Source: an optimization exercise on an open RTL-to-GDS flow (aim: small area). Production flows keep margins and buffers that such runs may drop.
RTL that was checked went through simulation tests only; none was proved equivalent to the original.
The series may have gaps, and a smaller design here may also do less where the tests do not look.
Function not checked in run 5: the RTL went through the layout flow alone.
Power figures rest on the tool's default switching activity, not on a simulated workload.

--- flow/config.mk ---
export PLATFORM = sky130hd
export DESIGN_NAME = top_full_design
export DESIGN_NICKNAME = top_full_design
export VERILOG_FILES = /design/flow/design.v
export SDC_FILE = /design/flow/constraint.sdc
export NUM_CORES = 4
export LEC_CHECK = 0
export CAP_MARGIN = 20
export CORE_MARGIN = 2
export CORE_UTILIZATION = 40
export SLEW_MARGIN = 20
export SYNTH_MEMORY_MAX_BITS = 16384
--- flow/constraint.sdc ---
create_clock -name core_clock -period 8.0 [get_ports {clock}]
set_input_delay 1.6000 -clock core_clock [delete_from_list [all_inputs] [get_ports {clock}]]
set_output_delay 1.6000 -clock core_clock [all_outputs]
set_load 0.01 [all_outputs]
--- flow/design.v ---
module signal_generator(input [9:0] n, input [1:0] sel, output [7:0] x);
reg [8:0] u; always @* case(n[4:0])
  5'd0: u = 9'h1fd;
  5'd1: u = 9'h16;
  5'd2: u = 9'h2e;
  5'd3: u = 9'h44;
  5'd4: u = 9'h58;
  5'd5: u = 9'h68;
  5'd6: u = 9'h73;
  5'd7: u = 9'h7a;
  5'd8: u = 9'h7d;
  5'd9: u = 9'h7b;
  5'd10: u = 9'h73;
  5'd11: u = 9'h67;
  5'd12: u = 9'h58;
  5'd13: u = 9'h44;
  5'd14: u = 9'h2e;
  5'd15: u = 9'h16;
  5'd16: u = 9'h1fd;
  5'd17: u = 9'h1e4;
  5'd18: u = 9'h1cc;
  5'd19: u = 9'h1b5;
  5'd20: u = 9'h1a3;
  5'd21: u = 9'h193;
  5'd22: u = 9'h186;
  5'd23: u = 9'h17f;
  5'd24: u = 9'h17c;
  5'd25: u = 9'h180;
  5'd26: u = 9'h186;
  5'd27: u = 9'h192;
  5'd28: u = 9'h1a3;
  5'd29: u = 9'h1b5;
  5'd30: u = 9'h1cc;
  5'd31: u = 9'h1e4;
endcase
wire [1:0] r4 = (n[9:4]) % 3; wire [1:0] r6 = n[9:6] % 3; wire [3:0] r9 = n[9:4] % 9; wire [1:0] r5 = n[9:5] % 3;
wire [5:0] i0 = {r4,n[3:0]}; reg [7:0] v0; always @* case(i0)
  6'd0: v0 = 8'h2;
  6'd1: v0 = 8'h35;
  6'd2: v0 = 8'hc4;
  6'd3: v0 = 8'h1b;
  6'd4: v0 = 8'h22;
  6'd5: v0 = 8'hc3;
  6'd6: v0 = 8'h30;
  6'd7: v0 = 8'hb;
  6'd8: v0 = 8'hcc;
  6'd9: v0 = 8'h3d;
  6'd10: v0 = 8'hf2;
  6'd11: v0 = 8'hdc;
  6'd12: v0 = 8'h42;
  6'd13: v0 = 8'hdc;
  6'd14: v0 = 8'hf2;
  6'd15: v0 = 8'h3e;
  6'd16: v0 = 8'hcb;
  6'd17: v0 = 8'ha;
  6'd18: v0 = 8'h30;
  6'd19: v0 = 8'hc3;
  6'd20: v0 = 8'h22;
  6'd21: v0 = 8'h1b;
  6'd22: v0 = 8'hc5;
  6'd23: v0 = 8'h36;
  6'd24: v0 = 8'h3;
  6'd25: v0 = 8'hcf;
  6'd26: v0 = 8'h41;
  6'd27: v0 = 8'hea;
  6'd28: v0 = 8'he2;
  6'd29: v0 = 8'h43;
  6'd30: v0 = 8'hd5;
  6'd31: v0 = 8'hfa;
  6'd32: v0 = 8'h39;
  6'd33: v0 = 8'hc7;
  6'd34: v0 = 8'h13;
  6'd35: v0 = 8'h2a;
  6'd36: v0 = 8'hc2;
  6'd37: v0 = 8'h29;
  6'd38: v0 = 8'h14;
  6'd39: v0 = 8'hc8;
  6'd40: v0 = 8'h3a;
  6'd41: v0 = 8'hfa;
  6'd42: v0 = 8'hd6;
  6'd43: v0 = 8'h42;
  6'd44: v0 = 8'he2;
  6'd45: v0 = 8'heb;
  6'd46: v0 = 8'h40;
  6'd47: v0 = 8'hd0;
  default: v0 = 0; endcase
wire [7:0] i1 = {r6,n[5:0]}; reg [7:0] v1; always @* case(i1)
  8'd0: v1 = 8'h3;
  8'd1: v1 = 8'h24;
  8'd2: v1 = 8'h3c;
  8'd3: v1 = 8'h42;
  8'd4: v1 = 8'h35;
  8'd5: v1 = 8'h19;
  8'd6: v1 = 8'hf6;
  8'd7: v1 = 8'hd6;
  8'd8: v1 = 8'hc5;
  8'd9: v1 = 8'hc5;
  8'd10: v1 = 8'hd9;
  8'd11: v1 = 8'hf9;
  8'd12: v1 = 8'h1a;
  8'd13: v1 = 8'h36;
  8'd14: v1 = 8'h42;
  8'd15: v1 = 8'h3a;
  8'd16: v1 = 8'h23;
  8'd17: v1 = 8'h0;
  8'd18: v1 = 8'hde;
  8'd19: v1 = 8'hc9;
  8'd20: v1 = 8'hc3;
  8'd21: v1 = 8'hd1;
  8'd22: v1 = 8'hee;
  8'd23: v1 = 8'h11;
  8'd24: v1 = 8'h30;
  8'd25: v1 = 8'h40;
  8'd26: v1 = 8'h40;
  8'd27: v1 = 8'h2c;
  8'd28: v1 = 8'ha;
  8'd29: v1 = 8'he9;
  8'd30: v1 = 8'hcd;
  8'd31: v1 = 8'hc2;
  8'd32: v1 = 8'hcb;
  8'd33: v1 = 8'he4;
  8'd34: v1 = 8'h6;
  8'd35: v1 = 8'h28;
  8'd36: v1 = 8'h3d;
  8'd37: v1 = 8'h41;
  8'd38: v1 = 8'h33;
  8'd39: v1 = 8'h16;
  8'd40: v1 = 8'hf1;
  8'd41: v1 = 8'hd3;
  8'd42: v1 = 8'hc3;
  8'd43: v1 = 8'hc7;
  8'd44: v1 = 8'hdb;
  8'd45: v1 = 8'hfc;
  8'd46: v1 = 8'h1e;
  8'd47: v1 = 8'h38;
  8'd48: v1 = 8'h43;
  8'd49: v1 = 8'h38;
  8'd50: v1 = 8'h1e;
  8'd51: v1 = 8'hfd;
  8'd52: v1 = 8'hdb;
  8'd53: v1 = 8'hc6;
  8'd54: v1 = 8'hc4;
  8'd55: v1 = 8'hd3;
  8'd56: v1 = 8'hf2;
  8'd57: v1 = 8'h15;
  8'd58: v1 = 8'h32;
  8'd59: v1 = 8'h42;
  8'd60: v1 = 8'h3d;
  8'd61: v1 = 8'h29;
  8'd62: v1 = 8'h6;
  8'd63: v1 = 8'he4;
  8'd64: v1 = 8'hcb;
  8'd65: v1 = 8'hc2;
  8'd66: v1 = 8'hcd;
  8'd67: v1 = 8'he8;
  8'd68: v1 = 8'ha;
  8'd69: v1 = 8'h2b;
  8'd70: v1 = 8'h3f;
  8'd71: v1 = 8'h40;
  8'd72: v1 = 8'h2f;
  8'd73: v1 = 8'h11;
  8'd74: v1 = 8'hed;
  8'd75: v1 = 8'hd1;
  8'd76: v1 = 8'hc3;
  8'd77: v1 = 8'hc8;
  8'd78: v1 = 8'hde;
  8'd79: v1 = 8'h0;
  8'd80: v1 = 8'h23;
  8'd81: v1 = 8'h3a;
  8'd82: v1 = 8'h42;
  8'd83: v1 = 8'h37;
  8'd84: v1 = 8'h1a;
  8'd85: v1 = 8'hf8;
  8'd86: v1 = 8'hd8;
  8'd87: v1 = 8'hc5;
  8'd88: v1 = 8'hc6;
  8'd89: v1 = 8'hd6;
  8'd90: v1 = 8'hf6;
  8'd91: v1 = 8'h1a;
  8'd92: v1 = 8'h35;
  8'd93: v1 = 8'h43;
  8'd94: v1 = 8'h3c;
  8'd95: v1 = 8'h24;
  8'd96: v1 = 8'h3;
  8'd97: v1 = 8'he0;
  8'd98: v1 = 8'hc9;
  8'd99: v1 = 8'hc2;
  8'd100: v1 = 8'hcf;
  8'd101: v1 = 8'heb;
  8'd102: v1 = 8'hf;
  8'd103: v1 = 8'h2e;
  8'd104: v1 = 8'h40;
  8'd105: v1 = 8'h3f;
  8'd106: v1 = 8'h2d;
  8'd107: v1 = 8'hd;
  8'd108: v1 = 8'hea;
  8'd109: v1 = 8'hce;
  8'd110: v1 = 8'hc2;
  8'd111: v1 = 8'hca;
  8'd112: v1 = 8'he3;
  8'd113: v1 = 8'h4;
  8'd114: v1 = 8'h26;
  8'd115: v1 = 8'h3d;
  8'd116: v1 = 8'h41;
  8'd117: v1 = 8'h33;
  8'd118: v1 = 8'h18;
  8'd119: v1 = 8'hf3;
  8'd120: v1 = 8'hd6;
  8'd121: v1 = 8'hc4;
  8'd122: v1 = 8'hc6;
  8'd123: v1 = 8'hda;
  8'd124: v1 = 8'hfa;
  8'd125: v1 = 8'h1d;
  8'd126: v1 = 8'h38;
  8'd127: v1 = 8'h42;
  8'd128: v1 = 8'h39;
  8'd129: v1 = 8'h20;
  8'd130: v1 = 8'hfe;
  8'd131: v1 = 8'hdd;
  8'd132: v1 = 8'hc7;
  8'd133: v1 = 8'hc3;
  8'd134: v1 = 8'hd3;
  8'd135: v1 = 8'hf0;
  8'd136: v1 = 8'h13;
  8'd137: v1 = 8'h31;
  8'd138: v1 = 8'h41;
  8'd139: v1 = 8'h3f;
  8'd140: v1 = 8'h29;
  8'd141: v1 = 8'h8;
  8'd142: v1 = 8'he6;
  8'd143: v1 = 8'hcc;
  8'd144: v1 = 8'hc3;
  8'd145: v1 = 8'hcc;
  8'd146: v1 = 8'he6;
  8'd147: v1 = 8'h9;
  8'd148: v1 = 8'h29;
  8'd149: v1 = 8'h3e;
  8'd150: v1 = 8'h42;
  8'd151: v1 = 8'h31;
  8'd152: v1 = 8'h14;
  8'd153: v1 = 8'hef;
  8'd154: v1 = 8'hd2;
  8'd155: v1 = 8'hc4;
  8'd156: v1 = 8'hc7;
  8'd157: v1 = 8'hdd;
  8'd158: v1 = 8'hfe;
  8'd159: v1 = 8'h20;
  8'd160: v1 = 8'h39;
  8'd161: v1 = 8'h42;
  8'd162: v1 = 8'h38;
  8'd163: v1 = 8'h1c;
  8'd164: v1 = 8'hfa;
  8'd165: v1 = 8'hd9;
  8'd166: v1 = 8'hc5;
  8'd167: v1 = 8'hc4;
  8'd168: v1 = 8'hd5;
  8'd169: v1 = 8'hf3;
  8'd170: v1 = 8'h17;
  8'd171: v1 = 8'h33;
  8'd172: v1 = 8'h41;
  8'd173: v1 = 8'h3c;
  8'd174: v1 = 8'h26;
  8'd175: v1 = 8'h4;
  8'd176: v1 = 8'he3;
  8'd177: v1 = 8'hca;
  8'd178: v1 = 8'hc2;
  8'd179: v1 = 8'hcf;
  8'd180: v1 = 8'hea;
  8'd181: v1 = 8'hc;
  8'd182: v1 = 8'h2c;
  8'd183: v1 = 8'h3f;
  8'd184: v1 = 8'h40;
  8'd185: v1 = 8'h2e;
  8'd186: v1 = 8'h10;
  8'd187: v1 = 8'hec;
  8'd188: v1 = 8'hcf;
  8'd189: v1 = 8'hc3;
  8'd190: v1 = 8'hc9;
  8'd191: v1 = 8'he0;
  default: v1 = 0; endcase
wire [7:0] i2 = {r9,n[3:0]}; reg [7:0] v2; always @* case(i2)
  8'd0: v2 = 8'h3;
  8'd1: v2 = 8'h2e;
  8'd2: v2 = 8'h42;
  8'd3: v2 = 8'h35;
  8'd4: v2 = 8'hd;
  8'd5: v2 = 8'he0;
  8'd6: v2 = 8'hc5;
  8'd7: v2 = 8'hca;
  8'd8: v2 = 8'hee;
  8'd9: v2 = 8'h1b;
  8'd10: v2 = 8'h3d;
  8'd11: v2 = 8'h40;
  8'd12: v2 = 8'h22;
  8'd13: v2 = 8'hf5;
  8'd14: v2 = 8'hce;
  8'd15: v2 = 8'hc3;
  8'd16: v2 = 8'hd9;
  8'd17: v2 = 8'h5;
  8'd18: v2 = 8'h30;
  8'd19: v2 = 8'h43;
  8'd20: v2 = 8'h33;
  8'd21: v2 = 8'ha;
  8'd22: v2 = 8'hde;
  8'd23: v2 = 8'hc4;
  8'd24: v2 = 8'hcc;
  8'd25: v2 = 8'hef;
  8'd26: v2 = 8'h1e;
  8'd27: v2 = 8'h3e;
  8'd28: v2 = 8'h3e;
  8'd29: v2 = 8'h21;
  8'd30: v2 = 8'hf2;
  8'd31: v2 = 8'hcc;
  8'd32: v2 = 8'hc3;
  8'd33: v2 = 8'hdc;
  8'd34: v2 = 8'h8;
  8'd35: v2 = 8'h33;
  8'd36: v2 = 8'h42;
  8'd37: v2 = 8'h31;
  8'd38: v2 = 8'h8;
  8'd39: v2 = 8'hdc;
  8'd40: v2 = 8'hc4;
  8'd41: v2 = 8'hcc;
  8'd42: v2 = 8'hf2;
  8'd43: v2 = 8'h20;
  8'd44: v2 = 8'h3e;
  8'd45: v2 = 8'h3f;
  8'd46: v2 = 8'h1e;
  8'd47: v2 = 8'hef;
  8'd48: v2 = 8'hcb;
  8'd49: v2 = 8'hc4;
  8'd50: v2 = 8'hde;
  8'd51: v2 = 8'hb;
  8'd52: v2 = 8'h33;
  8'd53: v2 = 8'h42;
  8'd54: v2 = 8'h30;
  8'd55: v2 = 8'h6;
  8'd56: v2 = 8'hda;
  8'd57: v2 = 8'hc3;
  8'd58: v2 = 8'hce;
  8'd59: v2 = 8'hf5;
  8'd60: v2 = 8'h22;
  8'd61: v2 = 8'h40;
  8'd62: v2 = 8'h3c;
  8'd63: v2 = 8'h1a;
  8'd64: v2 = 8'hed;
  8'd65: v2 = 8'hca;
  8'd66: v2 = 8'hc4;
  8'd67: v2 = 8'he1;
  8'd68: v2 = 8'hd;
  8'd69: v2 = 8'h35;
  8'd70: v2 = 8'h43;
  8'd71: v2 = 8'h2e;
  8'd72: v2 = 8'h2;
  8'd73: v2 = 8'hd7;
  8'd74: v2 = 8'hc3;
  8'd75: v2 = 8'hd0;
  8'd76: v2 = 8'hf7;
  8'd77: v2 = 8'h25;
  8'd78: v2 = 8'h40;
  8'd79: v2 = 8'h3b;
  8'd80: v2 = 8'h18;
  8'd81: v2 = 8'hea;
  8'd82: v2 = 8'hc8;
  8'd83: v2 = 8'hc6;
  8'd84: v2 = 8'he2;
  8'd85: v2 = 8'h10;
  8'd86: v2 = 8'h38;
  8'd87: v2 = 8'h42;
  8'd88: v2 = 8'h2c;
  8'd89: v2 = 8'hff;
  8'd90: v2 = 8'hd6;
  8'd91: v2 = 8'hc3;
  8'd92: v2 = 8'hd1;
  8'd93: v2 = 8'hfb;
  8'd94: v2 = 8'h27;
  8'd95: v2 = 8'h40;
  8'd96: v2 = 8'h39;
  8'd97: v2 = 8'h16;
  8'd98: v2 = 8'he7;
  8'd99: v2 = 8'hc7;
  8'd100: v2 = 8'hc6;
  8'd101: v2 = 8'he5;
  8'd102: v2 = 8'h14;
  8'd103: v2 = 8'h39;
  8'd104: v2 = 8'h42;
  8'd105: v2 = 8'h29;
  8'd106: v2 = 8'hfe;
  8'd107: v2 = 8'hd4;
  8'd108: v2 = 8'hc2;
  8'd109: v2 = 8'hd3;
  8'd110: v2 = 8'hfc;
  8'd111: v2 = 8'h29;
  8'd112: v2 = 8'h41;
  8'd113: v2 = 8'h38;
  8'd114: v2 = 8'h13;
  8'd115: v2 = 8'he5;
  8'd116: v2 = 8'hc6;
  8'd117: v2 = 8'hc7;
  8'd118: v2 = 8'he8;
  8'd119: v2 = 8'h16;
  8'd120: v2 = 8'h3a;
  8'd121: v2 = 8'h41;
  8'd122: v2 = 8'h28;
  8'd123: v2 = 8'hfb;
  8'd124: v2 = 8'hd1;
  8'd125: v2 = 8'hc3;
  8'd126: v2 = 8'hd5;
  8'd127: v2 = 8'h0;
  8'd128: v2 = 8'h2b;
  8'd129: v2 = 8'h42;
  8'd130: v2 = 8'h36;
  8'd131: v2 = 8'h11;
  8'd132: v2 = 8'he2;
  8'd133: v2 = 8'hc5;
  8'd134: v2 = 8'hc9;
  8'd135: v2 = 8'hea;
  8'd136: v2 = 8'h18;
  8'd137: v2 = 8'h3b;
  8'd138: v2 = 8'h41;
  8'd139: v2 = 8'h25;
  8'd140: v2 = 8'hf7;
  8'd141: v2 = 8'hd1;
  8'd142: v2 = 8'hc2;
  8'd143: v2 = 8'hd7;
  default: v2 = 0; endcase
wire [6:0] i3 = {r5,n[4:0]}; reg [7:0] v3; always @* case(i3)
  7'd0: v3 = 8'h2;
  7'd1: v3 = 8'h3c;
  7'd2: v3 = 8'h35;
  7'd3: v3 = 8'hf6;
  7'd4: v3 = 8'hc4;
  7'd5: v3 = 8'hd8;
  7'd6: v3 = 8'h1b;
  7'd7: v3 = 8'h42;
  7'd8: v3 = 8'h23;
  7'd9: v3 = 8'hde;
  7'd10: v3 = 8'hc3;
  7'd11: v3 = 8'hed;
  7'd12: v3 = 8'h2f;
  7'd13: v3 = 8'h3f;
  7'd14: v3 = 8'ha;
  7'd15: v3 = 8'hcd;
  7'd16: v3 = 8'hcb;
  7'd17: v3 = 8'h6;
  7'd18: v3 = 8'h3e;
  7'd19: v3 = 8'h33;
  7'd20: v3 = 8'hf1;
  7'd21: v3 = 8'hc3;
  7'd22: v3 = 8'hdc;
  7'd23: v3 = 8'h1f;
  7'd24: v3 = 8'h44;
  7'd25: v3 = 8'h1e;
  7'd26: v3 = 8'hdc;
  7'd27: v3 = 8'hc4;
  7'd28: v3 = 8'hf1;
  7'd29: v3 = 8'h33;
  7'd30: v3 = 8'h3e;
  7'd31: v3 = 8'h6;
  7'd32: v3 = 8'hcb;
  7'd33: v3 = 8'hcd;
  7'd34: v3 = 8'ha;
  7'd35: v3 = 8'h3f;
  7'd36: v3 = 8'h2f;
  7'd37: v3 = 8'hed;
  7'd38: v3 = 8'hc3;
  7'd39: v3 = 8'hde;
  7'd40: v3 = 8'h22;
  7'd41: v3 = 8'h42;
  7'd42: v3 = 8'h1b;
  7'd43: v3 = 8'hd9;
  7'd44: v3 = 8'hc4;
  7'd45: v3 = 8'hf6;
  7'd46: v3 = 8'h35;
  7'd47: v3 = 8'h3c;
  7'd48: v3 = 8'h3;
  7'd49: v3 = 8'hc9;
  7'd50: v3 = 8'hd0;
  7'd51: v3 = 8'hf;
  7'd52: v3 = 8'h40;
  7'd53: v3 = 8'h2c;
  7'd54: v3 = 8'hea;
  7'd55: v3 = 8'hc3;
  7'd56: v3 = 8'he2;
  7'd57: v3 = 8'h26;
  7'd58: v3 = 8'h42;
  7'd59: v3 = 8'h18;
  7'd60: v3 = 8'hd5;
  7'd61: v3 = 8'hc7;
  7'd62: v3 = 8'hfa;
  7'd63: v3 = 8'h38;
  7'd64: v3 = 8'h39;
  7'd65: v3 = 8'hfe;
  7'd66: v3 = 8'hc7;
  7'd67: v3 = 8'hd2;
  7'd68: v3 = 8'h13;
  7'd69: v3 = 8'h41;
  7'd70: v3 = 8'h29;
  7'd71: v3 = 8'he6;
  7'd72: v3 = 8'hc3;
  7'd73: v3 = 8'he6;
  7'd74: v3 = 8'h29;
  7'd75: v3 = 8'h41;
  7'd76: v3 = 8'h13;
  7'd77: v3 = 8'hd2;
  7'd78: v3 = 8'hc7;
  7'd79: v3 = 8'hfe;
  7'd80: v3 = 8'h39;
  7'd81: v3 = 8'h38;
  7'd82: v3 = 8'hfa;
  7'd83: v3 = 8'hc7;
  7'd84: v3 = 8'hd5;
  7'd85: v3 = 8'h17;
  7'd86: v3 = 8'h42;
  7'd87: v3 = 8'h27;
  7'd88: v3 = 8'he4;
  7'd89: v3 = 8'hc2;
  7'd90: v3 = 8'hea;
  7'd91: v3 = 8'h2c;
  7'd92: v3 = 8'h40;
  7'd93: v3 = 8'hf;
  7'd94: v3 = 8'hd0;
  7'd95: v3 = 8'hc9;
  default: v3 = 0; endcase
reg [7:0] v; always @* case(sel) 0: v=v0; 1: v=v1; 2: v=v2; default: v=v3; endcase
wire [9:0] sum = {u[8],u} + {{2{v[7]}},v};
wire [7:0] base = sum[8:1];
reg inc, dec; always @* begin inc=0; dec=0; case({sel,n})
  12'd0: inc=1;
  12'd48: inc=1;
  12'd96: inc=1;
  12'd120: inc=1;
  12'd192: inc=1;
  12'd216: inc=1;
  12'd312: inc=1;
  12'd384: inc=1;
  12'd768: inc=1;
  12'd792: inc=1;
  12'd816: inc=1;
  12'd840: dec=1;
  12'd888: inc=1;
  12'd1008: inc=1;
  12'd1120: dec=1;
  12'd1264: dec=1;
  12'd1360: dec=1;
  12'd1488: dec=1;
  12'd1600: dec=1;
  12'd1712: dec=1;
  12'd1872: dec=1;
  12'd1904: dec=1;
  12'd2032: dec=1;
  12'd2264: inc=1;
  12'd2408: inc=1;
  12'd2480: dec=1;
  12'd2696: inc=1;
  12'd2768: dec=1;
  12'd2912: dec=1;
  12'd3072: inc=1;
  12'd3112: inc=1;
  12'd3120: dec=1;
  12'd3128: inc=1;
  12'd3168: inc=1;
  12'd3208: inc=1;
  12'd3264: inc=1;
  12'd3320: inc=1;
  12'd3400: inc=1;
  12'd3456: inc=1;
  12'd3512: inc=1;
  12'd3784: inc=1;
  12'd3832: dec=1;
  12'd3840: inc=1;
  12'd3888: dec=1;
  12'd3896: inc=1;
  12'd3944: dec=1;
  12'd4024: dec=1;
  12'd4080: dec=1;
  12'd4088: inc=1;
  default: ; endcase end
assign x = base + {{7{dec}},inc|dec};
endmodule
module top_full_design
    #(
        parameter NB_ADDR = 6,
        parameter NB_DATA = 8
    )
    (
        output [NB_DATA - 1 : 0] o_log_data_from_ram,
        output o_log_ram_full,
        input [2:0] i_enable,
        input [1:0] i_sel,
        input i_reset,
        input clock
    );
reg [9:0] gen_cnt;
wire gen_clr = ~i_reset | ~i_enable[0];
always @(posedge clock or posedge gen_clr) begin
    if (gen_clr) gen_cnt <= 10'd0;
    else         gen_cnt <= gen_cnt + 10'd1;
end
reg [1:0] sel_prev;
reg [1:0] sel;
always @(posedge clock) begin
    if (~i_reset) begin
        sel_prev <= 2'b00;
        sel      <= 2'b00;
    end else begin
        sel_prev <= i_sel;
        sel      <= sel ^ (i_sel & ~sel_prev);
    end
end
wire [7:0] x0;
signal_generator u_gen (.n(gen_cnt), .sel(sel), .x(x0));
reg [7:0] dl [1:14];
integer i;
always @(posedge clock) begin
    if (~i_reset) begin
        for (i = 1; i <= 14; i = i + 1) dl[i] <= 8'd0;
    end else if (i_enable[0]) begin
        dl[1] <= x0;
        for (i = 1; i < 14; i = i + 1) dl[i+1] <= dl[i];
    end
end
wire signed [14:0] t0  = {{7{x0[7]}}, x0};
wire signed [14:0] t1  = {{7{dl[1][7]}}, dl[1]};
wire signed [14:0] t2  = {{7{dl[2][7]}}, dl[2]};
wire signed [14:0] t4  = {{7{dl[4][7]}}, dl[4]};
wire signed [14:0] t5  = {{7{dl[5][7]}}, dl[5]};
wire signed [14:0] t6  = {{7{dl[6][7]}}, dl[6]};
wire signed [14:0] t7  = {{7{dl[7][7]}}, dl[7]};
wire signed [14:0] t8  = {{7{dl[8][7]}}, dl[8]};
wire signed [14:0] t9  = {{7{dl[9][7]}}, dl[9]};
wire signed [14:0] t10 = {{7{dl[10][7]}}, dl[10]};
wire signed [14:0] t12 = {{7{dl[12][7]}}, dl[12]};
wire signed [14:0] t13 = {{7{dl[13][7]}}, dl[13]};
wire signed [14:0] t14 = {{7{dl[14][7]}}, dl[14]};
wire signed [14:0] acc = 15'sd3*(t4+t10) + 15'sd8*(t5+t9) + 15'sd13*(t6+t8) + 15'sd16*t7
                       - (t0+t1+t2+t12+t13+t14);
wire sat_ok = (acc[14] == acc[13]);
wire [7:0] y = sat_ok ? {acc[14], acc[12:6]} : {acc[14], {7{~acc[14]}}};
reg [7:0] y1, y2, y3;
always @(posedge clock) begin
    y1 <= y;
    y2 <= y1;
    y3 <= y2;
end
reg        run;
reg [5:0]  wc;
reg        full;
wire       wc_last = &wc;
always @(posedge clock) begin
    if (~i_reset)      run <= 1'b0;
    else if (~run)     run <= i_enable[1] & ~full;
    else               run <= ~wc_last;
    if (~run) wc <= 6'd0;
    else      wc <= wc + 6'd1;
    if (~i_reset | ~i_enable[1]) full <= 1'b0;
    else if (wc_last)            full <= 1'b1;
end
reg [7:0] mem [0:63];
always @(posedge clock) begin
    if (run) mem[wc] <= y3;
end
reg [5:0] rd_addr;
reg       rd_inc, rd_rstn;
wire [5:0] rd_cnt = rd_rstn ? rd_addr + {5'd0, rd_inc} : 6'd0;
reg [7:0] rd_data, dout;
always @(posedge clock) begin
    rd_rstn <= i_reset;
    rd_inc  <= i_enable[2];
    rd_addr <= rd_cnt;
    rd_data <= mem[rd_addr];
    dout    <= rd_data;
end
assign o_log_data_from_ram = dout;
assign o_log_ram_full = full;
endmodule
--- flow/run.sh ---
#!/bin/bash
# synth_recipe.tcl (not shown) runs the flow's synth.tcl, then flattens the netlist and writes it again
# the make line also repeats each setting of config.mk as NAME=value (left out here)
make -C /OpenROAD-flow-scripts/flow DESIGN_CONFIG=/design/flow/config.mk WORK_HOME=/design/flow/orfs CLKGATE_MAP_FILE= SYNTH_SCRIPT=/design/flow/synth_recipe.tcl finish
==> impl_metrics.json, run 1 <==
{
  "status": "failed layout checks",
  "violatedChecks": "setup timing",
  "path_class": "flip-flop to flip-flop",
  "grt_pass1_wl_um": 188000,
  "route.detailed.drc": 0,
  "synth_nets": 3410,
  "cap_violations": 0,
  "vias": 28391,
  "ctsHoldBuffers": 0,
  "mostFrequentLayoutCell": "buf_4",
  "drive_above_1_share": 0.289,
  "max_slew_margin": 0.259,
  "crit_arrival_ps": 12210,
  "place_ws_ps": -4180,
  "grt_max_degree": 121,
  "cp-end-kind": "flip-flop",
  "worst_slew_pin_slew_ps": 1110,
  "grt-ovfl-total": 0,
  "critPathBufInv": 7,
  "critical_path.top_delay_family": "adder cells",
  "routabilityCongestion": 1.06,
  "syn_inst": 3167,
  "clk_pin_slew_ps": 60,
  "syn_area_um2": 38600,
  "area_growth_pct": 23.8,
  "initial_utilization": 0.405,
  "skew_ps": 32.3,
  "cts_root_buffer": "clkbuf_16",
  "crit_path_start_kind": "flip-flop",
  "hold_path_class": "flip-flop to flip-flop",
  "cts.sinks": 694,
  "dieArea_um2": 99000,
  "ir_drop_uv": 459,
  "ys.flop_type": "edfxtp_1",
  "setup_tns_ps": -29430,
  "max_stage_delay_ps": 540,
  "async_flop_share": 0.0144,
  "pin_count": 16,
  "synth_cell_type_count": 102,
  "rsz0062_at_grt": "yes",
  "wl_per_cell_um": 25.2,
  "most-common-layout-cells": "603 x buf_4, 512 x edfxtp_1, 213 x inv_1, 188 x nor2_1, 182 x mux4_2",
  "insertion_delay_ps": 650,
  "diodes": 0,
  "clock_path_buffers": 3,
  "max_freq_mhz": 85.4,
  "avgSynthCellArea_um2": 12.2,
  "cts_made_buffers": 75,
  "track_usage": 0.256,
  "antenna_found_initial": 3,
  "ys_warn_count": 3,
  "hpwlAfterDp_um": 91300,
  "drv_slew": 0,
  "final.period_utilization": 1.46,
  "crit_required_ps": 8500,
  "cts.htree.levels": 3,
  "drt-initial-drc-count": 3216,
  "finalSetupViolCount": 8,
  "finalWorstSetupSlack_ps": -3710,
  "ant_nets": 0,
  "ys_seq_area_frac": 0.494,
  "viasPerCell": 5.67,
  "power_leakage_nw": 18.0,
  "synth_edf_count": 512,
  "cts_tree": "done",
  "grt_pass1_vias": 28494,
  "slowest_stage": "mux4_2",
  "wl_um": 126000,
  "finalNetCount": 3920,
  "yosys_register_bits": 694,
  "core-area_um2": 95300,
  "drt_pass1_iterations": 7,
  "finalCriticalPeriod_ps": 11710,
  "crit_fanout": 7,
  "hold_viol_final": 0
}
[run 1: stage by stage]
step | cells | hold slack (ps) | cell area, um2 | util | power [mW]
floorplan | 3167 | 310 | 38800 | - | 6.99
global placement | 4834 | 310 | 44500 | 0.467 | 8.16
detailed placement | 4834 | 312 | 44500 | 0.467 | 8.25
CTS | 4993 | 316 | 47600 | 0.499 | 12.2
global route | 5003 | 325 | 47800 | 0.501 | 13.1
finish | 5003 | 317 | 47800 | 0.501 | 12.3
[run 1: layer usage]
layer,share of wire,GRT usage,vias to the layer above
li1,-,-,12735
met1,0.44,0.361,14177
met2,0.45,0.393,1169
met3,0.079,0.0529,308
met4,0.040,0.0919,2
met5,0.000087,0,-
[run 1: final cells by class]
| cell class | instances | area (um2) |
|---|---|---|
| Clock inverter | 45 | 677 |
| Multi-Input combinational cell | 2036 | 18500 |
| Timing Repair Buffer | 647 | 5160 |
| Fill cell | 8444 | 47500 |
| Inverter | 223 | 837 |
| Tap cell | 1265 | 1580 |
| Sequential cell | 694 | 19100 |
| Clock buffer | 93 | 1960 |
[run 1: where the power goes]
group	leakage [nW]	total [mW]	internal (mW)	switching [mW]
Clock	1.26	3.66	2.17	1.49
Combinational	10.6	4.14	1.98	2.17
Sequential	6.14	4.49	4.43	0.0608
Total	18.0	12.3	8.58	3.72
[run 1: sequential cells by signal, indices dropped and copies added (netlist names)]
register  cells
mem         512
dl          112
gen_cnt      10
dout          8
rd_data       8
y1            8
y2            8
y3            8
rd_addr       6
wc            6
sel           2
sel_prev      2
full          1
rd_inc        1
rd_rstn       1
run           1
[run 1: cells by family (layout without fill, tap and decap cells)]
| kind of cell | count (synthesis) | in the layout | share of synthesized area |
|---|---|---|---|
| compound gates | 639 | 639 | 0.107 |
| simple gates | 752 | 752 | 0.0956 |
| buf+inv | 437 | 1008 | 0.0436 |
| flops | 694 | 694 | 0.494 |
| xor+xnor | 83 | 83 | 0.0190 |
| mux | 326 | 326 | 0.144 |
| fa+ha+maj | 236 | 236 | 0.0971 |
[run 1: worst paths after layout]
| path | start | to | slack, ps | cells after the start |
|---|---|---|---|---|
| min in group asynchronous | i_reset | gen_cnt[1] | 1570 | 2 |
| worst max-delay path | gen_cnt[6] | y1[3] | -3710 | 53 |
| worst min-delay path | y2[3] | y3[3] | 320 | 0 |
| worst min register to register | y2[3] | y3[3] | 320 | 0 |
| max in group asynchronous | i_enable[0] | gen_cnt[4] | 5430 | 2 |
| worst max register to register | gen_cnt[6] | y1[3] | -3710 | 53 |
[run 1: timing repair]
item,4_1_cts,5_1_grt
endpoints found under the setup margin,8,8
setup buffers,21,10
pin swaps,54,28
gates resized for setup,71,26
cloned,0,0
[run 1: Yosys cell counts, drive strengths merged, types with 6 or more instances]
cell type | n | share of area
edfxtp | 512 | 0.40
inv | 222 | 0.022
nor2 | 195 | 0.019
mux4 | 182 | 0.11
a21oi | 179 | 0.023
dfxtp | 172 | 0.089
nand2 | 172 | 0.017
o21ai | 165 | 0.021
clkbuf | 152 | 0.015
mux2i | 137 | 0.036
nor2b | 134 | 0.022
ha | 130 | 0.042
fa | 106 | 0.055
xnor2 | 73 | 0.017
nand3 | 70 | 0.0091
buf | 62 | 0.0071
nor3 | 61 | 0.0079
a31oi | 41 | 0.0068
and2 | 31 | 0.0050
o211ai | 27 | 0.0054
a211oi | 25 | 0.0053
nand2b | 25 | 0.0042
o21bai | 21 | 0.0041
a21o | 19 | 0.0037
o311ai | 19 | 0.0043
a311oi | 17 | 0.0040
o31ai | 14 | 0.0031
a21boi | 13 | 0.0026
and3 | 12 | 0.0019
o22ai | 12 | 0.0019
or3 | 12 | 0.0019
dfrtp | 10 | 0.0065
xor2 | 10 | 0.0023
or2 | 9 | 0.0015
a2111oi | 7 | 0.0019
mux2 | 7 | 0.0020
o2111ai | 7 | 0.0016
o32ai | 7 | 0.0016
a22oi | 6 | 0.0012
nand4 | 6 | 0.00097
### Cell outlines without signal wires, run 1

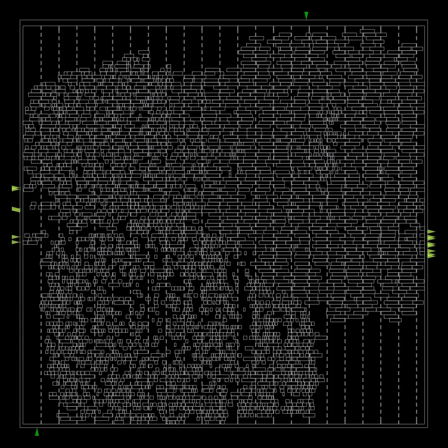
num sequential: 694
row count: 113
final non-filler cell total: 5003

### IR drop map, run 1

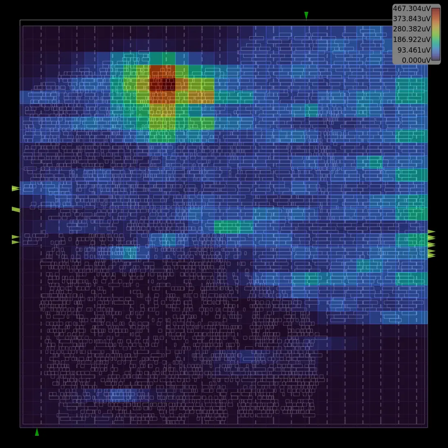
Int Pwr: 8.58 mW
pwr/cell area: 257 nW/um2

### Pin placement, run 1

Pins as bars across the die edge, other pins in grey.
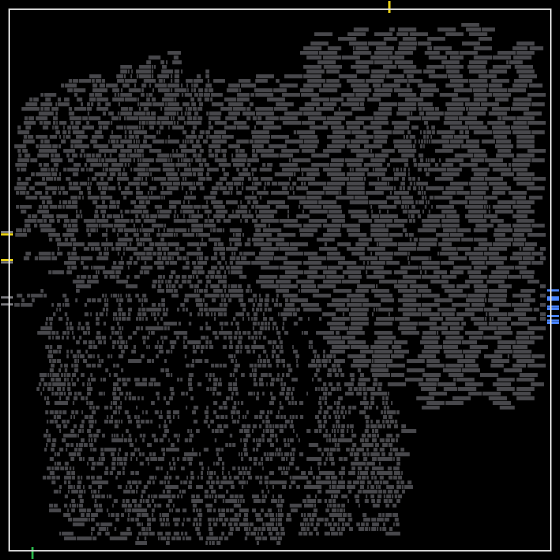
Green is clock, pins 1, direction input, edge south. Yellow is i_enable, pins 3, direction input, edge 2 west, 1 north. Blue is o_log_data_from_ram, pins 8, direction output, edge east.
All pins by edge: 8 east, 6 west, 1 south, 1 north.
Die H: 315 um
Die Width: 315 um
IO Port Bufs: 15

==> run 2, diff against run 1 <==
--- a/flow/design.v
+++ b/flow/design.v
@@ -35,3 +35,186 @@
 endcase
-wire [1:0] r4 = (n[9:4]) % 3; wire [1:0] r6 = n[9:6] % 3; wire [3:0] r9 = n[9:4] % 9; wire [1:0] r5 = n[9:5] % 3;
+reg [1:0] r4; always @* case(n[9:4])
+  6'd0: r4 = 2'd0;
+  6'd1: r4 = 2'd1;
+  6'd2: r4 = 2'd2;
+  6'd3: r4 = 2'd0;
+  6'd4: r4 = 2'd1;
+  6'd5: r4 = 2'd2;
+  6'd6: r4 = 2'd0;
+  6'd7: r4 = 2'd1;
+  6'd8: r4 = 2'd2;
+  6'd9: r4 = 2'd0;
+  6'd10: r4 = 2'd1;
+  6'd11: r4 = 2'd2;
+  6'd12: r4 = 2'd0;
+  6'd13: r4 = 2'd1;
+  6'd14: r4 = 2'd2;
+  6'd15: r4 = 2'd0;
+  6'd16: r4 = 2'd1;
+  6'd17: r4 = 2'd2;
+  6'd18: r4 = 2'd0;
+  6'd19: r4 = 2'd1;
+  6'd20: r4 = 2'd2;
+  6'd21: r4 = 2'd0;
+  6'd22: r4 = 2'd1;
+  6'd23: r4 = 2'd2;
+  6'd24: r4 = 2'd0;
+  6'd25: r4 = 2'd1;
+  6'd26: r4 = 2'd2;
+  6'd27: r4 = 2'd0;
+  6'd28: r4 = 2'd1;
+  6'd29: r4 = 2'd2;
+  6'd30: r4 = 2'd0;
+  6'd31: r4 = 2'd1;
+  6'd32: r4 = 2'd2;
+  6'd33: r4 = 2'd0;
+  6'd34: r4 = 2'd1;
+  6'd35: r4 = 2'd2;
+  6'd36: r4 = 2'd0;
+  6'd37: r4 = 2'd1;
+  6'd38: r4 = 2'd2;
+  6'd39: r4 = 2'd0;
+  6'd40: r4 = 2'd1;
+  6'd41: r4 = 2'd2;
+  6'd42: r4 = 2'd0;
+  6'd43: r4 = 2'd1;
+  6'd44: r4 = 2'd2;
+  6'd45: r4 = 2'd0;
+  6'd46: r4 = 2'd1;
+  6'd47: r4 = 2'd2;
+  6'd48: r4 = 2'd0;
+  6'd49: r4 = 2'd1;
+  6'd50: r4 = 2'd2;
+  6'd51: r4 = 2'd0;
+  6'd52: r4 = 2'd1;
+  6'd53: r4 = 2'd2;
+  6'd54: r4 = 2'd0;
+  6'd55: r4 = 2'd1;
+  6'd56: r4 = 2'd2;
+  6'd57: r4 = 2'd0;
+  6'd58: r4 = 2'd1;
+  6'd59: r4 = 2'd2;
+  6'd60: r4 = 2'd0;
+  6'd61: r4 = 2'd1;
+  6'd62: r4 = 2'd2;
+  6'd63: r4 = 2'd0;
+  default: r4 = 0; endcase
+reg [1:0] r6; always @* case(n[9:6])
+  4'd0: r6 = 2'd0;
+  4'd1: r6 = 2'd1;
+  4'd2: r6 = 2'd2;
+  4'd3: r6 = 2'd0;
+  4'd4: r6 = 2'd1;
+  4'd5: r6 = 2'd2;
+  4'd6: r6 = 2'd0;
+  4'd7: r6 = 2'd1;
+  4'd8: r6 = 2'd2;
+  4'd9: r6 = 2'd0;
+  4'd10: r6 = 2'd1;
+  4'd11: r6 = 2'd2;
+  4'd12: r6 = 2'd0;
+  4'd13: r6 = 2'd1;
+  4'd14: r6 = 2'd2;
+  4'd15: r6 = 2'd0;
+  default: r6 = 0; endcase
+reg [3:0] r9; always @* case(n[9:4])
+  6'd0: r9 = 4'd0;
+  6'd1: r9 = 4'd1;
+  6'd2: r9 = 4'd2;
+  6'd3: r9 = 4'd3;
+  6'd4: r9 = 4'd4;
+  6'd5: r9 = 4'd5;
+  6'd6: r9 = 4'd6;
+  6'd7: r9 = 4'd7;
+  6'd8: r9 = 4'd8;
+  6'd9: r9 = 4'd0;
+  6'd10: r9 = 4'd1;
+  6'd11: r9 = 4'd2;
+  6'd12: r9 = 4'd3;
+  6'd13: r9 = 4'd4;
+  6'd14: r9 = 4'd5;
+  6'd15: r9 = 4'd6;
+  6'd16: r9 = 4'd7;
+  6'd17: r9 = 4'd8;
+  6'd18: r9 = 4'd0;
+  6'd19: r9 = 4'd1;
+  6'd20: r9 = 4'd2;
+  6'd21: r9 = 4'd3;
+  6'd22: r9 = 4'd4;
+  6'd23: r9 = 4'd5;
+  6'd24: r9 = 4'd6;
+  6'd25: r9 = 4'd7;
+  6'd26: r9 = 4'd8;
+  6'd27: r9 = 4'd0;
+  6'd28: r9 = 4'd1;
+  6'd29: r9 = 4'd2;
+  6'd30: r9 = 4'd3;
+  6'd31: r9 = 4'd4;
+  6'd32: r9 = 4'd5;
+  6'd33: r9 = 4'd6;
+  6'd34: r9 = 4'd7;
+  6'd35: r9 = 4'd8;
+  6'd36: r9 = 4'd0;
+  6'd37: r9 = 4'd1;
+  6'd38: r9 = 4'd2;
+  6'd39: r9 = 4'd3;
+  6'd40: r9 = 4'd4;
+  6'd41: r9 = 4'd5;
+  6'd42: r9 = 4'd6;
+  6'd43: r9 = 4'd7;
+  6'd44: r9 = 4'd8;
+  6'd45: r9 = 4'd0;
+  6'd46: r9 = 4'd1;
+  6'd47: r9 = 4'd2;
+  6'd48: r9 = 4'd3;
+  6'd49: r9 = 4'd4;
+  6'd50: r9 = 4'd5;
+  6'd51: r9 = 4'd6;
+  6'd52: r9 = 4'd7;
+  6'd53: r9 = 4'd8;
+  6'd54: r9 = 4'd0;
+  6'd55: r9 = 4'd1;
+  6'd56: r9 = 4'd2;
+  6'd57: r9 = 4'd3;
+  6'd58: r9 = 4'd4;
+  6'd59: r9 = 4'd5;
+  6'd60: r9 = 4'd6;
+  6'd61: r9 = 4'd7;
+  6'd62: r9 = 4'd8;
+  6'd63: r9 = 4'd0;
+  default: r9 = 0; endcase
+reg [1:0] r5; always @* case(n[9:5])
+  5'd0: r5 = 2'd0;
+  5'd1: r5 = 2'd1;
+  5'd2: r5 = 2'd2;
+  5'd3: r5 = 2'd0;
+  5'd4: r5 = 2'd1;
+  5'd5: r5 = 2'd2;
+  5'd6: r5 = 2'd0;
+  5'd7: r5 = 2'd1;
+  5'd8: r5 = 2'd2;
+  5'd9: r5 = 2'd0;
+  5'd10: r5 = 2'd1;
+  5'd11: r5 = 2'd2;
+  5'd12: r5 = 2'd0;
+  5'd13: r5 = 2'd1;
+  5'd14: r5 = 2'd2;
+  5'd15: r5 = 2'd0;
+  5'd16: r5 = 2'd1;
+  5'd17: r5 = 2'd2;
+  5'd18: r5 = 2'd0;
+  5'd19: r5 = 2'd1;
+  5'd20: r5 = 2'd2;
+  5'd21: r5 = 2'd0;
+  5'd22: r5 = 2'd1;
+  5'd23: r5 = 2'd2;
+  5'd24: r5 = 2'd0;
+  5'd25: r5 = 2'd1;
+  5'd26: r5 = 2'd2;
+  5'd27: r5 = 2'd0;
+  5'd28: r5 = 2'd1;
+  5'd29: r5 = 2'd2;
+  5'd30: r5 = 2'd0;
+  5'd31: r5 = 2'd1;
+  default: r5 = 0; endcase
 wire [5:0] i0 = {r4,n[3:0]}; reg [7:0] v0; always @* case(i0)
@@ -85,3 +268,3 @@
   6'd47: v0 = 8'hd0;
-  default: v0 = 0; endcase
+  default: v0 = 8'bx; endcase
 wire [7:0] i1 = {r6,n[5:0]}; reg [7:0] v1; always @* case(i1)
@@ -279,3 +462,3 @@
   8'd191: v1 = 8'he0;
-  default: v1 = 0; endcase
+  default: v1 = 8'bx; endcase
 wire [7:0] i2 = {r9,n[3:0]}; reg [7:0] v2; always @* case(i2)
@@ -425,3 +608,3 @@
   8'd143: v2 = 8'hd7;
-  default: v2 = 0; endcase
+  default: v2 = 8'bx; endcase
 wire [6:0] i3 = {r5,n[4:0]}; reg [7:0] v3; always @* case(i3)
@@ -523,3 +706,3 @@
   7'd95: v3 = 8'hc9;
-  default: v3 = 0; endcase
+  default: v3 = 8'bx; endcase
 reg [7:0] v; always @* case(sel) 0: v=v0; 1: v=v1; 2: v=v2; default: v=v3; endcase
@@ -622,23 +805,21 @@
 end
-wire signed [14:0] t0  = {{7{x0[7]}}, x0};
-wire signed [14:0] t1  = {{7{dl[1][7]}}, dl[1]};
-wire signed [14:0] t2  = {{7{dl[2][7]}}, dl[2]};
-wire signed [14:0] t4  = {{7{dl[4][7]}}, dl[4]};
-wire signed [14:0] t5  = {{7{dl[5][7]}}, dl[5]};
-wire signed [14:0] t6  = {{7{dl[6][7]}}, dl[6]};
-wire signed [14:0] t7  = {{7{dl[7][7]}}, dl[7]};
-wire signed [14:0] t8  = {{7{dl[8][7]}}, dl[8]};
-wire signed [14:0] t9  = {{7{dl[9][7]}}, dl[9]};
-wire signed [14:0] t10 = {{7{dl[10][7]}}, dl[10]};
-wire signed [14:0] t12 = {{7{dl[12][7]}}, dl[12]};
-wire signed [14:0] t13 = {{7{dl[13][7]}}, dl[13]};
-wire signed [14:0] t14 = {{7{dl[14][7]}}, dl[14]};
-wire signed [14:0] acc = 15'sd3*(t4+t10) + 15'sd8*(t5+t9) + 15'sd13*(t6+t8) + 15'sd16*t7
-                       - (t0+t1+t2+t12+t13+t14);
+function [14:0] sx;
+    input [7:0] v;
+    sx = {{7{v[7]}}, v};
+endfunction
+wire [14:0] g = 15'd3*(sx(dl[4])+sx(dl[10])) + {sx(dl[5])+sx(dl[9]), 3'd0}
+              + 15'd13*(sx(dl[6])+sx(dl[8])) + {sx(dl[7]), 4'd0}
+              - (sx(dl[1])+sx(dl[2])+sx(dl[12])+sx(dl[13])+sx(dl[14]));
+reg [14:0] g_r;
+reg        shifted;
+always @(posedge clock) begin
+    g_r     <= g;
+    shifted <= i_enable[0];
+end
+wire [14:0] acc = g_r - (shifted ? sx(dl[1]) : 15'd0);
 wire sat_ok = (acc[14] == acc[13]);
 wire [7:0] y = sat_ok ? {acc[14], acc[12:6]} : {acc[14], {7{~acc[14]}}};
-reg [7:0] y1, y2, y3;
+reg [7:0] y2, y3;
 always @(posedge clock) begin
-    y1 <= y;
-    y2 <= y1;
+    y2 <= y;
     y3 <= y2;
### IR drop map, run 2

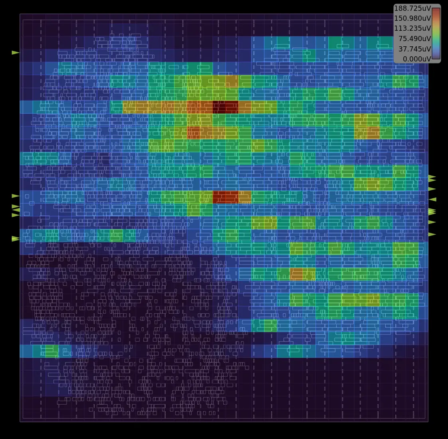
Psw: 2.64 mW
Int Pwr: 7.15 mW
Power Total: 9.80 mW
pwr/cell area: 226 nW/um2

### Pin placement, run 2

Pins as bars across the die edge, other pins in grey.
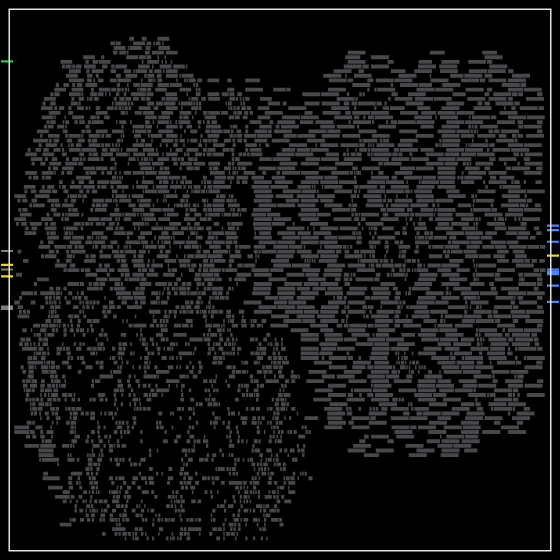
Blue is o_log_data_from_ram, pins 8, direction output, edge east. Green is clock, pins 1, direction input, edge west. Yellow is i_enable, pins 3, direction input, edge 2 west, 1 east.
Die Width: 317 um
Die H: 317 um

### Cell outlines without signal wires, run 2

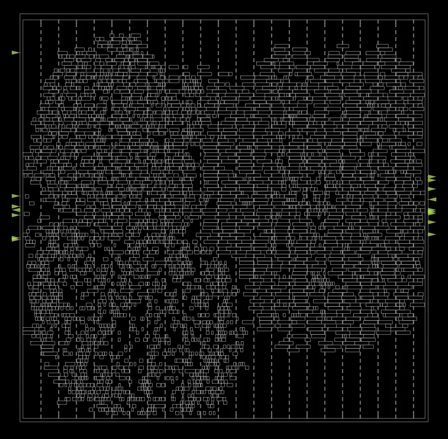
fill cell count: 8952
Seq/total area: 0.443
post-layout util: 0.448

==> impl_metrics.json, run 2 <==
{
  "ir_drop_uv": 192,
  "hpwlAfterDp_um": 80400,
  "cts.sinks": 702,
  "hold_path_class": "flip-flop to flip-flop",
  "hold_depth": 0,
  "cts.htree.levels": 3,
  "avgSynthCellArea_um2": 11.6,
  "drt-initial-drc-count": 3265,
  "synth_cell_type_count": 89,
  "cts_root_buffer": "clkbuf_16",
  "finalCriticalPeriod_ps": 7030,
  "dieArea_um2": 101000,
  "critPathBufInv": 3,
  "ys.flop_type": "edfxtp_1",
  "critical_path.top_delay_family": "compound AO/OA/AOI/OAI gates",
  "viasPerCell": 5.92,
  "grt_max_degree": 125,
  "skew_ps": 36.5,
  "grt-ovfl-total": 0,
  "max_slew_margin": 0.182,
  "syn_inst": 3401,
  "synth_area_leader_cell": "edfxtp_1",
  "cts_setup_buffers": 0,
  "reg2regPathDepth": 26,
  "cp.depth": 26,
  "setup_tns_ps": 0,
  "ctsHoldBuffers": 0,
  "crit_fanout": 20,
  "worst_slew_pin_slew_ps": 1220,
  "place_ws_ps": 1110,
  "ys_warn_count": 3,
  "async_flop_share": 0.0142,
  "vias": 27838,
  "drt_pass1_iterations": 6,
  "crit_arrival_ps": 7520,
  "track_usage": 0.233,
  "routabilityCongestion": 1.03,
  "clock_path_buffers": 3,
  "syn_area_um2": 39300,
  "most-common-layout-cells": "512 x edfxtp_1, 233 x mux2i_1, 228 x a21oi_1, 199 x nor2_1, 190 x nand2_1",
  "grt_pass1_wl_um": 179000,
  "ys_seq_area_frac": 0.489,
  "ant_nets": 0,
  "synth_edf_count": 512,
  "wl_um": 119000,
  "hold_viol_final": 0,
  "netlist_top_cells_area": "edfxtp_1 39%, dfxtp_1 9.2%, mux2i_1 5.9%, fa_1 5.1%, mux4_2 4.9%",
  "antenna_found_initial": 6,
  "cp-end-kind": "flip-flop",
  "yosys_register_bits": 702,
  "status": "finished clean",
  "clk_pin_slew_ps": 60,
  "synth_common_cells": "512 x edfxtp_1, 233 x mux2i_1, 228 x a21oi_1",
  "crit_required_ps": 8500,
  "finalWorstSetupSlack_ps": 973,
  "largest_register_ff_count": 512
}
run 2: cell count changes after synthesis, moves of 15 or more:
cell | previous run | this run
mux2i_1 | 136 | 233
o21ai_0 | 155 | 170
nand3_1 | 70 | 54
inv_1 | 219 | 184
mux4_2 | 182 | 86
buf_2 | 13 | 47
a21oi_1 | 177 | 228
nand2_1 | 172 | 191
mux2_2 | 7 | 40
o22ai_1 | 12 | 51
o221ai_1 | 3 | 42
run 2: metal layers:
| metal | vias to the layer above | part of all wire | GRT usage |
|---|---|---|---|
| met5 | - | 0.00021 | 0.00378 |
| met4 | 4 | 0.048 | 0.103 |
| met3 | 340 | 0.084 | 0.0544 |
| met2 | 1312 | 0.43 | 0.349 |
| met1 | 13649 | 0.44 | 0.323 |
| li1 | 12533 | - | - |
run 2: layout make-up:
type | instances | area (um2)
Antenna cell | 1 | 2.50
Clock buffer | 101 | 2090
Clock inverter | 30 | 348
Fill cell | 8952 | 53600
Inverter | 188 | 706
Multi-Input combinational cell | 2272 | 18400
Sequential cell | 702 | 19300
Tap cell | 1276 | 1600
Timing Repair Buffer | 133 | 1070
run 2: per-stage QoR:
step | area, um2 | hold slack [ps]
after detailed placement | 41000 | 312
after global routing | 43400 | 328
after global placement | 41000 | 310
final | 43400 | 325
after floorplan | 39300 | 310
after CTS | 43400 | 326
run 2: worst reg2reg max path: stages (launching register included):
cell and delay, ps:
dfrtp_2 480, inv_1 100, buf_4 310, ha_1 510, nand2b_1 190, a21oi_1 110, o221a_1 300, nor3_2 680
buf_4 410, o21ai_0 160, a21oi_1 200, a21oi_1 100, mux4_2 480, ha_1 320, and2_1 160, o21ai_0 130
o21ai_1 130, o311a_1 320, a311o_1 320, ha_1 330, a21oi_1 150, o21ai_0 110, xor2_1 180, xor2_1 200
nand2b_1 90, a31oi_1 90, o31a_1 330
run 2: logic make-up (layout without fill, tap and decap cells):
family	Yosys count	in the layout	synth area share
AO/OA/AOI/OAI	804	804	0.132
AND/OR/NAND/NOR	769	769	0.0962
flip-flops	702	702	0.489
buffers and inverters	427	452	0.0444
multiplexers	359	359	0.120
adder cells (fa/ha/maj)	244	244	0.0968
XOR/XNOR	96	96	0.0217
other	0	1	0
run 2: path summary, 6_finish.rpt:
path | end | slack, ps
setup / recovery | dl[1][7] | 970
hold / removal | y3[5] | 330
setup reg to reg | dl[1][7] | 970
hold reg to reg | y3[5] | 330
max in group asynchronous | gen_cnt[3] | 5780
min in group asynchronous | gen_cnt[8] | 1650
run 2: power by group:
part | total, mW | internal, mW | leakage [nW] | switching (mW)
Sequential | 4.54 | 4.45 | 6.22 | 0.0934
Combinational | 1.80 | 0.675 | 8.15 | 1.13
Clock | 3.46 | 2.03 | 1.19 | 1.42
==> run 3, diff against run 2 <==
--- a/flow/config.mk
+++ b/flow/config.mk
@@ -7,2 +7,3 @@
 export LEC_CHECK = 0
+export ABC_AREA = 1
 export CAP_MARGIN = 20
### Cell outlines without signal wires, run 3

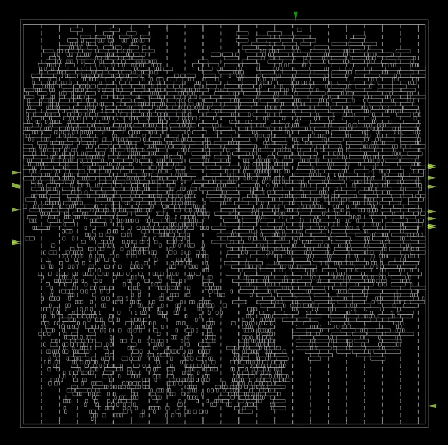
Tap Cells: 1265
final non-filler cell total: 5397
post-layout util: 0.444

### Clock wires, drivers and flops, run 3

Bar = 100 um.
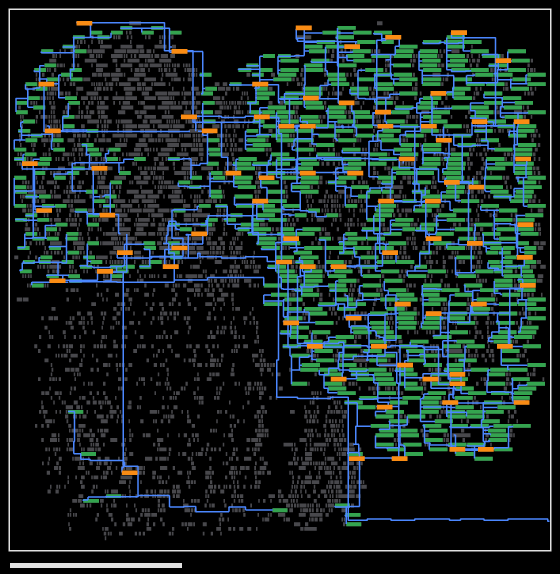
Orange is clock drivers, count 76. Green is flip-flops, count 702. Blue is clock wires, length 9160 um.
There are 77 routed clock nets.
Clk pwr share: 0.271
skew final: 77.0 ps
P_clk: 3.64 mW

### Signal wires by layer, run 3

Bar = 100 um.
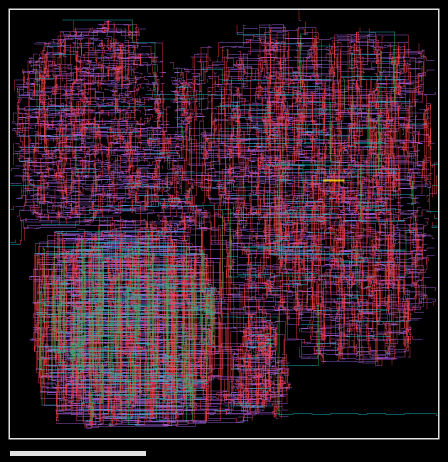
Green is metal 4, wire length 7280 um. Yellow is metal 5, wire length 13.8 um. Cyan is metal 3, wire length 10200 um. Red is metal 2, wire length 57.9 mm. Purple is metal 1, wire length 58.1 mm.
final wirelength: 134000 um
GRT Total Usage: 0.269

==> impl_metrics.json, run 3 <==
{
  "setup_tns_ps": 0,
  "synth_edf_count": 512,
  "ir_drop_uv": 387,
  "yosys_register_bits": 702,
  "hold_ws_ps": 314,
  "synth_area_leader_cell": "edfxtp_1",
  "vias": 31122,
  "placed_area_um2": 39600,
  "drt-initial-drc-count": 3268,
  "antenna_found_initial": 3,
  "synth_common_cells": "753 x nor2_1, 574 x o21ai_0, 512 x edfxtp_1",
  "crit_required_ps": 8490,
  "grt-ovfl-total": 0,
  "finalWorstSetupSlack_ps": 1390,
  "power_density_nw_per_um2": 318,
  "grt.met1_usage": 0.376,
  "ant_nets": 0,
  "cp-end-kind": "flip-flop",
  "cts.sinks": 702,
  "routabilityCongestion": 1.05,
  "hpwlAfterDp_um": 91900,
  "syn_area_um2": 38400,
  "p_total_mw": 13.4,
  "status": "finished clean",
  "syn_inst": 4123,
  "most-common-layout-cells": "753 x nor2_1, 574 x o21ai_0, 512 x edfxtp_1, 373 x nand2_1, 320 x inv_1",
  "synth_cell_type_count": 68,
  "grt_max_degree": 132,
  "grtUsageMet2": 0.402,
  "crit_fanout": 30,
  "ctsHoldBuffers": 0,
  "grt_pass1_wl_um": 198000,
  "clock_path_buffers": 3,
  "avgSynthCellArea_um2": 9.30,
  "netlist_top_cells_area": "edfxtp_1 40%, dfxtp_1 9.4%, o21ai_0 7.5%, nor2_1 7.4%, fa_1 5.2%",
  "crit_arrival_ps": 7100,
  "ys_warn_count": 3,
  "async_flop_share": 0.0142,
  "cts_root_buffer": "clkbuf_16",
  "hold_viol_final": 0,
  "gr-usage-met3": 0.0499,
  "clk_pin_slew_ps": 90,
  "nFillCells": 9209,
  "cts.htree.levels": 3
}
run 3: cell count changes in the layout (fill, tap and decap cells not counted), sizes merged, moves of 31 or more:
cell	before	now
buf	120	67
inv	190	364
nor2b	148	0
mux4	86	0
o22ai	51	182
mux2	40	0
nor2	199	774
nand2	191	406
a21oi	229	170
xor2	22	53
mux2i	233	0
xnor2	73	24
nand3	54	142
o21ai	173	617
run 3: area by class of cell:
| cell class | count | area (um2) | share of cell area |
|---|---|---|---|
| inverters | 364 | 1390 | 0.0328 |
| repair buffers | 80 | 646 | 0.0153 |
| clock inverters | 34 | 417 | 0.00987 |
| flip-flops and latches | 702 | 19200 | 0.456 |
| well taps | 1265 | 1580 | 0.0375 |
| multi-input cells | 2842 | 16800 | 0.397 |
| diodes | 3 | 7.51 | 0.000178 |
| clock buffers | 107 | 2170 | 0.0513 |
run 3: report_power, final:
part | internal [mW] | switching, mW
logic | 2.00 | 3.08
registers | 4.57 | 0.140
clock network | 2.14 | 1.51
total | 8.70 | 4.73
run 3: cells by family after synthesis:
kind of cell             synth area share
AND/OR/NAND/NOR                     0.152
AO/OA/AOI/OAI                       0.168
flip-flops                          0.501
buffers and inverters              0.0620
adder cells (fa/ha/maj)            0.0992
XOR/XNOR                           0.0176
run 3: per-layer routing:
layer | share of wire | wire [um]
met1 | 0.44 | 58100
met2 | 0.43 | 57900
met3 | 0.077 | 10200
met4 | 0.055 | 7280
met5 | 0.000097 | 13
run 3: final timing paths:
kind	end	slack (ps)	depth (start not counted)	from
worst min-delay path	y3[3]	310	0	y2[3]
worst min register to register	y3[3]	310	0	y2[3]
max in group asynchronous	gen_cnt[4]	5600	3	i_enable[0]
worst max-delay path	dl[1][7]	1390	33	gen_cnt[5]
min in group asynchronous	gen_cnt[1]	1390	3	i_reset
worst max register to register	dl[1][7]	1390	33	gen_cnt[5]
run 3: critical path: cells and delay by family (launching register included):
kind                     cells  cell delay, ps
AO/OA/AOI/OAI                7            1830
XOR/XNOR                     2             310
adder cells (fa/ha/maj)      3            1120
buffers and inverters        4             550
flip-flops                   1             380
AND/OR/NAND/NOR             17            2180
==> run 4, diff against run 3 <==
--- a/flow/config.mk
+++ b/flow/config.mk
@@ -11,2 +11,5 @@
 export CORE_UTILIZATION = 40
+export CTS_BUF_LIST = sky130_fd_sc_hd__clkbuf_8
+export CTS_CLUSTER_DIAMETER = 50
+export CTS_CLUSTER_SIZE = 12
 export SLEW_MARGIN = 20
### Cell outlines without signal wires, run 4

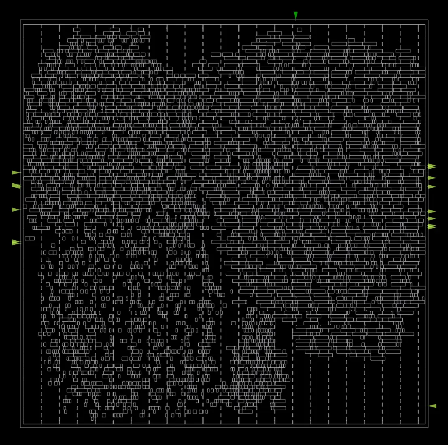
num sequential: 702
Seq/total area: 0.466
final non-filler cell total: 5406
post-layout util: 0.435

### Gate-type map, run 4

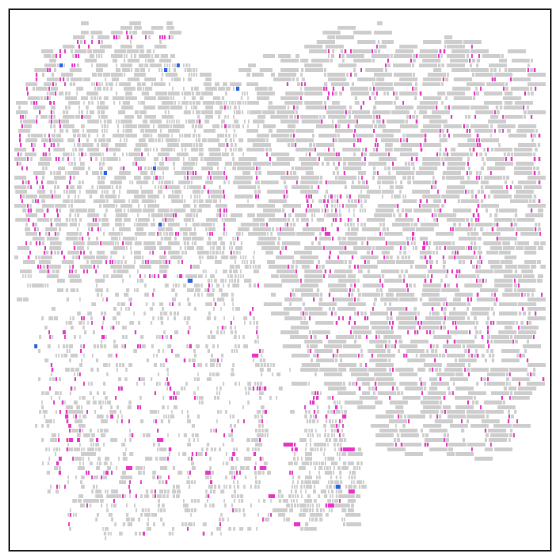
Blue is AND and OR gates, cells 10. Magenta is NOR gates, cells 808, where spread over the die.
fraction of area in multi-input gates: 0.405
most common cell after layout, fill and taps aside: nor2_1

### IR drop map, run 4

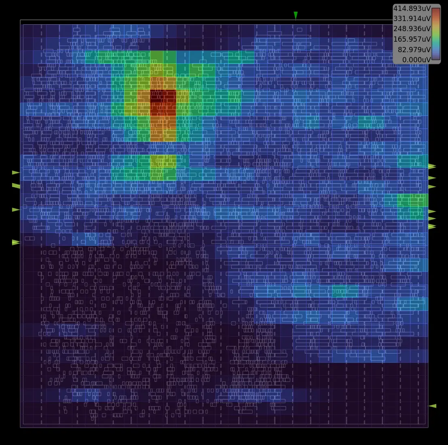
Int Pwr: 7.75 mW
Power Total: 12.4 mW
Psw: 4.61 mW
pwr/cell area: 299 nW/um2

==> impl_metrics.json, run 4 <==
{
  "status": "finished clean",
  "dieWidth_um": 314,
  "synthMuxAreaShare": 0,
  "cts.htree.levels": 3,
  "grt-ovfl-total": 0,
  "area_growth_pct": 7.73,
  "topRoutingLayerUsed": "met4",
  "regMostFlops": "mem",
  "largest_register_ff_count": 512,
  "cts_root_buffer": "clkbuf_8",
  "routabilityCongestion": 1.05,
  "drt_pass1_iterations": 6,
  "largest_registers": "mem (512), dl (112), g_r (15)",
  "antenna_found_initial": 3,
  "hpwlAfterDp_um": 91900,
  "hold_path_class": "flip-flop to flip-flop",
  "syn_area_um2": 38400,
  "crit_top_cell": "nand2_1",
  "finalSetupViolCount": 0,
  "yosysMostFrequentCell": "nor2_1",
  "yosys.area.top_type_share": 0.401,
  "yosys_register_bits": 702,
  "met3_length_um": 10100,
  "route.detailed.drc": 0,
  "synth_simple_gate_area_share": 0.152,
  "synthAdderAreaFrac": 0.0992,
  "cp-end-kind": "flip-flop",
  "synth_compound_area_frac": 0.168,
  "most-common-layout-cells": "753 x nor2_1, 574 x o21ai_0, 512 x edfxtp_1, 373 x nand2_1, 348 x inv_1",
  "vias": 30999,
  "cts-resized-gates": 0,
  "netlist_top_cells_area": "edfxtp_1 40%, dfxtp_1 9.4%, o21ai_0 7.5%, nor2_1 7.4%, fa_1 5.2%",
  "wl_per_cell_um": 24.6,
  "dieArea_um2": 98400,
  "crit_path_start_kind": "flip-flop",
  "syn_inst": 4123,
  "wl_um": 133000,
  "synth_edf_count": 512,
  "max_slew_margin": 0.167,
  "hold_viol_final": 0,
  "synth_cell_type_count": 68,
  "synth_top_family_by_area": "compound AO/OA/AOI/OAI gates",
  "path_class": "flip-flop to flip-flop",
  "wl_met2_um": 57800,
  "setup_tns_ps": 0,
  "clk_pin_slew_ps": 80,
  "track_usage": 0.268,
  "drive_above_1_share": 0.0785,
  "ys_warn_count": 3,
  "rsz0062_at_grt": "no",
  "cts_setup_buffers": 0,
  "power_leakage_nw": 15.9,
  "skew_ps": 45.9,
  "cts_tree": "done",
  "ys.flop_type": "edfxtp_1",
  "crit_fanout": 30,
  "avgSynthCellArea_um2": 9.30,
  "drt-initial-drc-count": 3566,
  "die_height_um": 314,
  "max_stage_delay_ps": 660,
  "core-area_um2": 95000,
  "drv_slew": 0,
  "viasPerCell": 5.73,
  "finalCriticalPeriod_ps": 6480,
  "pin_count": 16,
  "grt_pass1_wl_um": 197000,
  "ctsHoldBuffers": 0,
  "ir_drop_uv": 343,
  "grt_max_degree": 132,
  "m1WireLength_um": 58100,
  "initial_utilization": 0.404,
  "cts_made_buffers": 84,
  "io_buffer_count": 15,
  "final.period_utilization": 0.810,
  "async_flop_share": 0.0142,
  "max_freq_mhz": 154,
  "clock_path_buffers": 3,
  "synth_nets": 4374,
  "hold_ws_ps": 328,
  "ys_seq_area_frac": 0.501,
  "synth_common_cells": "753 x nor2_1, 574 x o21ai_0, 512 x edfxtp_1",
  "finalNetCount": 4325,
  "yosys.area_share.xor_xnor": 0.0176,
  "slowest_stage": "nor2_4",
  "worst_slew_pin_slew_ps": 1240,
  "insertion_delay_ps": 770,
  "cts.sinks": 702,
  "crit_arrival_ps": 7110,
  "rows": 113,
  "grt_pass1_vias": 29602,
  "crit_required_ps": 8630,
  "synth_area_leader_cell": "edfxtp_1",
  "cap_violations": 0,
  "ant_nets": 0
}
-- run 4: report_power, final --
part           internal (mW)  total (mW)  switching, mW
clock network           1.19        2.61           1.42
logic                   2.00        5.05           3.06
registers               4.56        4.70          0.138
-- run 4: cell type report --
cell class | count | area [um2]
Multi-Input combinational cell | 2842 | 16800
Clock inverter | 59 | 445
Fill cell | 9326 | 53700
Sequential cell | 702 | 19200
Clock buffer | 91 | 1250
Inverter | 364 | 1390
Antenna cell | 3 | 7.51
Tap cell | 1265 | 1580
Timing Repair Buffer | 80 | 646
-- run 4: kinds of logic (layout without fill, tap and decap cells) --
| kind of cell | after synthesis | after routing |
|---|---|---|
| xor+xnor | 77 | 77 |
| other cells | 0 | 3 |
| simple gates | 1389 | 1389 |
| compound gates | 1132 | 1132 |
| fa+ha+maj | 244 | 244 |
| buf+inv | 579 | 594 |
| flops | 702 | 702 |
-- run 4: per-stage QoR --
stage | cells | setup slack, ps | area [um2]
floorplan | 4123 | 2440 | 38400
global placement | 5253 | 1500 | 39600
detailed placement | 5253 | 1710 | 39600
CTS | 5403 | 1640 | 41300
global route | 5404 | 987 | 41300
finish | 5406 | 1520 | 41300
-- run 4: worst paths after layout --
path,startpoint,endpoint,slack [ps],cells after the start
max in group asynchronous,i_enable[0],gen_cnt[3],5710,3
worst min-delay path,y2[4],y3[4],330,0
worst max register to register,gen_cnt[5],dl[1][7],1520,36
worst min register to register,y2[4],y3[4],330,0
worst max-delay path,gen_cnt[5],dl[1][7],1520,36
min in group asynchronous,i_reset,gen_cnt[4],1290,3
-- run 4: worst max-delay path, delay by kind of cell (launching register included) --
kind                     cells  cell delay (ps)
AND/OR/NAND/NOR             20             2400
AO/OA/AOI/OAI                7             1710
flip-flops                   1              380
buffers and inverters        5              600
XOR/XNOR                     1              150
adder cells (fa/ha/maj)      3             1080
-- run 4: metal layers --
metal	global-route usage	vias to the layer above
li1	-	14213
met1	0.372	15140
met4	0.126	0
met5	0	-
met2	0.404	1296
met3	0.0511	350
## Run 5: large edit since run 4, in outline
flow/design.v: 857 -> 1039 lines; modules unchanged: 1
  fir_tree: new, 168 lines
  my_fa: new, 4 lines
  my_ha: new, 4 lines
  fir_cpa: new, 9 lines
  top_full_design: edited, 94 -> 91 lines
==> module my_ha as of run 5 <==
module my_ha(input a, input b, output s, output co);
assign s  = a ^ b;
assign co = a & b;
endmodule
==> module fir_cpa as of run 5 <==
module fir_cpa(input [14:0] a, input [14:0] b, output [14:0] s);
wire [15:0] c;
assign c[0] = 1'b0;
my_ha u_ha0(.a(a[0]), .b(b[0]), .s(s[0]), .co(c[1]));
genvar i;
generate for (i = 1; i < 15; i = i + 1) begin : g
    my_fa u_fa(.a(a[i]), .b(b[i]), .c(c[i]), .s(s[i]), .co(c[i+1]));
end endgenerate
endmodule
==> module my_fa as of run 5 <==
module my_fa(input a, input b, input c, output s, output co);
assign s  = a ^ b ^ c;
assign co = (a & b) | (a & c) | (b & c);
endmodule
==> module top_full_design as of run 5 <==
module top_full_design
    #(
        parameter NB_ADDR = 6,
        parameter NB_DATA = 8
    )
    (
        output [NB_DATA - 1 : 0] o_log_data_from_ram,
        output o_log_ram_full,
        input [2:0] i_enable,
        input [1:0] i_sel,
        input i_reset,
        input clock
    );
reg [9:0] gen_cnt;
wire gen_clr = ~i_reset | ~i_enable[0];
always @(posedge clock or posedge gen_clr) begin
    if (gen_clr) gen_cnt <= 10'd0;
    else         gen_cnt <= gen_cnt + 10'd1;
end
reg [1:0] sel_prev;
reg [1:0] sel;
always @(posedge clock) begin
    if (~i_reset) begin
        sel_prev <= 2'b00;
        sel      <= 2'b00;
    end else begin
        sel_prev <= i_sel;
        sel      <= sel ^ (i_sel & ~sel_prev);
    end
end
wire [7:0] x0;
signal_generator u_gen (.n(gen_cnt), .sel(sel), .x(x0));
reg [7:0] dl [1:14];
integer i;
always @(posedge clock) begin
    if (~i_reset) begin
        for (i = 1; i <= 14; i = i + 1) dl[i] <= 8'd0;
    end else if (i_enable[0]) begin
        dl[1] <= x0;
        for (i = 1; i < 14; i = i + 1) dl[i+1] <= dl[i];
    end
end
wire [14:0] ra, rb;
fir_tree u_tree(.x0(x0), .d({dl[14], dl[13], dl[12], dl[11], dl[10], dl[9], dl[8],
                            dl[7], dl[6], dl[5], dl[4], dl[3], dl[2], dl[1]}),
                .ra(ra), .rb(rb));
reg [14:0] ra_r, rb_r;
always @(posedge clock) begin
    ra_r <= ra;
    rb_r <= rb;
end
wire [14:0] acc;
fir_cpa u_cpa(.a(ra_r), .b(rb_r), .s(acc));
wire sat_ok = (acc[14] == acc[13]);
wire [7:0] y = sat_ok ? {acc[14], acc[12:6]} : {acc[14], {7{~acc[14]}}};
reg [7:0] y2, y3;
always @(posedge clock) begin
    y2 <= y;
    y3 <= y2;
end
reg        run;
reg [5:0]  wc;
reg        full;
wire       wc_last = &wc;
always @(posedge clock) begin
    if (~i_reset)      run <= 1'b0;
    else if (~run)     run <= i_enable[1] & ~full;
    else               run <= ~wc_last;
    if (~run) wc <= 6'd0;
    else      wc <= wc + 6'd1;
    if (~i_reset | ~i_enable[1]) full <= 1'b0;
    else if (wc_last)            full <= 1'b1;
end
reg [7:0] mem [0:63];
always @(posedge clock) begin
    if (run) mem[wc] <= y3;
end
reg [5:0] rd_addr;
reg       rd_inc, rd_rstn;
wire [5:0] rd_cnt = rd_rstn ? rd_addr + {5'd0, rd_inc} : 6'd0;
reg [7:0] rd_data, dout;
always @(posedge clock) begin
    rd_rstn <= i_reset;
    rd_inc  <= i_enable[2];
    rd_addr <= rd_cnt;
    rd_data <= mem[rd_addr];
    dout    <= rd_data;
end
assign o_log_data_from_ram = dout;
assign o_log_ram_full = full;
endmodule
--- a/flow/config.mk
+++ b/flow/config.mk
@@ -10,7 +10,5 @@
 export CORE_MARGIN = 2
 export CORE_UTILIZATION = 40
-export CTS_BUF_LIST = sky130_fd_sc_hd__clkbuf_8
-export CTS_CLUSTER_DIAMETER = 50
-export CTS_CLUSTER_SIZE = 12
 export SLEW_MARGIN = 20
+export SYNTH_HIERARCHICAL = 1
 export SYNTH_MEMORY_MAX_BITS = 16384
### Signal wires by layer, run 5

Bar = 100 um.
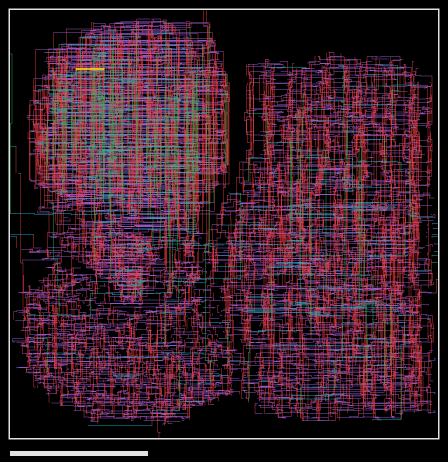
Green is metal 4, wire length 7170 um. Purple is metal 1, wire length 55.1 mm. Red is metal 2, wire length 56.3 mm. Yellow is metal 5, wire length 19.3 um. Cyan is metal 3, wire length 8080 um.
DR WL/cell: 24.0 um
GRT Total Usage: 0.265
Vias: 28855
final wirelength: 127000 um

### Gate-type map, run 5

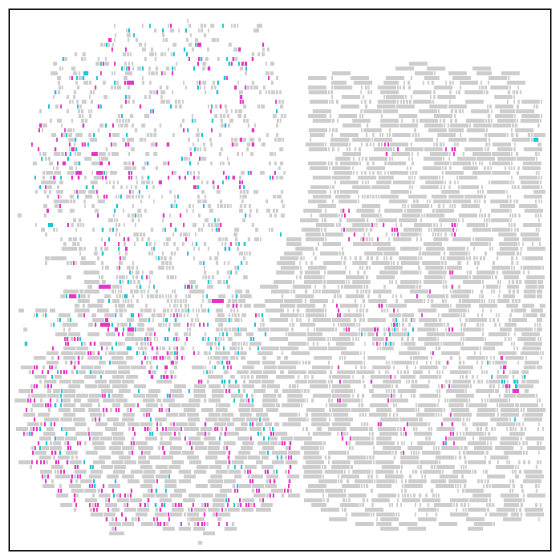
Magenta is NOR gates, cells 499, where spread over the die. Cyan is inverters, cells 268.
most common cell after layout, fill and taps aside: nand2_1
final non-filler cell total: 5282
fraction of area in multi-input gates: 0.383

### Clock wires, drivers and flops, run 5

Bar = 100 um.
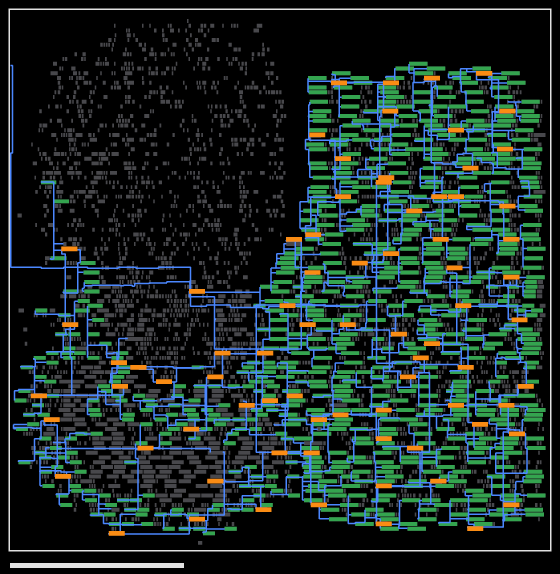
Orange is clock drivers, count 77. Blue is clock wires, length 8780 um. Green is flip-flops, count 716.
There are 78 routed clock nets. Position of the flops: spread over the die.
Clock Latency Late Sink: 640 ps
P_clk: 3.49 mW
Clk pwr share: 0.318
skew final: 29.4 ps

==> impl_metrics.json, run 5 <==
{
  "finish.utilization": 0.440,
  "finalCriticalPeriod_ps": 6760,
  "clock_path_buffers": 3,
  "comb_power_share": 0.250,
  "worst_slew_pin_slew_ps": 1150,
  "syn_inst": 4040,
  "max_freq_mhz": 148,
  "clk_pin_slew_ps": 60,
  "hpwlAfterDp_um": 86800,
  "power_density_nw_per_um2": 269,
  "crit_top_cell": "fa_1",
  "initial_utilization": 0.402,
  "synth_cell_type_count": 66,
  "drv_slew": 0,
  "netlist_top_cells_area": "edfxtp_1 41%, nand2_1 11%, dfxtp_1 10%, fa_1 7.4%, nand3_1 5.7%",
  "ant_nets": 0,
  "drt_pass1_iterations": 6,
  "antenna_found_initial": 2,
  "ys_warn_count": 9,
  "io_buffer_count": 15,
  "most-common-layout-cells": "1075 x nand2_1, 512 x edfxtp_1, 453 x nor2_1, 424 x nand3_1, 232 x o21ai_0",
  "largest_register_ff_count": 512,
  "synth_nets": 4267,
  "setup_tns_ps": 0,
  "power_leakage_nw": 16.3,
  "die_height_um": 310,
  "min-delay-start": "y2[0]",
  "r2r-end": "y2[0]",
  "ys.flop_type": "edfxtp_1",
  "dieWidth_um": 310,
  "finalWorstSetupSlack_ps": 1240,
  "max_stage_delay_ps": 510,
  "crit_path_end": "y2[0]",
  "path_class": "flip-flop to flip-flop",
  "grt_max_degree": 191,
  "drive_above_1_share": 0.0653,
  "crit_path_start_kind": "flip-flop",
  "syn_area_um2": 37400,
  "avgSynthCellArea_um2": 9.25,
  "place_ws_ps": 1300,
  "switchingPower_mw": 3.35,
  "reg2reg_from": "ra_r[0]",
  "cp-end-kind": "flip-flop",
  "crit_path_start": "ra_r[0]",
  "synth_area_leader_cell": "edfxtp_1",
  "grt-ovfl-total": 0,
  "grt_pass1_wl_um": 188000,
  "cts.sinks": 716,
  "cts_root_buffer": "clkbuf_16",
  "internal_power_mw": 7.63,
  "rsz0062_at_grt": "no",
  "crit_required_ps": 8480,
  "sequentialPowerShare": 0.432,
  "max_slew_margin": 0.231,
  "viasPerCell": 5.46,
  "slowest_stage": "fa_1",
  "status": "finished clean",
  "async_flop_share": 0.0140,
  "pin_count": 16,
  "reg2regPathDepth": 18,
  "ys_seq_area_frac": 0.522,
  "reg2reg_slack_ps": 1240,
  "yosysMostFrequentCell": "nand2_1",
  "dieArea_um2": 95900,
  "crit_fanout": 7,
  "ctsHoldBuffers": 0,
  "ir_drop_uv": 237,
  "hold_path_class": "flip-flop to flip-flop",
  "cts-resized-gates": 0,
  "area_growth_pct": 9.33,
  "final.period_utilization": 0.845,
  "swShare": 0.305,
  "regMostFlops": "mem",
  "drt-initial-drc-count": 3058,
  "synth_common_cells": "1075 x nand2_1, 512 x edfxtp_1, 455 x nor2_1",
  "yosys.area.top_type_share": 0.411,
  "cts_tree": "done"
}
run 5: changes by cell type in the layout (fill, tap and decap cells not counted), moves of 17 or more:
cell       change
fa_1          +39
nor2_1       -300
ha_1          -63
clkbuf_8      -86
clkbuf_16     +80
xnor2_1       -17
inv_1        -117
nand3_1      +293
xor2_1        -41
o21ai_0      -342
o21ai_1       -20
nand2_1      +702
clkbuf_1      +23
o22ai_1      -156
run 5: worst max-delay path, delay by kind of cell (launching register included):
kind	cells	cell delay, ps
adder cells (fa/ha/maj)	15	5890
AND/OR/NAND/NOR	1	310
flip-flops	1	300
AO/OA/AOI/OAI	1	70
buffers and inverters	1	50
run 5: stage by stage:
step | power, mW | hold slack [ps] | area, um2 | instances
3_3_place_gp | 7.55 | 312 | 38400 | 5142
4_1_cts | 11.1 | 312 | 40900 | 5281
6_report | 11.0 | 310 | 40900 | 5282
5_1_grt | 11.6 | 322 | 40900 | 5281
3_5_place_dp | 7.64 | 312 | 38400 | 5142
2_1_floorplan | 7.38 | 310 | 37400 | 4040
run 5: cell families after synthesis:
group	synth area share
AOI/OAI and AO/OA	0.0847
adders and majority gates	0.102
and+or+nand+nor	0.227
other	0.000100
buffers and inverters	0.0599
DFF	0.522
xor gates and xnor gates	0.00445
run 5: worst min-delay path by stage:
stage	to	slack [ps]	depth (start not counted)
2_1_floorplan	dout[0]	310	0
3_5_place_dp	y3[3]	310	0
3_3_place_gp	dout[1]	310	0
4_1_cts	y3[0]	310	0
6_report	y3[0]	310	0
5_1_grt	y3[0]	320	0
run 5: per-module statistics from Yosys (local to each module, per instance), a selection:
module            cells inside  flip-flops and latches  area (um2)  times used
top_full_design           2496                     716       27100           1
fir_tree                    97                       0         526           1
my_fa                        1                       0        20.0         137
my_ha                        1                       0        12.5          22
signal_generator          1288                       0        6750           1
run 5: final cells by class:
| cell class | instances | area [um2] |
|---|---|---|
| fillers | 9067 | 52100 |
| repair buffers | 73 | 606 |
| multi-input cells | 2831 | 15600 |
| well taps | 1254 | 1570 |
| clock buffers | 108 | 2160 |
| flip-flops and latches | 716 | 19500 |
| diodes | 1 | 2.50 |
| inverters | 268 | 1040 |
| clock inverters | 31 | 328 |
run 5: power by group through the flow:
stage | Clock [mW] | Combinational (mW) | Sequential, mW
2_1_floorplan | 0 | 2.39 | 4.99
3_3_place_gp | 0 | 2.72 | 4.82
3_5_place_dp | 0 | 2.81 | 4.83
4_1_cts | 3.56 | 2.82 | 4.75
5_1_grt | 3.70 | 3.13 | 4.77
6_report | 3.49 | 2.75 | 4.74
run 5: routing by layer:
layer,GRT usage,share of wire,wire length (um),vias to the layer above
met4,0.134,0.057,7170,2
li1,-,-,-,13414
met1,0.366,0.44,55100,13969
met5,0,0.00015,19,-
met3,0.0376,0.064,8070,330
met2,0.408,0.44,56300,1140
## Run 6: large edit since run 5, in outline
flow/design.v: 1039 -> 710 lines; modules unchanged: 4
  signal_generator: edited, 763 -> 362 lines
  g_nand2: new, 1 lines
  g_nand3: new, 1 lines
  g_nand4: new, 1 lines
  g_nor2: new, 1 lines
  g_nor4: new, 1 lines
  g_inv: new, 1 lines
  g_a222oi: new, 3 lines
  ram_rdec: new, 19 lines
  ram_rbit: new, 21 lines
  top_full_design: edited, 91 -> 114 lines
==> module g_nand4 as of run 6 <==
module g_nand4(input a, input b, input c, input d, output y);  assign y = ~(a & b & c & d); endmodule
==> module g_nor2 as of run 6 <==
module g_nor2(input a, input b, output y);  assign y = ~(a | b); endmodule
==> module ram_rdec as of run 6 <==
module ram_rdec(input [5:0] a, output [63:0] s);
wire [5:0] an;
wire [7:0] pl, ph;
genvar i, j;
generate
    for (i = 0; i < 6; i = i + 1) begin : ginv
        g_inv u(.a(a[i]), .y(an[i]));
    end
    for (i = 0; i < 8; i = i + 1) begin : gpre
        g_nand3 ul(.a(i & 1 ? a[0] : an[0]), .b(i & 2 ? a[1] : an[1]), .c(i & 4 ? a[2] : an[2]), .y(pl[i]));
        g_nand3 uh(.a(i & 1 ? a[3] : an[3]), .b(i & 2 ? a[4] : an[4]), .c(i & 4 ? a[5] : an[5]), .y(ph[i]));
    end
    for (j = 0; j < 8; j = j + 1) begin : gh
        for (i = 0; i < 8; i = i + 1) begin : gl
            g_nor2 u(.a(pl[i]), .b(ph[j]), .y(s[j*8+i]));
        end
    end
endgenerate
endmodule
==> module g_a222oi as of run 6 <==
module g_a222oi(input a1, input a2, input b1, input b2, input c1, input c2, output y);
    assign y = ~((a1 & a2) | (b1 & b2) | (c1 & c2));
endmodule
==> module g_inv as of run 6 <==
module g_inv(input a, output y);  assign y = ~a; endmodule
==> module g_nor4 as of run 6 <==
module g_nor4(input a, input b, input c, input d, output y);  assign y = ~(a | b | c | d); endmodule
==> module top_full_design as of run 6 <==
module top_full_design
    #(
        parameter NB_ADDR = 6,
        parameter NB_DATA = 8
    )
    (
        output [NB_DATA - 1 : 0] o_log_data_from_ram,
        output o_log_ram_full,
        input [2:0] i_enable,
        input [1:0] i_sel,
        input i_reset,
        input clock
    );
reg [9:0] gen_cnt;
reg [3:0] gen_q9;
wire gen_clr = ~i_reset | ~i_enable[0];
always @(posedge clock or posedge gen_clr) begin
    if (gen_clr) begin
        gen_cnt <= 10'd0;
        gen_q9  <= 4'd0;
    end else begin
        gen_cnt <= gen_cnt + 10'd1;
        gen_q9  <= (&gen_cnt || gen_q9 == 4'd8) ? 4'd0 : gen_q9 + 4'd1;
    end
end
reg [1:0] sel_prev;
reg [1:0] sel;
always @(posedge clock) begin
    if (~i_reset) begin
        sel_prev <= 2'b00;
        sel      <= 2'b00;
    end else begin
        sel_prev <= i_sel;
        sel      <= sel ^ (i_sel & ~sel_prev);
    end
end
wire [7:0] x0;
signal_generator u_gen (.n(gen_cnt), .q9(gen_q9), .sel(sel), .x(x0));
reg [7:0] dl [1:14];
integer i;
always @(posedge clock) begin
    if (~i_reset) begin
        for (i = 1; i <= 14; i = i + 1) dl[i] <= 8'd0;
    end else if (i_enable[0]) begin
        dl[1] <= x0;
        for (i = 1; i < 14; i = i + 1) dl[i+1] <= dl[i];
    end
end
wire [14:0] ra, rb;
fir_tree u_tree(.x0(x0), .d({dl[14], dl[13], dl[12], dl[11], dl[10], dl[9], dl[8],
                            dl[7], dl[6], dl[5], dl[4], dl[3], dl[2], dl[1]}),
                .ra(ra), .rb(rb));
reg [14:0] ra_r, rb_r;
always @(posedge clock) begin
    ra_r <= ra;
    rb_r <= rb;
end
wire [14:0] acc;
fir_cpa u_cpa(.a(ra_r), .b(rb_r), .s(acc));
wire sat_ok = (acc[14] == acc[13]);
wire [7:0] y = sat_ok ? {acc[14], acc[12:6]} : {acc[14], {7{~acc[14]}}};
reg [7:0] y2, y3;
always @(posedge clock) begin
    y2 <= y;
    y3 <= y2;
end
reg        run;
reg [5:0]  wc;
reg        full;
wire       wc_last = &wc;
always @(posedge clock) begin
    if (~i_reset)      run <= 1'b0;
    else if (~run)     run <= i_enable[1] & ~full;
    else               run <= ~wc_last;
    if (~run) wc <= 6'd0;
    else      wc <= wc + 6'd1;
    if (~i_reset | ~i_enable[1]) full <= 1'b0;
    else if (wc_last)            full <= 1'b1;
end
reg [7:0] mem [0:63];
always @(posedge clock) begin
    if (run) mem[wc] <= y3;
end
reg [5:0] rd_addr;
reg       rd_inc, rd_rstn;
wire [5:0] rd_cnt = rd_rstn ? rd_addr + {5'd0, rd_inc} : 6'd0;
reg [7:0] rd_data, dout;
wire [63:0] rd_sel;
wire [7:0] rd_mux;
wire [511:0] mem_flat;
genvar gw, gb;
generate
    for (gw = 0; gw < 64; gw = gw + 1) begin : gmem
        assign mem_flat[gw*8 +: 8] = mem[gw];
    end
    for (gb = 0; gb < 8; gb = gb + 1) begin : grd
        wire [63:0] col;
        for (gw = 0; gw < 64; gw = gw + 1) begin : gc
            assign col[gw] = mem_flat[gw*8 + gb];
        end
        ram_rbit u_rbit(.d(col), .s(rd_sel), .q(rd_mux[gb]));
    end
endgenerate
ram_rdec u_rdec(.a(rd_addr), .s(rd_sel));
always @(posedge clock) begin
    rd_rstn <= i_reset;
    rd_inc  <= i_enable[2];
    rd_addr <= rd_cnt;
    rd_data <= rd_mux;
    dout    <= rd_data;
end
assign o_log_data_from_ram = dout;
assign o_log_ram_full = full;
endmodule
==> module g_nand3 as of run 6 <==
module g_nand3(input a, input b, input c, output y);  assign y = ~(a & b & c); endmodule
==> module g_nand2 as of run 6 <==
module g_nand2(input a, input b, output y);  assign y = ~(a & b); endmodule
==> module ram_rbit as of run 6 <==
module ram_rbit(input [63:0] d, input [63:0] s, output q);
wire [21:0] t;
wire [5:0] u;
wire [1:0] v;
genvar i;
generate
    for (i = 0; i < 21; i = i + 1) begin : ga
        g_a222oi ua(.a1(s[3*i]), .a2(d[3*i]), .b1(s[3*i+1]), .b2(d[3*i+1]), .c1(s[3*i+2]), .c2(d[3*i+2]), .y(t[i]));
    end
endgenerate
g_nand2 ul(.a(s[63]), .b(d[63]), .y(t[21]));
g_nand4 u0(.a(t[0]),  .b(t[1]),  .c(t[2]),  .d(t[3]),  .y(u[0]));
g_nand4 u1(.a(t[4]),  .b(t[5]),  .c(t[6]),  .d(t[7]),  .y(u[1]));
g_nand4 u2(.a(t[8]),  .b(t[9]),  .c(t[10]), .d(t[11]), .y(u[2]));
g_nand4 u3(.a(t[12]), .b(t[13]), .c(t[14]), .d(t[15]), .y(u[3]));
g_nand4 u4(.a(t[16]), .b(t[17]), .c(t[18]), .d(t[19]), .y(u[4]));
g_nand2 u5(.a(t[20]), .b(t[21]), .y(u[5]));
g_nor4  v0(.a(u[0]), .b(u[1]), .c(u[2]), .d(u[3]), .y(v[0]));
g_nor2  v1(.a(u[4]), .b(u[5]), .y(v[1]));
g_nand2 w0(.a(v[0]), .b(v[1]), .y(q));
endmodule
--- a/flow/config.mk
+++ b/flow/config.mk
@@ -6,5 +6,4 @@
 export NUM_CORES = 4
 export LEC_CHECK = 0
-export ABC_AREA = 1
 export CAP_MARGIN = 20
 export CORE_MARGIN = 2
### Gate-type map, run 6

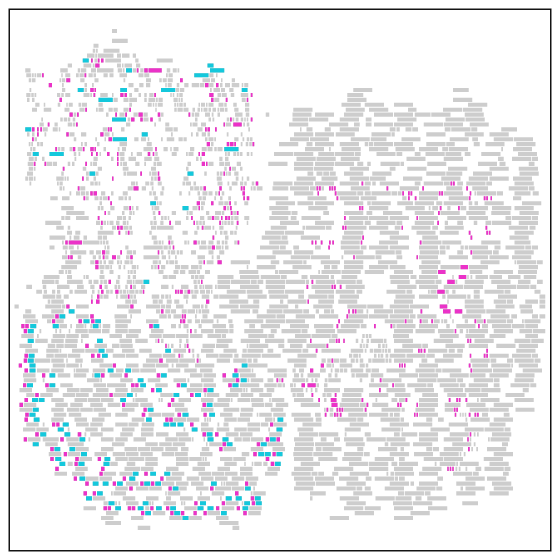
Cyan is multiplexers, cells 134. Magenta is NOR gates, cells 448, where spread over the die.
final non-filler cell total: 3935
most common cell after layout, fill and taps aside: edfxtp_1
fraction of area in multi-input gates: 0.358

### Pin placement, run 6

Pins as bars across the die edge, other pins in grey.
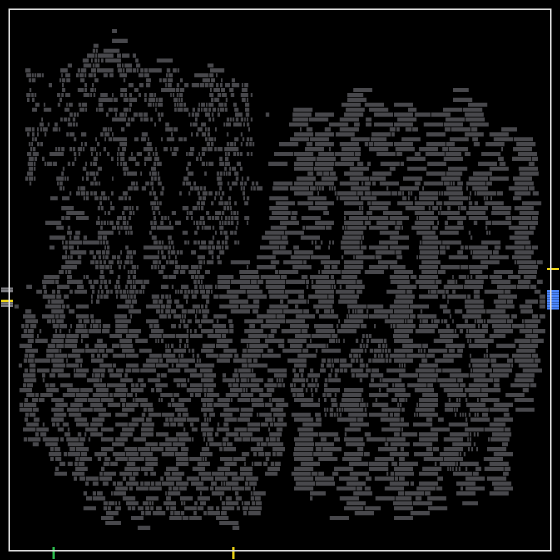
Blue is o_log_data_from_ram, pins 8, direction output, edge east. Green is clock, pins 1, direction input, edge south. Yellow is i_enable, pins 3, direction input, edge 1 south, 1 west, 1 east.
Die H: 299 um
Die Width: 299 um

### Cell outlines without signal wires, run 6

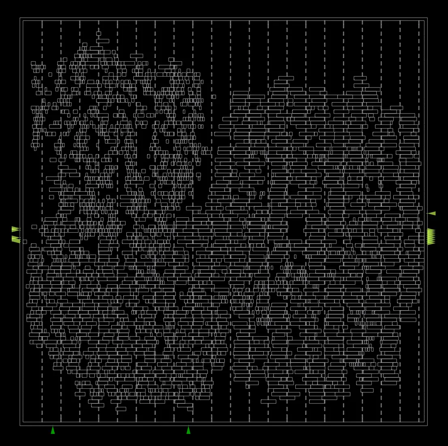
Tap Cells: 1155
Core Region: 86300 um2
Seq/total area: 0.510
post-layout util: 0.446

==> impl_metrics.json, run 6 <==
{
  "crit_path_start_kind": "flip-flop",
  "vias": 23375,
  "clk_pin_slew_ps": 60,
  "drt-initial-drc-count": 2984,
  "synth_cell_type_count": 93,
  "insertion_delay_ps": 640,
  "ctsHoldBuffers": 0,
  "ys_warn_count": 9,
  "rows": 108,
  "crit_path_end": "ra_r[7]",
  "netlist_top_cells_area": "edfxtp_1 44%, dfxtp_1 11%, fa_1 8.0%, a222oi_1 4.8%, mux2i_1 3.6%",
  "cts-resized-gates": 0,
  "max_freq_mhz": 135,
  "antenna_found_initial": 0,
  "pin_count": 16,
  "routabilityCongestion": 0.941,
  "grt-ovfl-total": 0,
  "largest_register_ff_count": 512,
  "dieArea_um2": 89200,
  "route.detailed.drc": 0,
  "reg2regPathDepth": 33,
  "cts_tree": "done",
  "max_stage_delay_ps": 440,
  "synth_nets": 2950,
  "ant_nets": 0,
  "finalNetCount": 2929,
  "clock_path_buffers": 3,
  "diodes": 0,
  "dp.cells": 3791,
  "max_slew_margin": 0.383,
  "final.period_utilization": 0.924,
  "regMostFlops": "mem",
  "slowest_stage": "fa_1",
  "synth_area_leader_cell": "edfxtp_1",
  "finalCriticalPeriod_ps": 7390,
  "largest_registers": "mem (512), dl (112)",
  "min-delay-start": "y2[3]",
  "grt_pass1_wl_um": 143000,
  "crit_required_ps": 8500,
  "cp-end-kind": "flip-flop",
  "yosysMostFrequentCell": "edfxtp_1",
  "cts.sinks": 720,
  "cts_root_buffer": "clkbuf_16",
  "p_total_mw": 10.0,
  "ir_drop_uv": 212,
  "cts.htree.levels": 3,
  "skew_ps": 23.6,
  "ys_seq_area_frac": 0.565,
  "wl_per_cell_um": 23.8,
  "wl_um": 93500,
  "cts_made_buffers": 77,
  "crit_path_start": "gen_cnt[0]",
  "power_leakage_nw": 13.3,
  "path_class": "flip-flop to flip-flop",
  "drt_pass1_iterations": 9,
  "crit_fanout": 17,
  "power_density_nw_per_um2": 260,
  "rsz0062_at_grt": "no",
  "hpwlAfterDp_um": 62100,
  "grt_max_degree": 66,
  "hold_viol_final": 0,
  "initial_utilization": 0.402,
  "syn_inst": 2736,
  "synth_common_cells": "512 x edfxtp_1, 247 x nor2_1, 194 x dfxtp_1",
  "most-common-layout-cells": "512 x edfxtp_1, 247 x nor2_1, 186 x dfxtp_1, 168 x a222oi_1, 160 x nand2_1",
  "setup_tns_ps": 0,
  "drive_above_1_share": 0.0867,
  "reg2reg_slack_ps": 610,
  "status": "finished clean",
  "worst_slew_pin_slew_ps": 926,
  "reg2reg_from": "gen_cnt[0]",
  "viasPerCell": 5.94,
  "drv_slew": 0,
  "avgSynthCellArea_um2": 12.7,
  "ys.flop_type": "edfxtp_1",
  "hold_path_class": "flip-flop to flip-flop",
  "area_growth_pct": 10.9,
  "track_usage": 0.208,
  "r2r-end": "ra_r[7]",
  "io_buffer_count": 15,
  "syn_area_um2": 34700,
  "yosys.area.top_type_share": 0.443,
  "async_flop_share": 0.0194
}
## run 6: worst min path at each step
stage | endpoint | cells past startpoint
CTS | y3[7] | 0
global placement | dout[4] | 0
global route | y3[7] | 0
finish | y3[3] | 0
floorplan | dout[0] | 0
detailed placement | dout[1] | 0
## run 6: cells by family after synthesis
kind of cell,synth area share
and+or+nand+nor,0.116
DFF,0.565
AOI/OAI and AO/OA,0.122
buffers and inverters,0.0387
adders and majority gates,0.104
muxes,0.0416
xor gates and xnor gates,0.0120
other,0.000108
## run 6: per-module statistics from Yosys, one instance, submodules excluded, excerpt
module / cells inside / area [um2] / flip-flops and latches
g_nand4: 1 / 6.26 / 0
g_a222oi: 1 / 10.0 / 0
fir_tree: 97 / 526 / 0
g_nand2: 1 / 3.75 / 0
g_inv: 1 / 3.75 / 0
my_ha: 1 / 12.5 / 0
top_full_design: 1180 / 22800 / 720
my_fa: 1 / 20.0 / 0
g_nor4: 1 / 12.5 / 0
signal_generator: 966 / 5850 / 0
g_nor2: 1 / 3.75 / 0
g_nand3: 1 / 5.00 / 0
## run 6: final cells by class
| type | count | area (um2) |
|---|---|---|
| fillers | 7738 | 47800 |
| flip-flops and latches | 720 | 19600 |
| multi-input cells | 1743 | 13800 |
| clock buffers | 104 | 2160 |
| well taps | 1155 | 1450 |
| repair buffers | 78 | 651 |
| clock inverters | 40 | 480 |
| inverters | 95 | 359 |
## run 6: through the flow
stage          setup WS [ps]  area (um2)  utilization  hold slack (ps)
2_1_floorplan            292       34700            -              310
3_3_place_gp             539       35800        0.415              312
3_5_place_dp             524       35800        0.415              312
4_1_cts                  470       38500        0.446              323
5_1_grt                 12.8       38500        0.446              326
6_report                 609       38500        0.446              325
## run 6: where the power goes
group	leakage [nW]	total, mW	switching, mW	internal [mW]
registers	6.33	4.63	0.0751	4.56
clock network	1.28	3.65	1.48	2.17
logic	5.64	1.72	1.12	0.599
## run 6: critical path, delay by kind of cell (launching register included)
family / cells / cell delay (ps)
compound gates: 16 / 3570
flops: 1 / 340
xor+xnor: 5 / 1070
fa+ha+maj: 4 / 1160
buf+inv: 4 / 630
simple gates: 4 / 510
## run 6: routing by layer
layer  wire [um]  global-route usage
met4        3530              0.0787
met5           0                   0
met2       43700               0.332
met3        7360              0.0298
met1       38900               0.288
==> run 7, diff against run 6 <==
--- a/flow/config.mk
+++ b/flow/config.mk
@@ -10,2 +10,5 @@
 export CORE_UTILIZATION = 40
+export CTS_BUF_LIST = sky130_fd_sc_hd__clkbuf_16
+export CTS_CLUSTER_DIAMETER = 100
+export CTS_CLUSTER_SIZE = 30
 export SLEW_MARGIN = 20
### Clock wires, drivers and flops, run 7

Bar = 100 um.
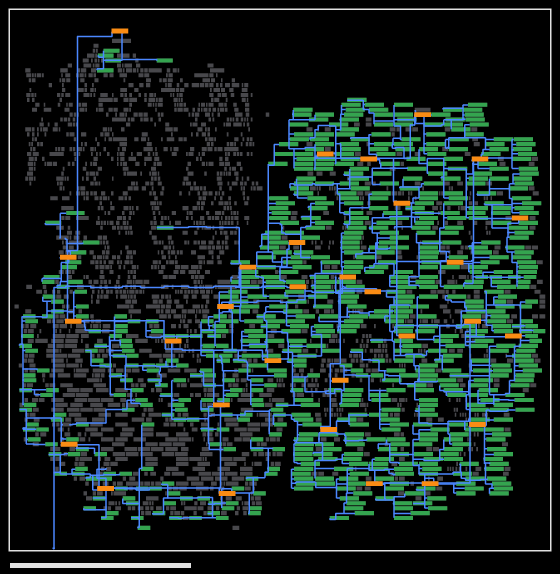
Orange is clock drivers, count 30. Blue is clock wires, length 7240 um. Green is flip-flops, count 720.
There are 31 routed clock nets.
Clk pwr share: 0.231
P_clk: 1.90 mW
skew final: 27.3 ps
Clock Latency Late Sink: 660 ps

### IR drop map, run 7

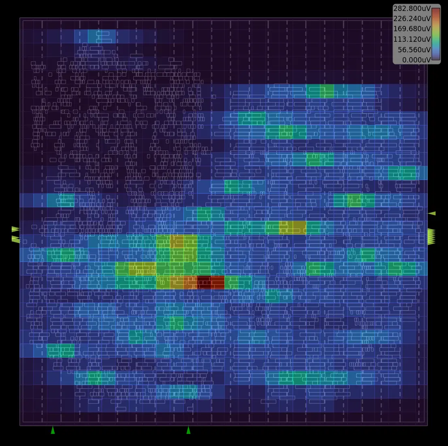
Power Total: 8.26 mW
pwr/cell area: 224 nW/um2
Psw: 2.37 mW

### Signal wires by layer, run 7

Bar = 100 um.
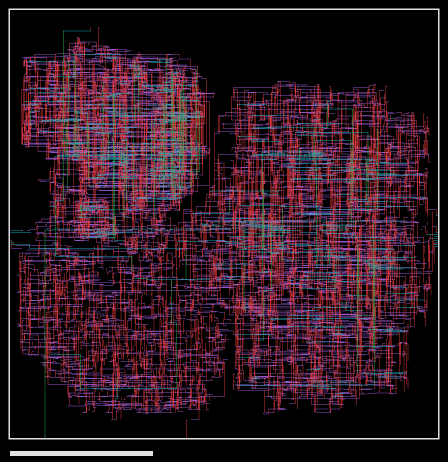
Green is metal 4, wire length 3230 um. Purple is metal 1, wire length 38.9 mm. Cyan is metal 3, wire length 6970 um. Red is metal 2, wire length 43.3 mm.
final wirelength: 92400 um
DR WL/cell: 24.0 um
GRT Total Usage: 0.203
Vias: 23029

==> impl_metrics.json, run 7 <==
{
  "status": "finished clean",
  "routabilityCongestion": 0.941,
  "core-area_um2": 86300,
  "slowest_stage": "fa_1",
  "final_cell_area_um2": 36800,
  "max_freq_mhz": 136,
  "cts.sinks": 720,
  "crit_required_ps": 8530,
  "most-common-layout-cells": "512 x edfxtp_1, 247 x nor2_1, 186 x dfxtp_1, 168 x a222oi_1, 160 x nand2_1",
  "diodes": 0,
  "crit_fanout": 17,
  "setup_tns_ps": 0,
  "syn_inst": 2736,
  "power_leakage_nw": 12.5,
  "grt-ovfl-total": 0,
  "syn_area_um2": 34700,
  "ys_warn_count": 9,
  "hold_viol_final": 0,
  "synth_area_leader_cell": "edfxtp_1",
  "crit_path_start_kind": "flip-flop",
  "die_height_um": 299,
  "yosys.area.top_type_share": 0.443,
  "worst_slew_pin_slew_ps": 939,
  "rsz0062_at_grt": "no",
  "drt-initial-drc-count": 2855,
  "min-delay-start": "y2[7]",
  "reg2reg_from": "gen_cnt[0]",
  "area_growth_pct": 6.07,
  "max_stage_delay_ps": 440,
  "place_ws_ps": 524,
  "finalNetCount": 2882,
  "finalWorstSetupSlack_ps": 642,
  "hold_depth": 0,
  "avgSynthCellArea_um2": 12.7,
  "drv_slew": 0,
  "cts_root_buffer": "clkbuf_16",
  "final.period_utilization": 0.920,
  "synth_simple_gate_area_share": 0.116,
  "ys.flop_type": "edfxtp_1",
  "reg2regPathDepth": 33,
  "ys_seq_area_frac": 0.565,
  "synth_compound_area_frac": 0.122,
  "synth_top_family_by_area": "compound AO/OA/AOI/OAI gates",
  "synth_cell_type_count": 93,
  "max_slew_margin": 0.374,
  "rows": 108,
  "nFillCells": 7903,
  "io_buffer_count": 15,
  "yosysMostFrequentCell": "edfxtp_1",
  "drive_above_1_share": 0.0595,
  "route.detailed.drc": 0,
  "hold_ws_ps": 325,
  "hpwlAfterDp_um": 62100,
  "cts_tree": "done",
  "largest_register_ff_count": 512,
  "synthMuxAreaShare": 0.0416,
  "cts.htree.levels": 1,
  "yosys.area_share.xor_xnor": 0.0120,
  "dieArea_um2": 89200,
  "path_class": "flip-flop to flip-flop",
  "finalCriticalPeriod_ps": 7360,
  "clock_path_buffers": 3,
  "grt_pass1_wl_um": 141000,
  "hold-path-endpoint": "y3[7]",
  "synth_common_cells": "512 x edfxtp_1, 247 x nor2_1, 194 x dfxtp_1",
  "ir_drop_uv": 188,
  "reg2reg_slack_ps": 640
}
==> run 7: cell types whose count changed in the layout (fill, tap and decap cells not counted), sizes merged <==
cell	delta
bufinv	-8
clkbuf	-73
clkinv	-22
clkinvlp	-4
inv	+17
==> run 7: cells by family after synthesis <==
group,Yosys count
simple gates,804
flops,720
compound gates,551
buf+inv,273
fa+ha+maj,207
mux,134
xor+xnor,46
other cells,1
==> run 7: routing by layer <==
metal / up-vias / global-route usage / wire, um
met2: 1101 / 0.328 / 43300
met4: 0 / 0.0628 / 3230
met3: 184 / 0.0239 / 6970
met5: - / 0 / 0
li1: 10214 / - / -
met1: 11530 / 0.287 / 38900
==> run 7: per-module statistics from Yosys, one instance, submodules excluded, excerpt <==
module | cells inside | flip-flops and latches | times used | area, um2
g_nand2 | 1 | 0 | 24 | 3.75
g_inv | 1 | 0 | 6 | 3.75
top_full_design | 1180 | 720 | 1 | 22800
signal_generator | 966 | 0 | 1 | 5850
g_nor4 | 1 | 0 | 8 | 12.5
my_ha | 1 | 0 | 22 | 12.5
g_nor2 | 1 | 0 | 72 | 3.75
fir_tree | 97 | 0 | 1 | 526
g_a222oi | 1 | 0 | 168 | 10.0
g_nand4 | 1 | 0 | 40 | 6.26
g_nand3 | 1 | 0 | 16 | 5.00
my_fa | 1 | 0 | 137 | 20.0
==> run 7: power by group <==
group	total (mW)	switching (mW)	internal, mW
logic	1.72	1.13	0.597
clock network	1.90	1.16	0.739
registers	4.63	0.0751	4.55
==> run 7: worst max path at each step <==
stage,end,cells after the start,slack (ps),from
floorplan,ra_r[7],35,290,gen_q9[1]
global placement,ra_r[7],30,540,gen_cnt[1]
detailed placement,ra_r[7],31,520,gen_q9[1]
CTS,ra_r[7],30,490,gen_cnt[1]
global route,ra_r[7],32,40,gen_cnt[0]
finish,ra_r[7],33,640,gen_cnt[0]
==> run 7: final cells by class <==
type | instances | area (um2) | share of cell area
Tap cell | 1155 | 1450 | 0.0392
Clock inverter | 23 | 185 | 0.00503
Clock buffer | 31 | 776 | 0.0211
Inverter | 95 | 359 | 0.00975
Sequential cell | 720 | 19600 | 0.533
Multi-Input combinational cell | 1743 | 13800 | 0.374
Timing Repair Buffer | 78 | 651 | 0.0177
==> run 7: timing repair <==
item,4_1_cts,5_1_grt
setup endpoints to repair,0,2
resized for setup,0,7
hold endpoints to repair,0,0
setup buffers,0,0
==> run 7: metrics by stage <==
| step | util | cells | power (mW) |
|---|---|---|---|
| 2_1_floorplan | - | 2736 | 6.19 |
| 4_1_cts | 0.426 | 3845 | 8.36 |
| 3_3_place_gp | 0.415 | 3791 | 6.43 |
| 3_5_place_dp | 0.415 | 3791 | 6.49 |
| 6_report | 0.426 | 3845 | 8.26 |
| 5_1_grt | 0.426 | 3845 | 8.68 |
==> run 7: worst max-delay path: cells and delay by family (launching register included) <==
family / cells / cell delay [ps]
fa+ha+maj: 4 / 1230
xor+xnor: 5 / 1000
buf+inv: 4 / 620
compound gates: 16 / 3550
simple gates: 4 / 510
flops: 1 / 350
==> run 8, diff against run 7 <==
--- a/flow/config.mk
+++ b/flow/config.mk
@@ -10,5 +10,5 @@
 export CORE_UTILIZATION = 40
-export CTS_BUF_LIST = sky130_fd_sc_hd__clkbuf_16
-export CTS_CLUSTER_DIAMETER = 100
-export CTS_CLUSTER_SIZE = 30
+export CTS_BUF_LIST = sky130_fd_sc_hd__clkbuf_8
+export CTS_CLUSTER_DIAMETER = 60
+export CTS_CLUSTER_SIZE = 16
 export SLEW_MARGIN = 20
### Clock wires, drivers and flops, run 8

Bar = 100 um.
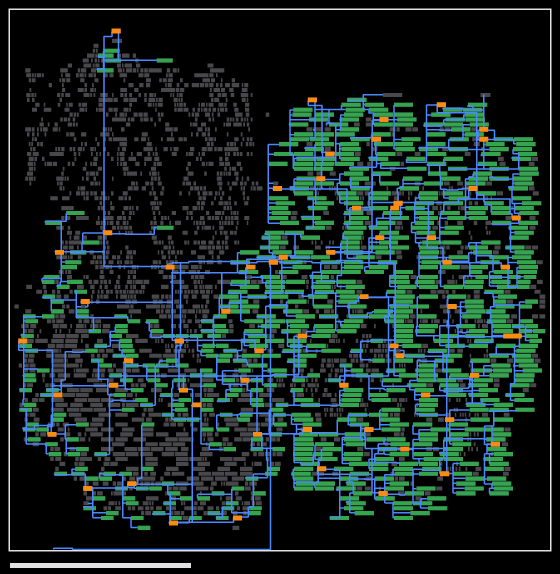
Green is flip-flops, count 720. Blue is clock wires, length 8160 um. Orange is clock drivers, count 61.
There are 62 routed clock nets.
Clock Latency Late Sink: 740 ps
P_clk: 2.15 mW
skew final: 44.2 ps
Clk pwr share: 0.253

### IR drop map, run 8

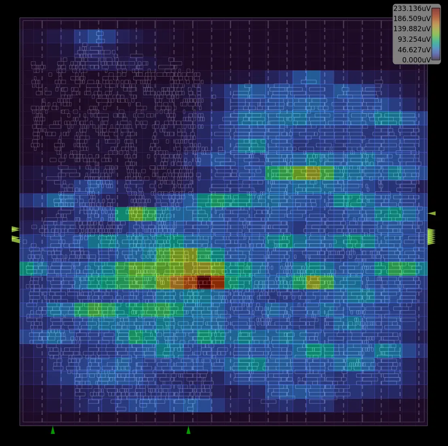
pwr/cell area: 229 nW/um2
Int Pwr: 5.99 mW
Psw: 2.51 mW
Power Total: 8.50 mW

### Signal wires by layer, run 8

Bar = 100 um.
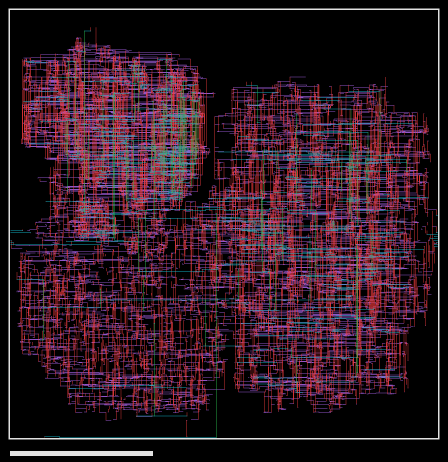
Red is metal 2, wire length 43.5 mm. Purple is metal 1, wire length 39.2 mm. Cyan is metal 3, wire length 7160 um. Green is metal 4, wire length 3320 um.
DR WL/cell: 23.9 um
GRT Total Usage: 0.206
Vias: 23214

==> impl_metrics.json, run 8 <==
{
  "hold_viol_final": 0,
  "die_height_um": 299,
  "comb_power_share": 0.203,
  "drt-initial-drc-count": 3067,
  "min-delay-start": "y2[2]",
  "max_slew_margin": 0.361,
  "power_leakage_nw": 12.7,
  "core-area_um2": 86300,
  "viasPerCell": 5.94,
  "setup_tns_ps": 0,
  "final.period_utilization": 0.923,
  "cts.sinks": 720,
  "syn_area_um2": 34700,
  "worst_slew_pin_slew_ps": 951,
  "yosys_register_bits": 720,
  "finalCriticalPeriod_ps": 7390,
  "antenna_found_initial": 1,
  "hold_depth": 0,
  "ir_drop_uv": 204,
  "synth_cell_type_count": 93,
  "sequentialPowerShare": 0.545,
  "placed_area_um2": 35800,
  "rows": 108,
  "ys_seq_area_frac": 0.565,
  "synth_common_cells": "512 x edfxtp_1, 247 x nor2_1, 194 x dfxtp_1",
  "finalSetupViolCount": 0,
  "grt_pass1_wl_um": 142000,
  "crit_path_start_kind": "flip-flop",
  "wl_um": 93200,
  "cts_setup_buffers": 0,
  "hpwlAfterDp_um": 62100,
  "crit_required_ps": 8590,
  "drive_above_1_share": 0.0771,
  "largest_register_ff_count": 512,
  "reg2reg_from": "gen_cnt[0]",
  "route.detailed.drc": 0,
  "reg2reg_slack_ps": 610,
  "clock_path_buffers": 3,
  "slowest_stage": "fa_1",
  "hold_ws_ps": 308,
  "synth_nets": 2950,
  "hold-path-endpoint": "y3[2]",
  "instances_no_fill": 3906,
  "clk_pin_slew_ps": 100,
  "status": "finished clean",
  "ys.flop_type": "edfxtp_1",
  "cts_root_buffer": "clkbuf_8",
  "max_freq_mhz": 135,
  "finalNetCount": 2913,
  "yosys.area.top_type_share": 0.443,
  "max_stage_delay_ps": 440,
  "dp.cells": 3791,
  "grt-ovfl-total": 0,
  "crit_arrival_ps": 7980,
  "final_cell_area_um2": 37100,
  "drt_pass1_iterations": 6,
  "yosysMostFrequentCell": "edfxtp_1",
  "async_flop_share": 0.0194,
  "dieArea_um2": 89200,
  "routabilityCongestion": 0.941,
  "area_growth_pct": 6.94,
  "cts_tree": "done",
  "swShare": 0.295,
  "avgSynthCellArea_um2": 12.7,
  "nFillCells": 7910,
  "most-common-layout-cells": "512 x edfxtp_1, 247 x nor2_1, 186 x dfxtp_1, 168 x a222oi_1, 160 x nand2_1",
  "synth_area_leader_cell": "edfxtp_1",
  "io_buffer_count": 15,
  "ys_warn_count": 9,
  "initial_utilization": 0.402,
  "pin_count": 16,
  "cts.htree.levels": 2,
  "drv_slew": 0,
  "syn_inst": 2736,
  "cts_made_buffers": 61,
  "crit_fanout": 17,
  "path_class": "flip-flop to flip-flop",
  "reg2regPathDepth": 33,
  "rsz0062_at_grt": "no"
}
-- run 8: cell counts after synthesis --
Identical to the previous run, type by type.
-- run 8: layout make-up --
| cell class | instances | area (um2) | area share |
|---|---|---|---|
| antenna | 1 | 2.50 | 0.0000674 |
| tap | 1155 | 1450 | 0.0389 |
| clock buffer | 62 | 853 | 0.0230 |
| inverter | 95 | 359 | 0.00967 |
| multi-input combinational | 1743 | 13800 | 0.371 |
| sequential | 720 | 19600 | 0.529 |
| timing repair buffer | 78 | 651 | 0.0175 |
| clock inverter | 52 | 405 | 0.0109 |
-- run 8: per-module statistics from Yosys (local to each module, per instance), excerpt --
| module | cells inside | area (um2) |
|---|---|---|
| my_fa | 1 | 20.0 |
| g_inv | 1 | 3.75 |
| g_nand3 | 1 | 5.00 |
| g_nor2 | 1 | 3.75 |
| signal_generator | 966 | 5850 |
| fir_tree | 97 | 526 |
| top_full_design | 1180 | 22800 |
| g_nand4 | 1 | 6.26 |
| my_ha | 1 | 12.5 |
| g_nand2 | 1 | 3.75 |
| g_a222oi | 1 | 10.0 |
| g_nor4 | 1 | 12.5 |
-- run 8: through the flow --
step	worst slack (ps)	util
final	613	0.430
after global routing	17.8	0.430
after CTS	475	0.430
after detailed placement	524	0.415
after global placement	539	0.415
after floorplan	292	-
-- run 8: how the worst max path moves through the flow --
| stage | from | endpoint | slack, ps |
|---|---|---|---|
| finish | gen_cnt[0] | ra_r[7] | 610 |
| global route | gen_cnt[0] | ra_r[7] | 20 |
| CTS | gen_q9[1] | ra_r[7] | 470 |
| detailed placement | gen_q9[1] | ra_r[7] | 520 |
| global placement | gen_cnt[1] | ra_r[7] | 540 |
| floorplan | gen_q9[1] | ra_r[7] | 290 |
-- run 8: critical path, delay by kind of cell (launching register included) --
family	cells	cell delay, ps
AOI/OAI and AO/OA	16	3550
and+or+nand+nor	4	520
xor gates and xnor gates	5	1000
DFF	1	350
buffers and inverters	4	630
adders and majority gates	4	1220
-- run 8: repair_timing --
action	CTS	global route
endpoints found under the setup margin	0	2
gates resized for setup	0	7
hold buffers	0	0
-- run 8: power groups by stage --
| stage | clock (mW) | combinational [mW] | sequential (mW) |
|---|---|---|---|
| final | 2.15 | 1.72 | 4.63 |
| after global routing | 2.35 | 1.97 | 4.65 |
| after CTS | 2.22 | 1.78 | 4.63 |
| after detailed placement | 0 | 1.78 | 4.72 |
| after global placement | 0 | 1.72 | 4.71 |
| after floorplan | 0 | 1.30 | 4.88 |
-- run 8: metal layers --
layer | global-route usage | up-vias | routed length [um]
li1 | - | 10313 | -
met1 | 0.287 | 11599 | 39200
met2 | 0.330 | 1107 | 43500
met3 | 0.0288 | 195 | 7160
met4 | 0.0726 | 0 | 3320
met5 | 0 | - | 0
-- run 8: logic make-up after synthesis --
group	share of synthesized area
and+or+nand+nor	0.116
DFF	0.565
AOI/OAI and AO/OA	0.122
buffers and inverters	0.0387
adders and majority gates	0.104
muxes	0.0416
xor gates and xnor gates	0.0120
other	0.000108
==> run 9: too many edits to list; what changed since run 8 <==
flow/design.v: 710 -> 700 lines; modules unchanged: 11
  fir_tree: edited, 168 -> 138 lines
  sg_exc: new, 53 lines
  signal_generator: edited, 362 -> 312 lines
  ram_rdec: edited, 19 -> 19 lines
  top_full_design: edited, 114 -> 131 lines
==> module sg_exc as of run 9 <==
module sg_exc(input [9:0] n, input [1:0] sel, output reg inc, output reg dec);
always @* begin inc=0; dec=0; case({sel,n})
  12'd0: inc=1;
  12'd48: inc=1;
  12'd96: inc=1;
  12'd120: inc=1;
  12'd192: inc=1;
  12'd216: inc=1;
  12'd312: inc=1;
  12'd384: inc=1;
  12'd768: inc=1;
  12'd792: inc=1;
  12'd816: inc=1;
  12'd840: dec=1;
  12'd888: inc=1;
  12'd1008: inc=1;
  12'd1120: dec=1;
  12'd1264: dec=1;
  12'd1360: dec=1;
  12'd1488: dec=1;
  12'd1600: dec=1;
  12'd1712: dec=1;
  12'd1872: dec=1;
  12'd1904: dec=1;
  12'd2032: dec=1;
  12'd2264: inc=1;
  12'd2408: inc=1;
  12'd2480: dec=1;
  12'd2696: inc=1;
  12'd2768: dec=1;
  12'd2912: dec=1;
  12'd3072: inc=1;
  12'd3112: inc=1;
  12'd3120: dec=1;
  12'd3128: inc=1;
  12'd3168: inc=1;
  12'd3208: inc=1;
  12'd3264: inc=1;
  12'd3320: inc=1;
  12'd3400: inc=1;
  12'd3456: inc=1;
  12'd3512: inc=1;
  12'd3784: inc=1;
  12'd3832: dec=1;
  12'd3840: inc=1;
  12'd3888: dec=1;
  12'd3896: inc=1;
  12'd3944: dec=1;
  12'd4024: dec=1;
  12'd4080: dec=1;
  12'd4088: inc=1;
  default: ; endcase end
endmodule
==> module ram_rdec as of run 9 <==
module ram_rdec(input [5:0] a, output [63:0] s);
wire [5:0] an;
wire [7:0] pl, ph;
genvar i, j;
generate
    for (i = 0; i < 6; i = i + 1) begin : ginv
        g_inv u(.a(a[i]), .y(an[i]));
    end
    for (i = 0; i < 8; i = i + 1) begin : gpre
        g_nand3 ul(.a((i & 1) != 0 ? a[0] : an[0]), .b((i & 2) != 0 ? a[1] : an[1]), .c((i & 4) != 0 ? a[2] : an[2]), .y(pl[i]));
        g_nand3 uh(.a((i & 1) != 0 ? a[3] : an[3]), .b((i & 2) != 0 ? a[4] : an[4]), .c((i & 4) != 0 ? a[5] : an[5]), .y(ph[i]));
    end
    for (j = 0; j < 8; j = j + 1) begin : gh
        for (i = 0; i < 8; i = i + 1) begin : gl
            g_nor2 u(.a(pl[i]), .b(ph[j]), .y(s[j*8+i]));
        end
    end
endgenerate
endmodule
--- a/flow/config.mk
+++ b/flow/config.mk
@@ -9,7 +9,7 @@
 export CORE_MARGIN = 2
 export CORE_UTILIZATION = 40
-export CTS_BUF_LIST = sky130_fd_sc_hd__clkbuf_8
-export CTS_CLUSTER_DIAMETER = 60
-export CTS_CLUSTER_SIZE = 16
+export CTS_BUF_LIST = sky130_fd_sc_hd__clkbuf_16
+export CTS_CLUSTER_DIAMETER = 100
+export CTS_CLUSTER_SIZE = 30
 export SLEW_MARGIN = 20
 export SYNTH_HIERARCHICAL = 1
### Pin placement, run 9

Pins as bars across the die edge, other pins in grey.
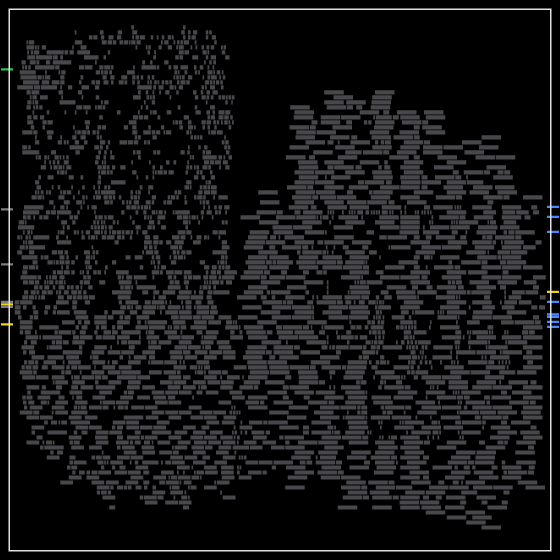
Green is clock, pins 1, direction input, edge west. Blue is o_log_data_from_ram, pins 8, direction output, edge east. Yellow is i_enable, pins 3, direction input, edge 2 west, 1 east.
Die H: 294 um
Die Width: 294 um

### Signal wires by layer, run 9

Bar = 100 um.
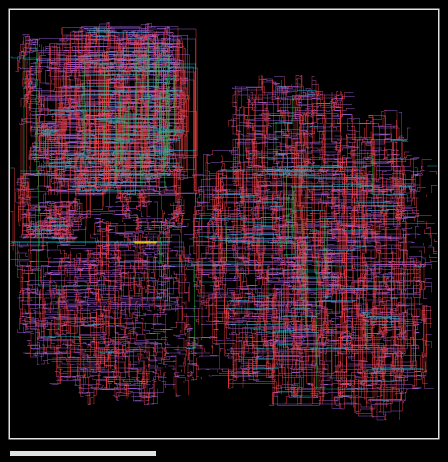
Green is metal 4, wire length 2980 um. Purple is metal 1, wire length 39.4 mm. Red is metal 2, wire length 43.2 mm. Yellow is metal 5, wire length 13.8 um. Cyan is metal 3, wire length 6710 um.
Vias: 22168
final wirelength: 92300 um
DR WL/cell: 25.4 um
GRT Total Usage: 0.210

### Gate-type map, run 9

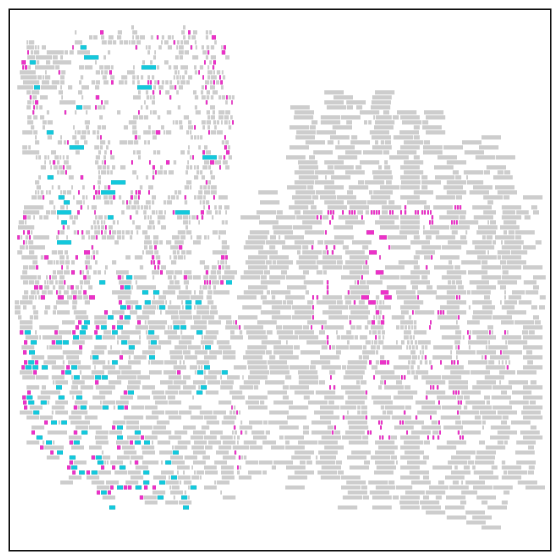
Cyan is multiplexers, cells 117. Magenta is NOR gates, cells 372, where spread over the die.
fraction of area in multi-input gates: 0.358
final non-filler cell total: 3640

==> impl_metrics.json, run 9 <==
{
  "pin_count": 16,
  "io_buffer_count": 15,
  "cts-resized-gates": 0,
  "drv_slew": 0,
  "route.detailed.drc": 0,
  "viasPerCell": 6.09,
  "power_density_nw_per_um2": 233,
  "synth_common_cells": "528 x edfxtp_1, 239 x nor2_1, 180 x nand2_1",
  "hold_ws_ps": 332,
  "largest_register_ff_count": 512,
  "hold_viol_final": 0,
  "drt_pass1_iterations": 6,
  "area_growth_pct": 6.12,
  "max_slew_margin": 0.272,
  "crit_arrival_ps": 7350,
  "clock_path_buffers": 3,
  "ctsHoldBuffers": 0,
  "status": "finished clean",
  "pwr-share-clk": 0.220,
  "most-common-layout-cells": "528 x edfxtp_1, 239 x nor2_1, 180 x nand2_1, 170 x dfxtp_1, 169 x a222oi_1",
  "path_class": "flip-flop to flip-flop",
  "cts.htree.levels": 1,
  "crit_required_ps": 8530,
  "grt-ovfl-total": 0,
  "synth_simple_gate_area_share": 0.109,
  "cts_made_buffers": 29,
  "initial_utilization": 0.402,
  "finalCriticalPeriod_ps": 6820,
  "yosys.area_share.xor_xnor": 0.0158,
  "slowest_stage": "ha_1",
  "core-area_um2": 83400,
  "avgSynthCellArea_um2": 12.9,
  "rows": 106,
  "finalNetCount": 2717,
  "synth_compound_area_frac": 0.125,
  "drt-initial-drc-count": 3275,
  "ir_drop_uv": 193,
  "power_leakage_nw": 12.0,
  "skew_ps": 37.6,
  "setup_tns_ps": 0,
  "finish.utilization": 0.427,
  "yosys.area.top_type_share": 0.472,
  "sequentialPowerShare": 0.562,
  "crit_fanout": 19,
  "ys_seq_area_frac": 0.589,
  "cts_root_buffer": "clkbuf_16",
  "dieArea_um2": 86300,
  "routabilityCongestion": 0.972,
  "worst_slew_pin_slew_ps": 1080,
  "clk_pin_slew_ps": 110,
  "dp.cells": 3586,
  "p_total_mw": 8.32,
  "yosys_register_bits": 720,
  "async_flop_share": 0.0194,
  "syn_area_um2": 33600,
  "nFillCells": 7691,
  "synth_area_leader_cell": "edfxtp_1",
  "antenna_found_initial": 1,
  "finalSetupViolCount": 0,
  "diodes": 0,
  "final.period_utilization": 0.852,
  "cts_tree": "done",
  "cts_setup_buffers": 0,
  "hpwlAfterDp_um": 62900,
  "drive_above_1_share": 0.0582,
  "syn_inst": 2600,
  "rsz0062_at_grt": "no",
  "synth_cell_type_count": 91,
  "ys.flop_type": "edfxtp_1",
  "internal_power_mw": 5.95
}
## run 9: changes by cell type after synthesis, sizes merged, moves of 16 or more
cell,previous run,this run
dfxtp,194,178
edfxtp,512,528
fa,138,118
inv,95,53
mux2i,125,106
nand2,160,180
nor2b,136,76
## run 9: layer usage
metal  routed length, um  vias up  track usage
met5                  13        -            0
met3                6710      174       0.0271
met4                2980        2       0.0645
met1               39400    11138        0.297
met2               43200     1013        0.339
li1                    -     9841            -
## run 9: power by group through the flow
stage	logic, mW	registers (mW)	clock network [mW]
floorplan	1.50	4.93	0
global placement	1.82	4.76	0
detailed placement	1.85	4.77	0
CTS	1.86	4.68	1.87
global route	2.08	4.70	1.99
finish	1.81	4.68	1.83
## run 9: cell families (layout without fill, tap and decap cells)
family	after synthesis	in the layout
flip-flops	720	720
AND/OR/NAND/NOR	753	753
XOR/XNOR	59	59
multiplexers	117	117
AO/OA/AOI/OAI	547	547
buffers and inverters	229	189
adder cells (fa/ha/maj)	173	173
other	2	2
## run 9: path summary, 6_finish.rpt
path                               endpoint  cells past startpoint  slack, ps        start
max reg2reg                gdl[1].gbit[7].q                     32       1180   gen_cnt[1]
min in group asynchronous        gen_cnt[6]                      2       1660  i_enable[0]
max in group asynchronous        gen_cnt[3]                      2       5510      i_reset
max                        gdl[1].gbit[7].q                     32       1180   gen_cnt[1]
min reg2reg                           y3[0]                      0        330        y2[0]
min                                   y3[0]                      0        330        y2[0]
## run 9: stage by stage
stage,worst slack (ps),cell area [um2]
final,1180,35600
after global routing,533,35600
after CTS,1170,35600
after detailed placement,1200,34700
after global placement,1140,34700
after floorplan,1370,33600
## run 9: area by class of cell
| cell class | count | area, um2 | area share |
|---|---|---|---|
| clock buffer | 29 | 726 | 0.0204 |
| clock inverter | 25 | 171 | 0.00481 |
| inverter | 55 | 206 | 0.00579 |
| multi-input combinational | 1651 | 12700 | 0.358 |
| sequential | 720 | 19800 | 0.555 |
| tap | 1080 | 1350 | 0.0379 |
| timing repair buffer | 80 | 646 | 0.0181 |
## run 9: modules after synthesis (local to each module, per instance), a selection
module            copies in the design  flops+latches  cell area, um2  cells
top_full_design                      1            720           22600   1168
signal_generator                     1              0            4960    807
sg_exc                               1              0             676    104
fir_tree                             1              0             383     58
my_fa                              117              0            20.0      1
g_nor4                               8              0            12.5      1
my_ha                               12              0            12.5      1
g_a222oi                           168              0            10.0      1
g_nand4                             40              0            6.26      1
g_nand3                             16              0            5.00      1
g_nor2                              72              0            3.75      1
g_inv                                6              0            3.75      1

==> screenshots <==
Pin placement.
Pins as bars across the die edge, other pins in grey.
(a)
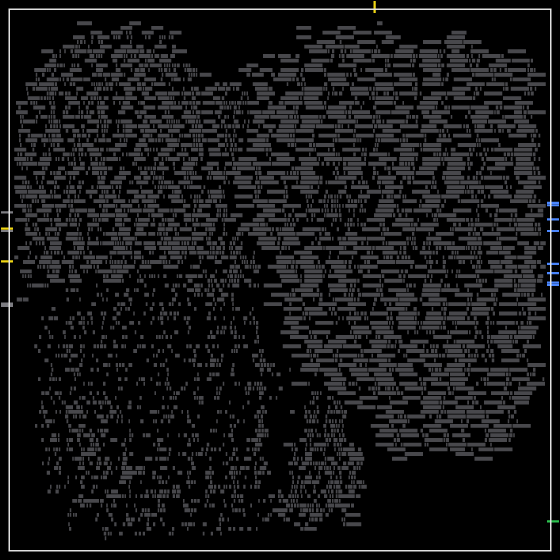
(b)
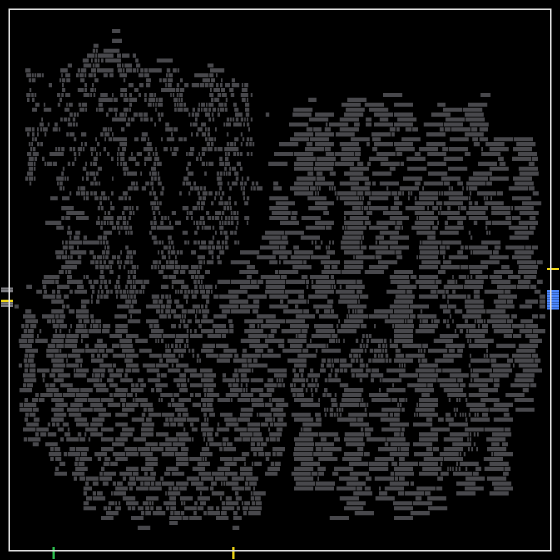
| from | picture |
|---|---|
| run 3 | (a) |
| run 8 | (b) |


==> layout pictures side by side <==
Pin placement.
Pins as bars across the die edge, other pins in grey.
shot_01.png
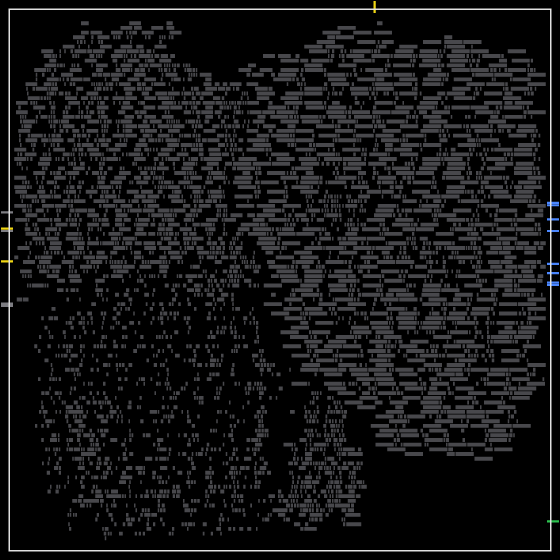
shot_02.png
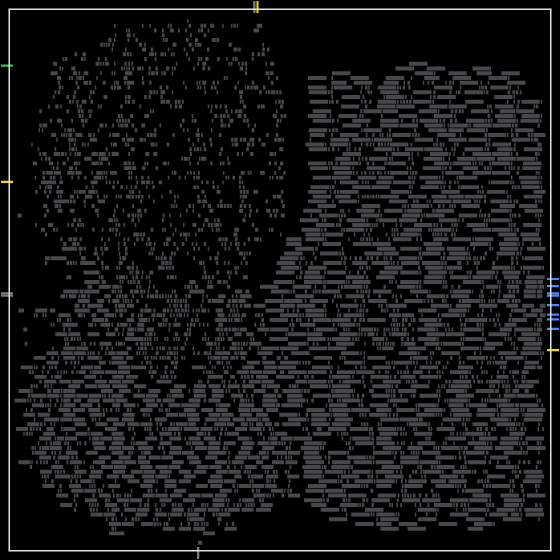
shot_03.png
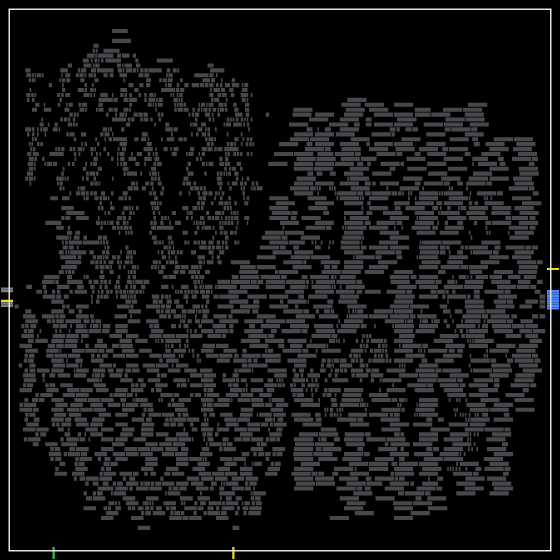
shot_01.png comes from run 4.
shot_03.png comes from run 7.
shot_02.png comes from run 5.

Key to shot_01.png:
Blue is o_log_data_from_ram, pins 8, direction output, edge east. Yellow is i_enable, pins 3, direction input, edge 2 west, 1 north. Green is clock, pins 1, direction input, edge east.

[what the ideal ports hide]
No port has a modelled driver above. Below, the same layouts with a new extraction and two added sets of constraints.
Step 1, drivers: a clkbuf_16 drives clock and a buf_2 each remaining input, both assumed.
Step 2 times the ports against the registers' clock, not the clock port: input delays grow and output delays shrink by t, the midpoint of the rising clock arrivals with the driver on.
Slacks: ideal ports / drivers / drivers and shift; pairs: ideal ports / drivers.
| run | shift t [ns] | setup slack, ns | hold slack, ns | worst slew at a driven data input, ns | pins driven straight from the clock port |
|---|---|---|---|---|---|
| run 1 | 0.703 | -3.709 / -3.709 / -3.709 | 0.317 / 0.317 / 0.317 | 0.04 | 1 |
| run 2 | 0.679 | 0.973 / 0.973 / 0.973 | 0.325 / 0.325 / 0.325 | 0.04 | 1 |
| run 3 | 0.700 | 1.395 / 1.395 / 1.395 | 0.314 / 0.314 / 0.314 | 0.03 | 1 |
| run 4 | 0.810 | 1.517 / 1.517 / 1.517 | 0.328 / 0.328 / 0.328 | 0.03 | 1 |
| run 5 | 0.684 | 1.241 / 1.241 / 1.241 | 0.310 / 0.310 / 0.310 | 0.04 | 1 |
| run 6 | 0.682 | 0.609 / 0.609 / 0.609 | 0.325 / 0.325 / 0.325 | 0.04 | 1 |
| run 7 | 0.710 | 0.642 / 0.642 / 0.642 | 0.325 / 0.325 / 0.325 | 0.04 | 1 |
| run 8 | 0.774 | 0.613 / 0.613 / 0.613 | 0.308 / 0.308 / 0.308 | 0.04 | 1 |
| run 9 | 0.705 | 1.182 / 1.182 / 1.182 | 0.332 / 0.332 / 0.332 | 0.13 | 1 |
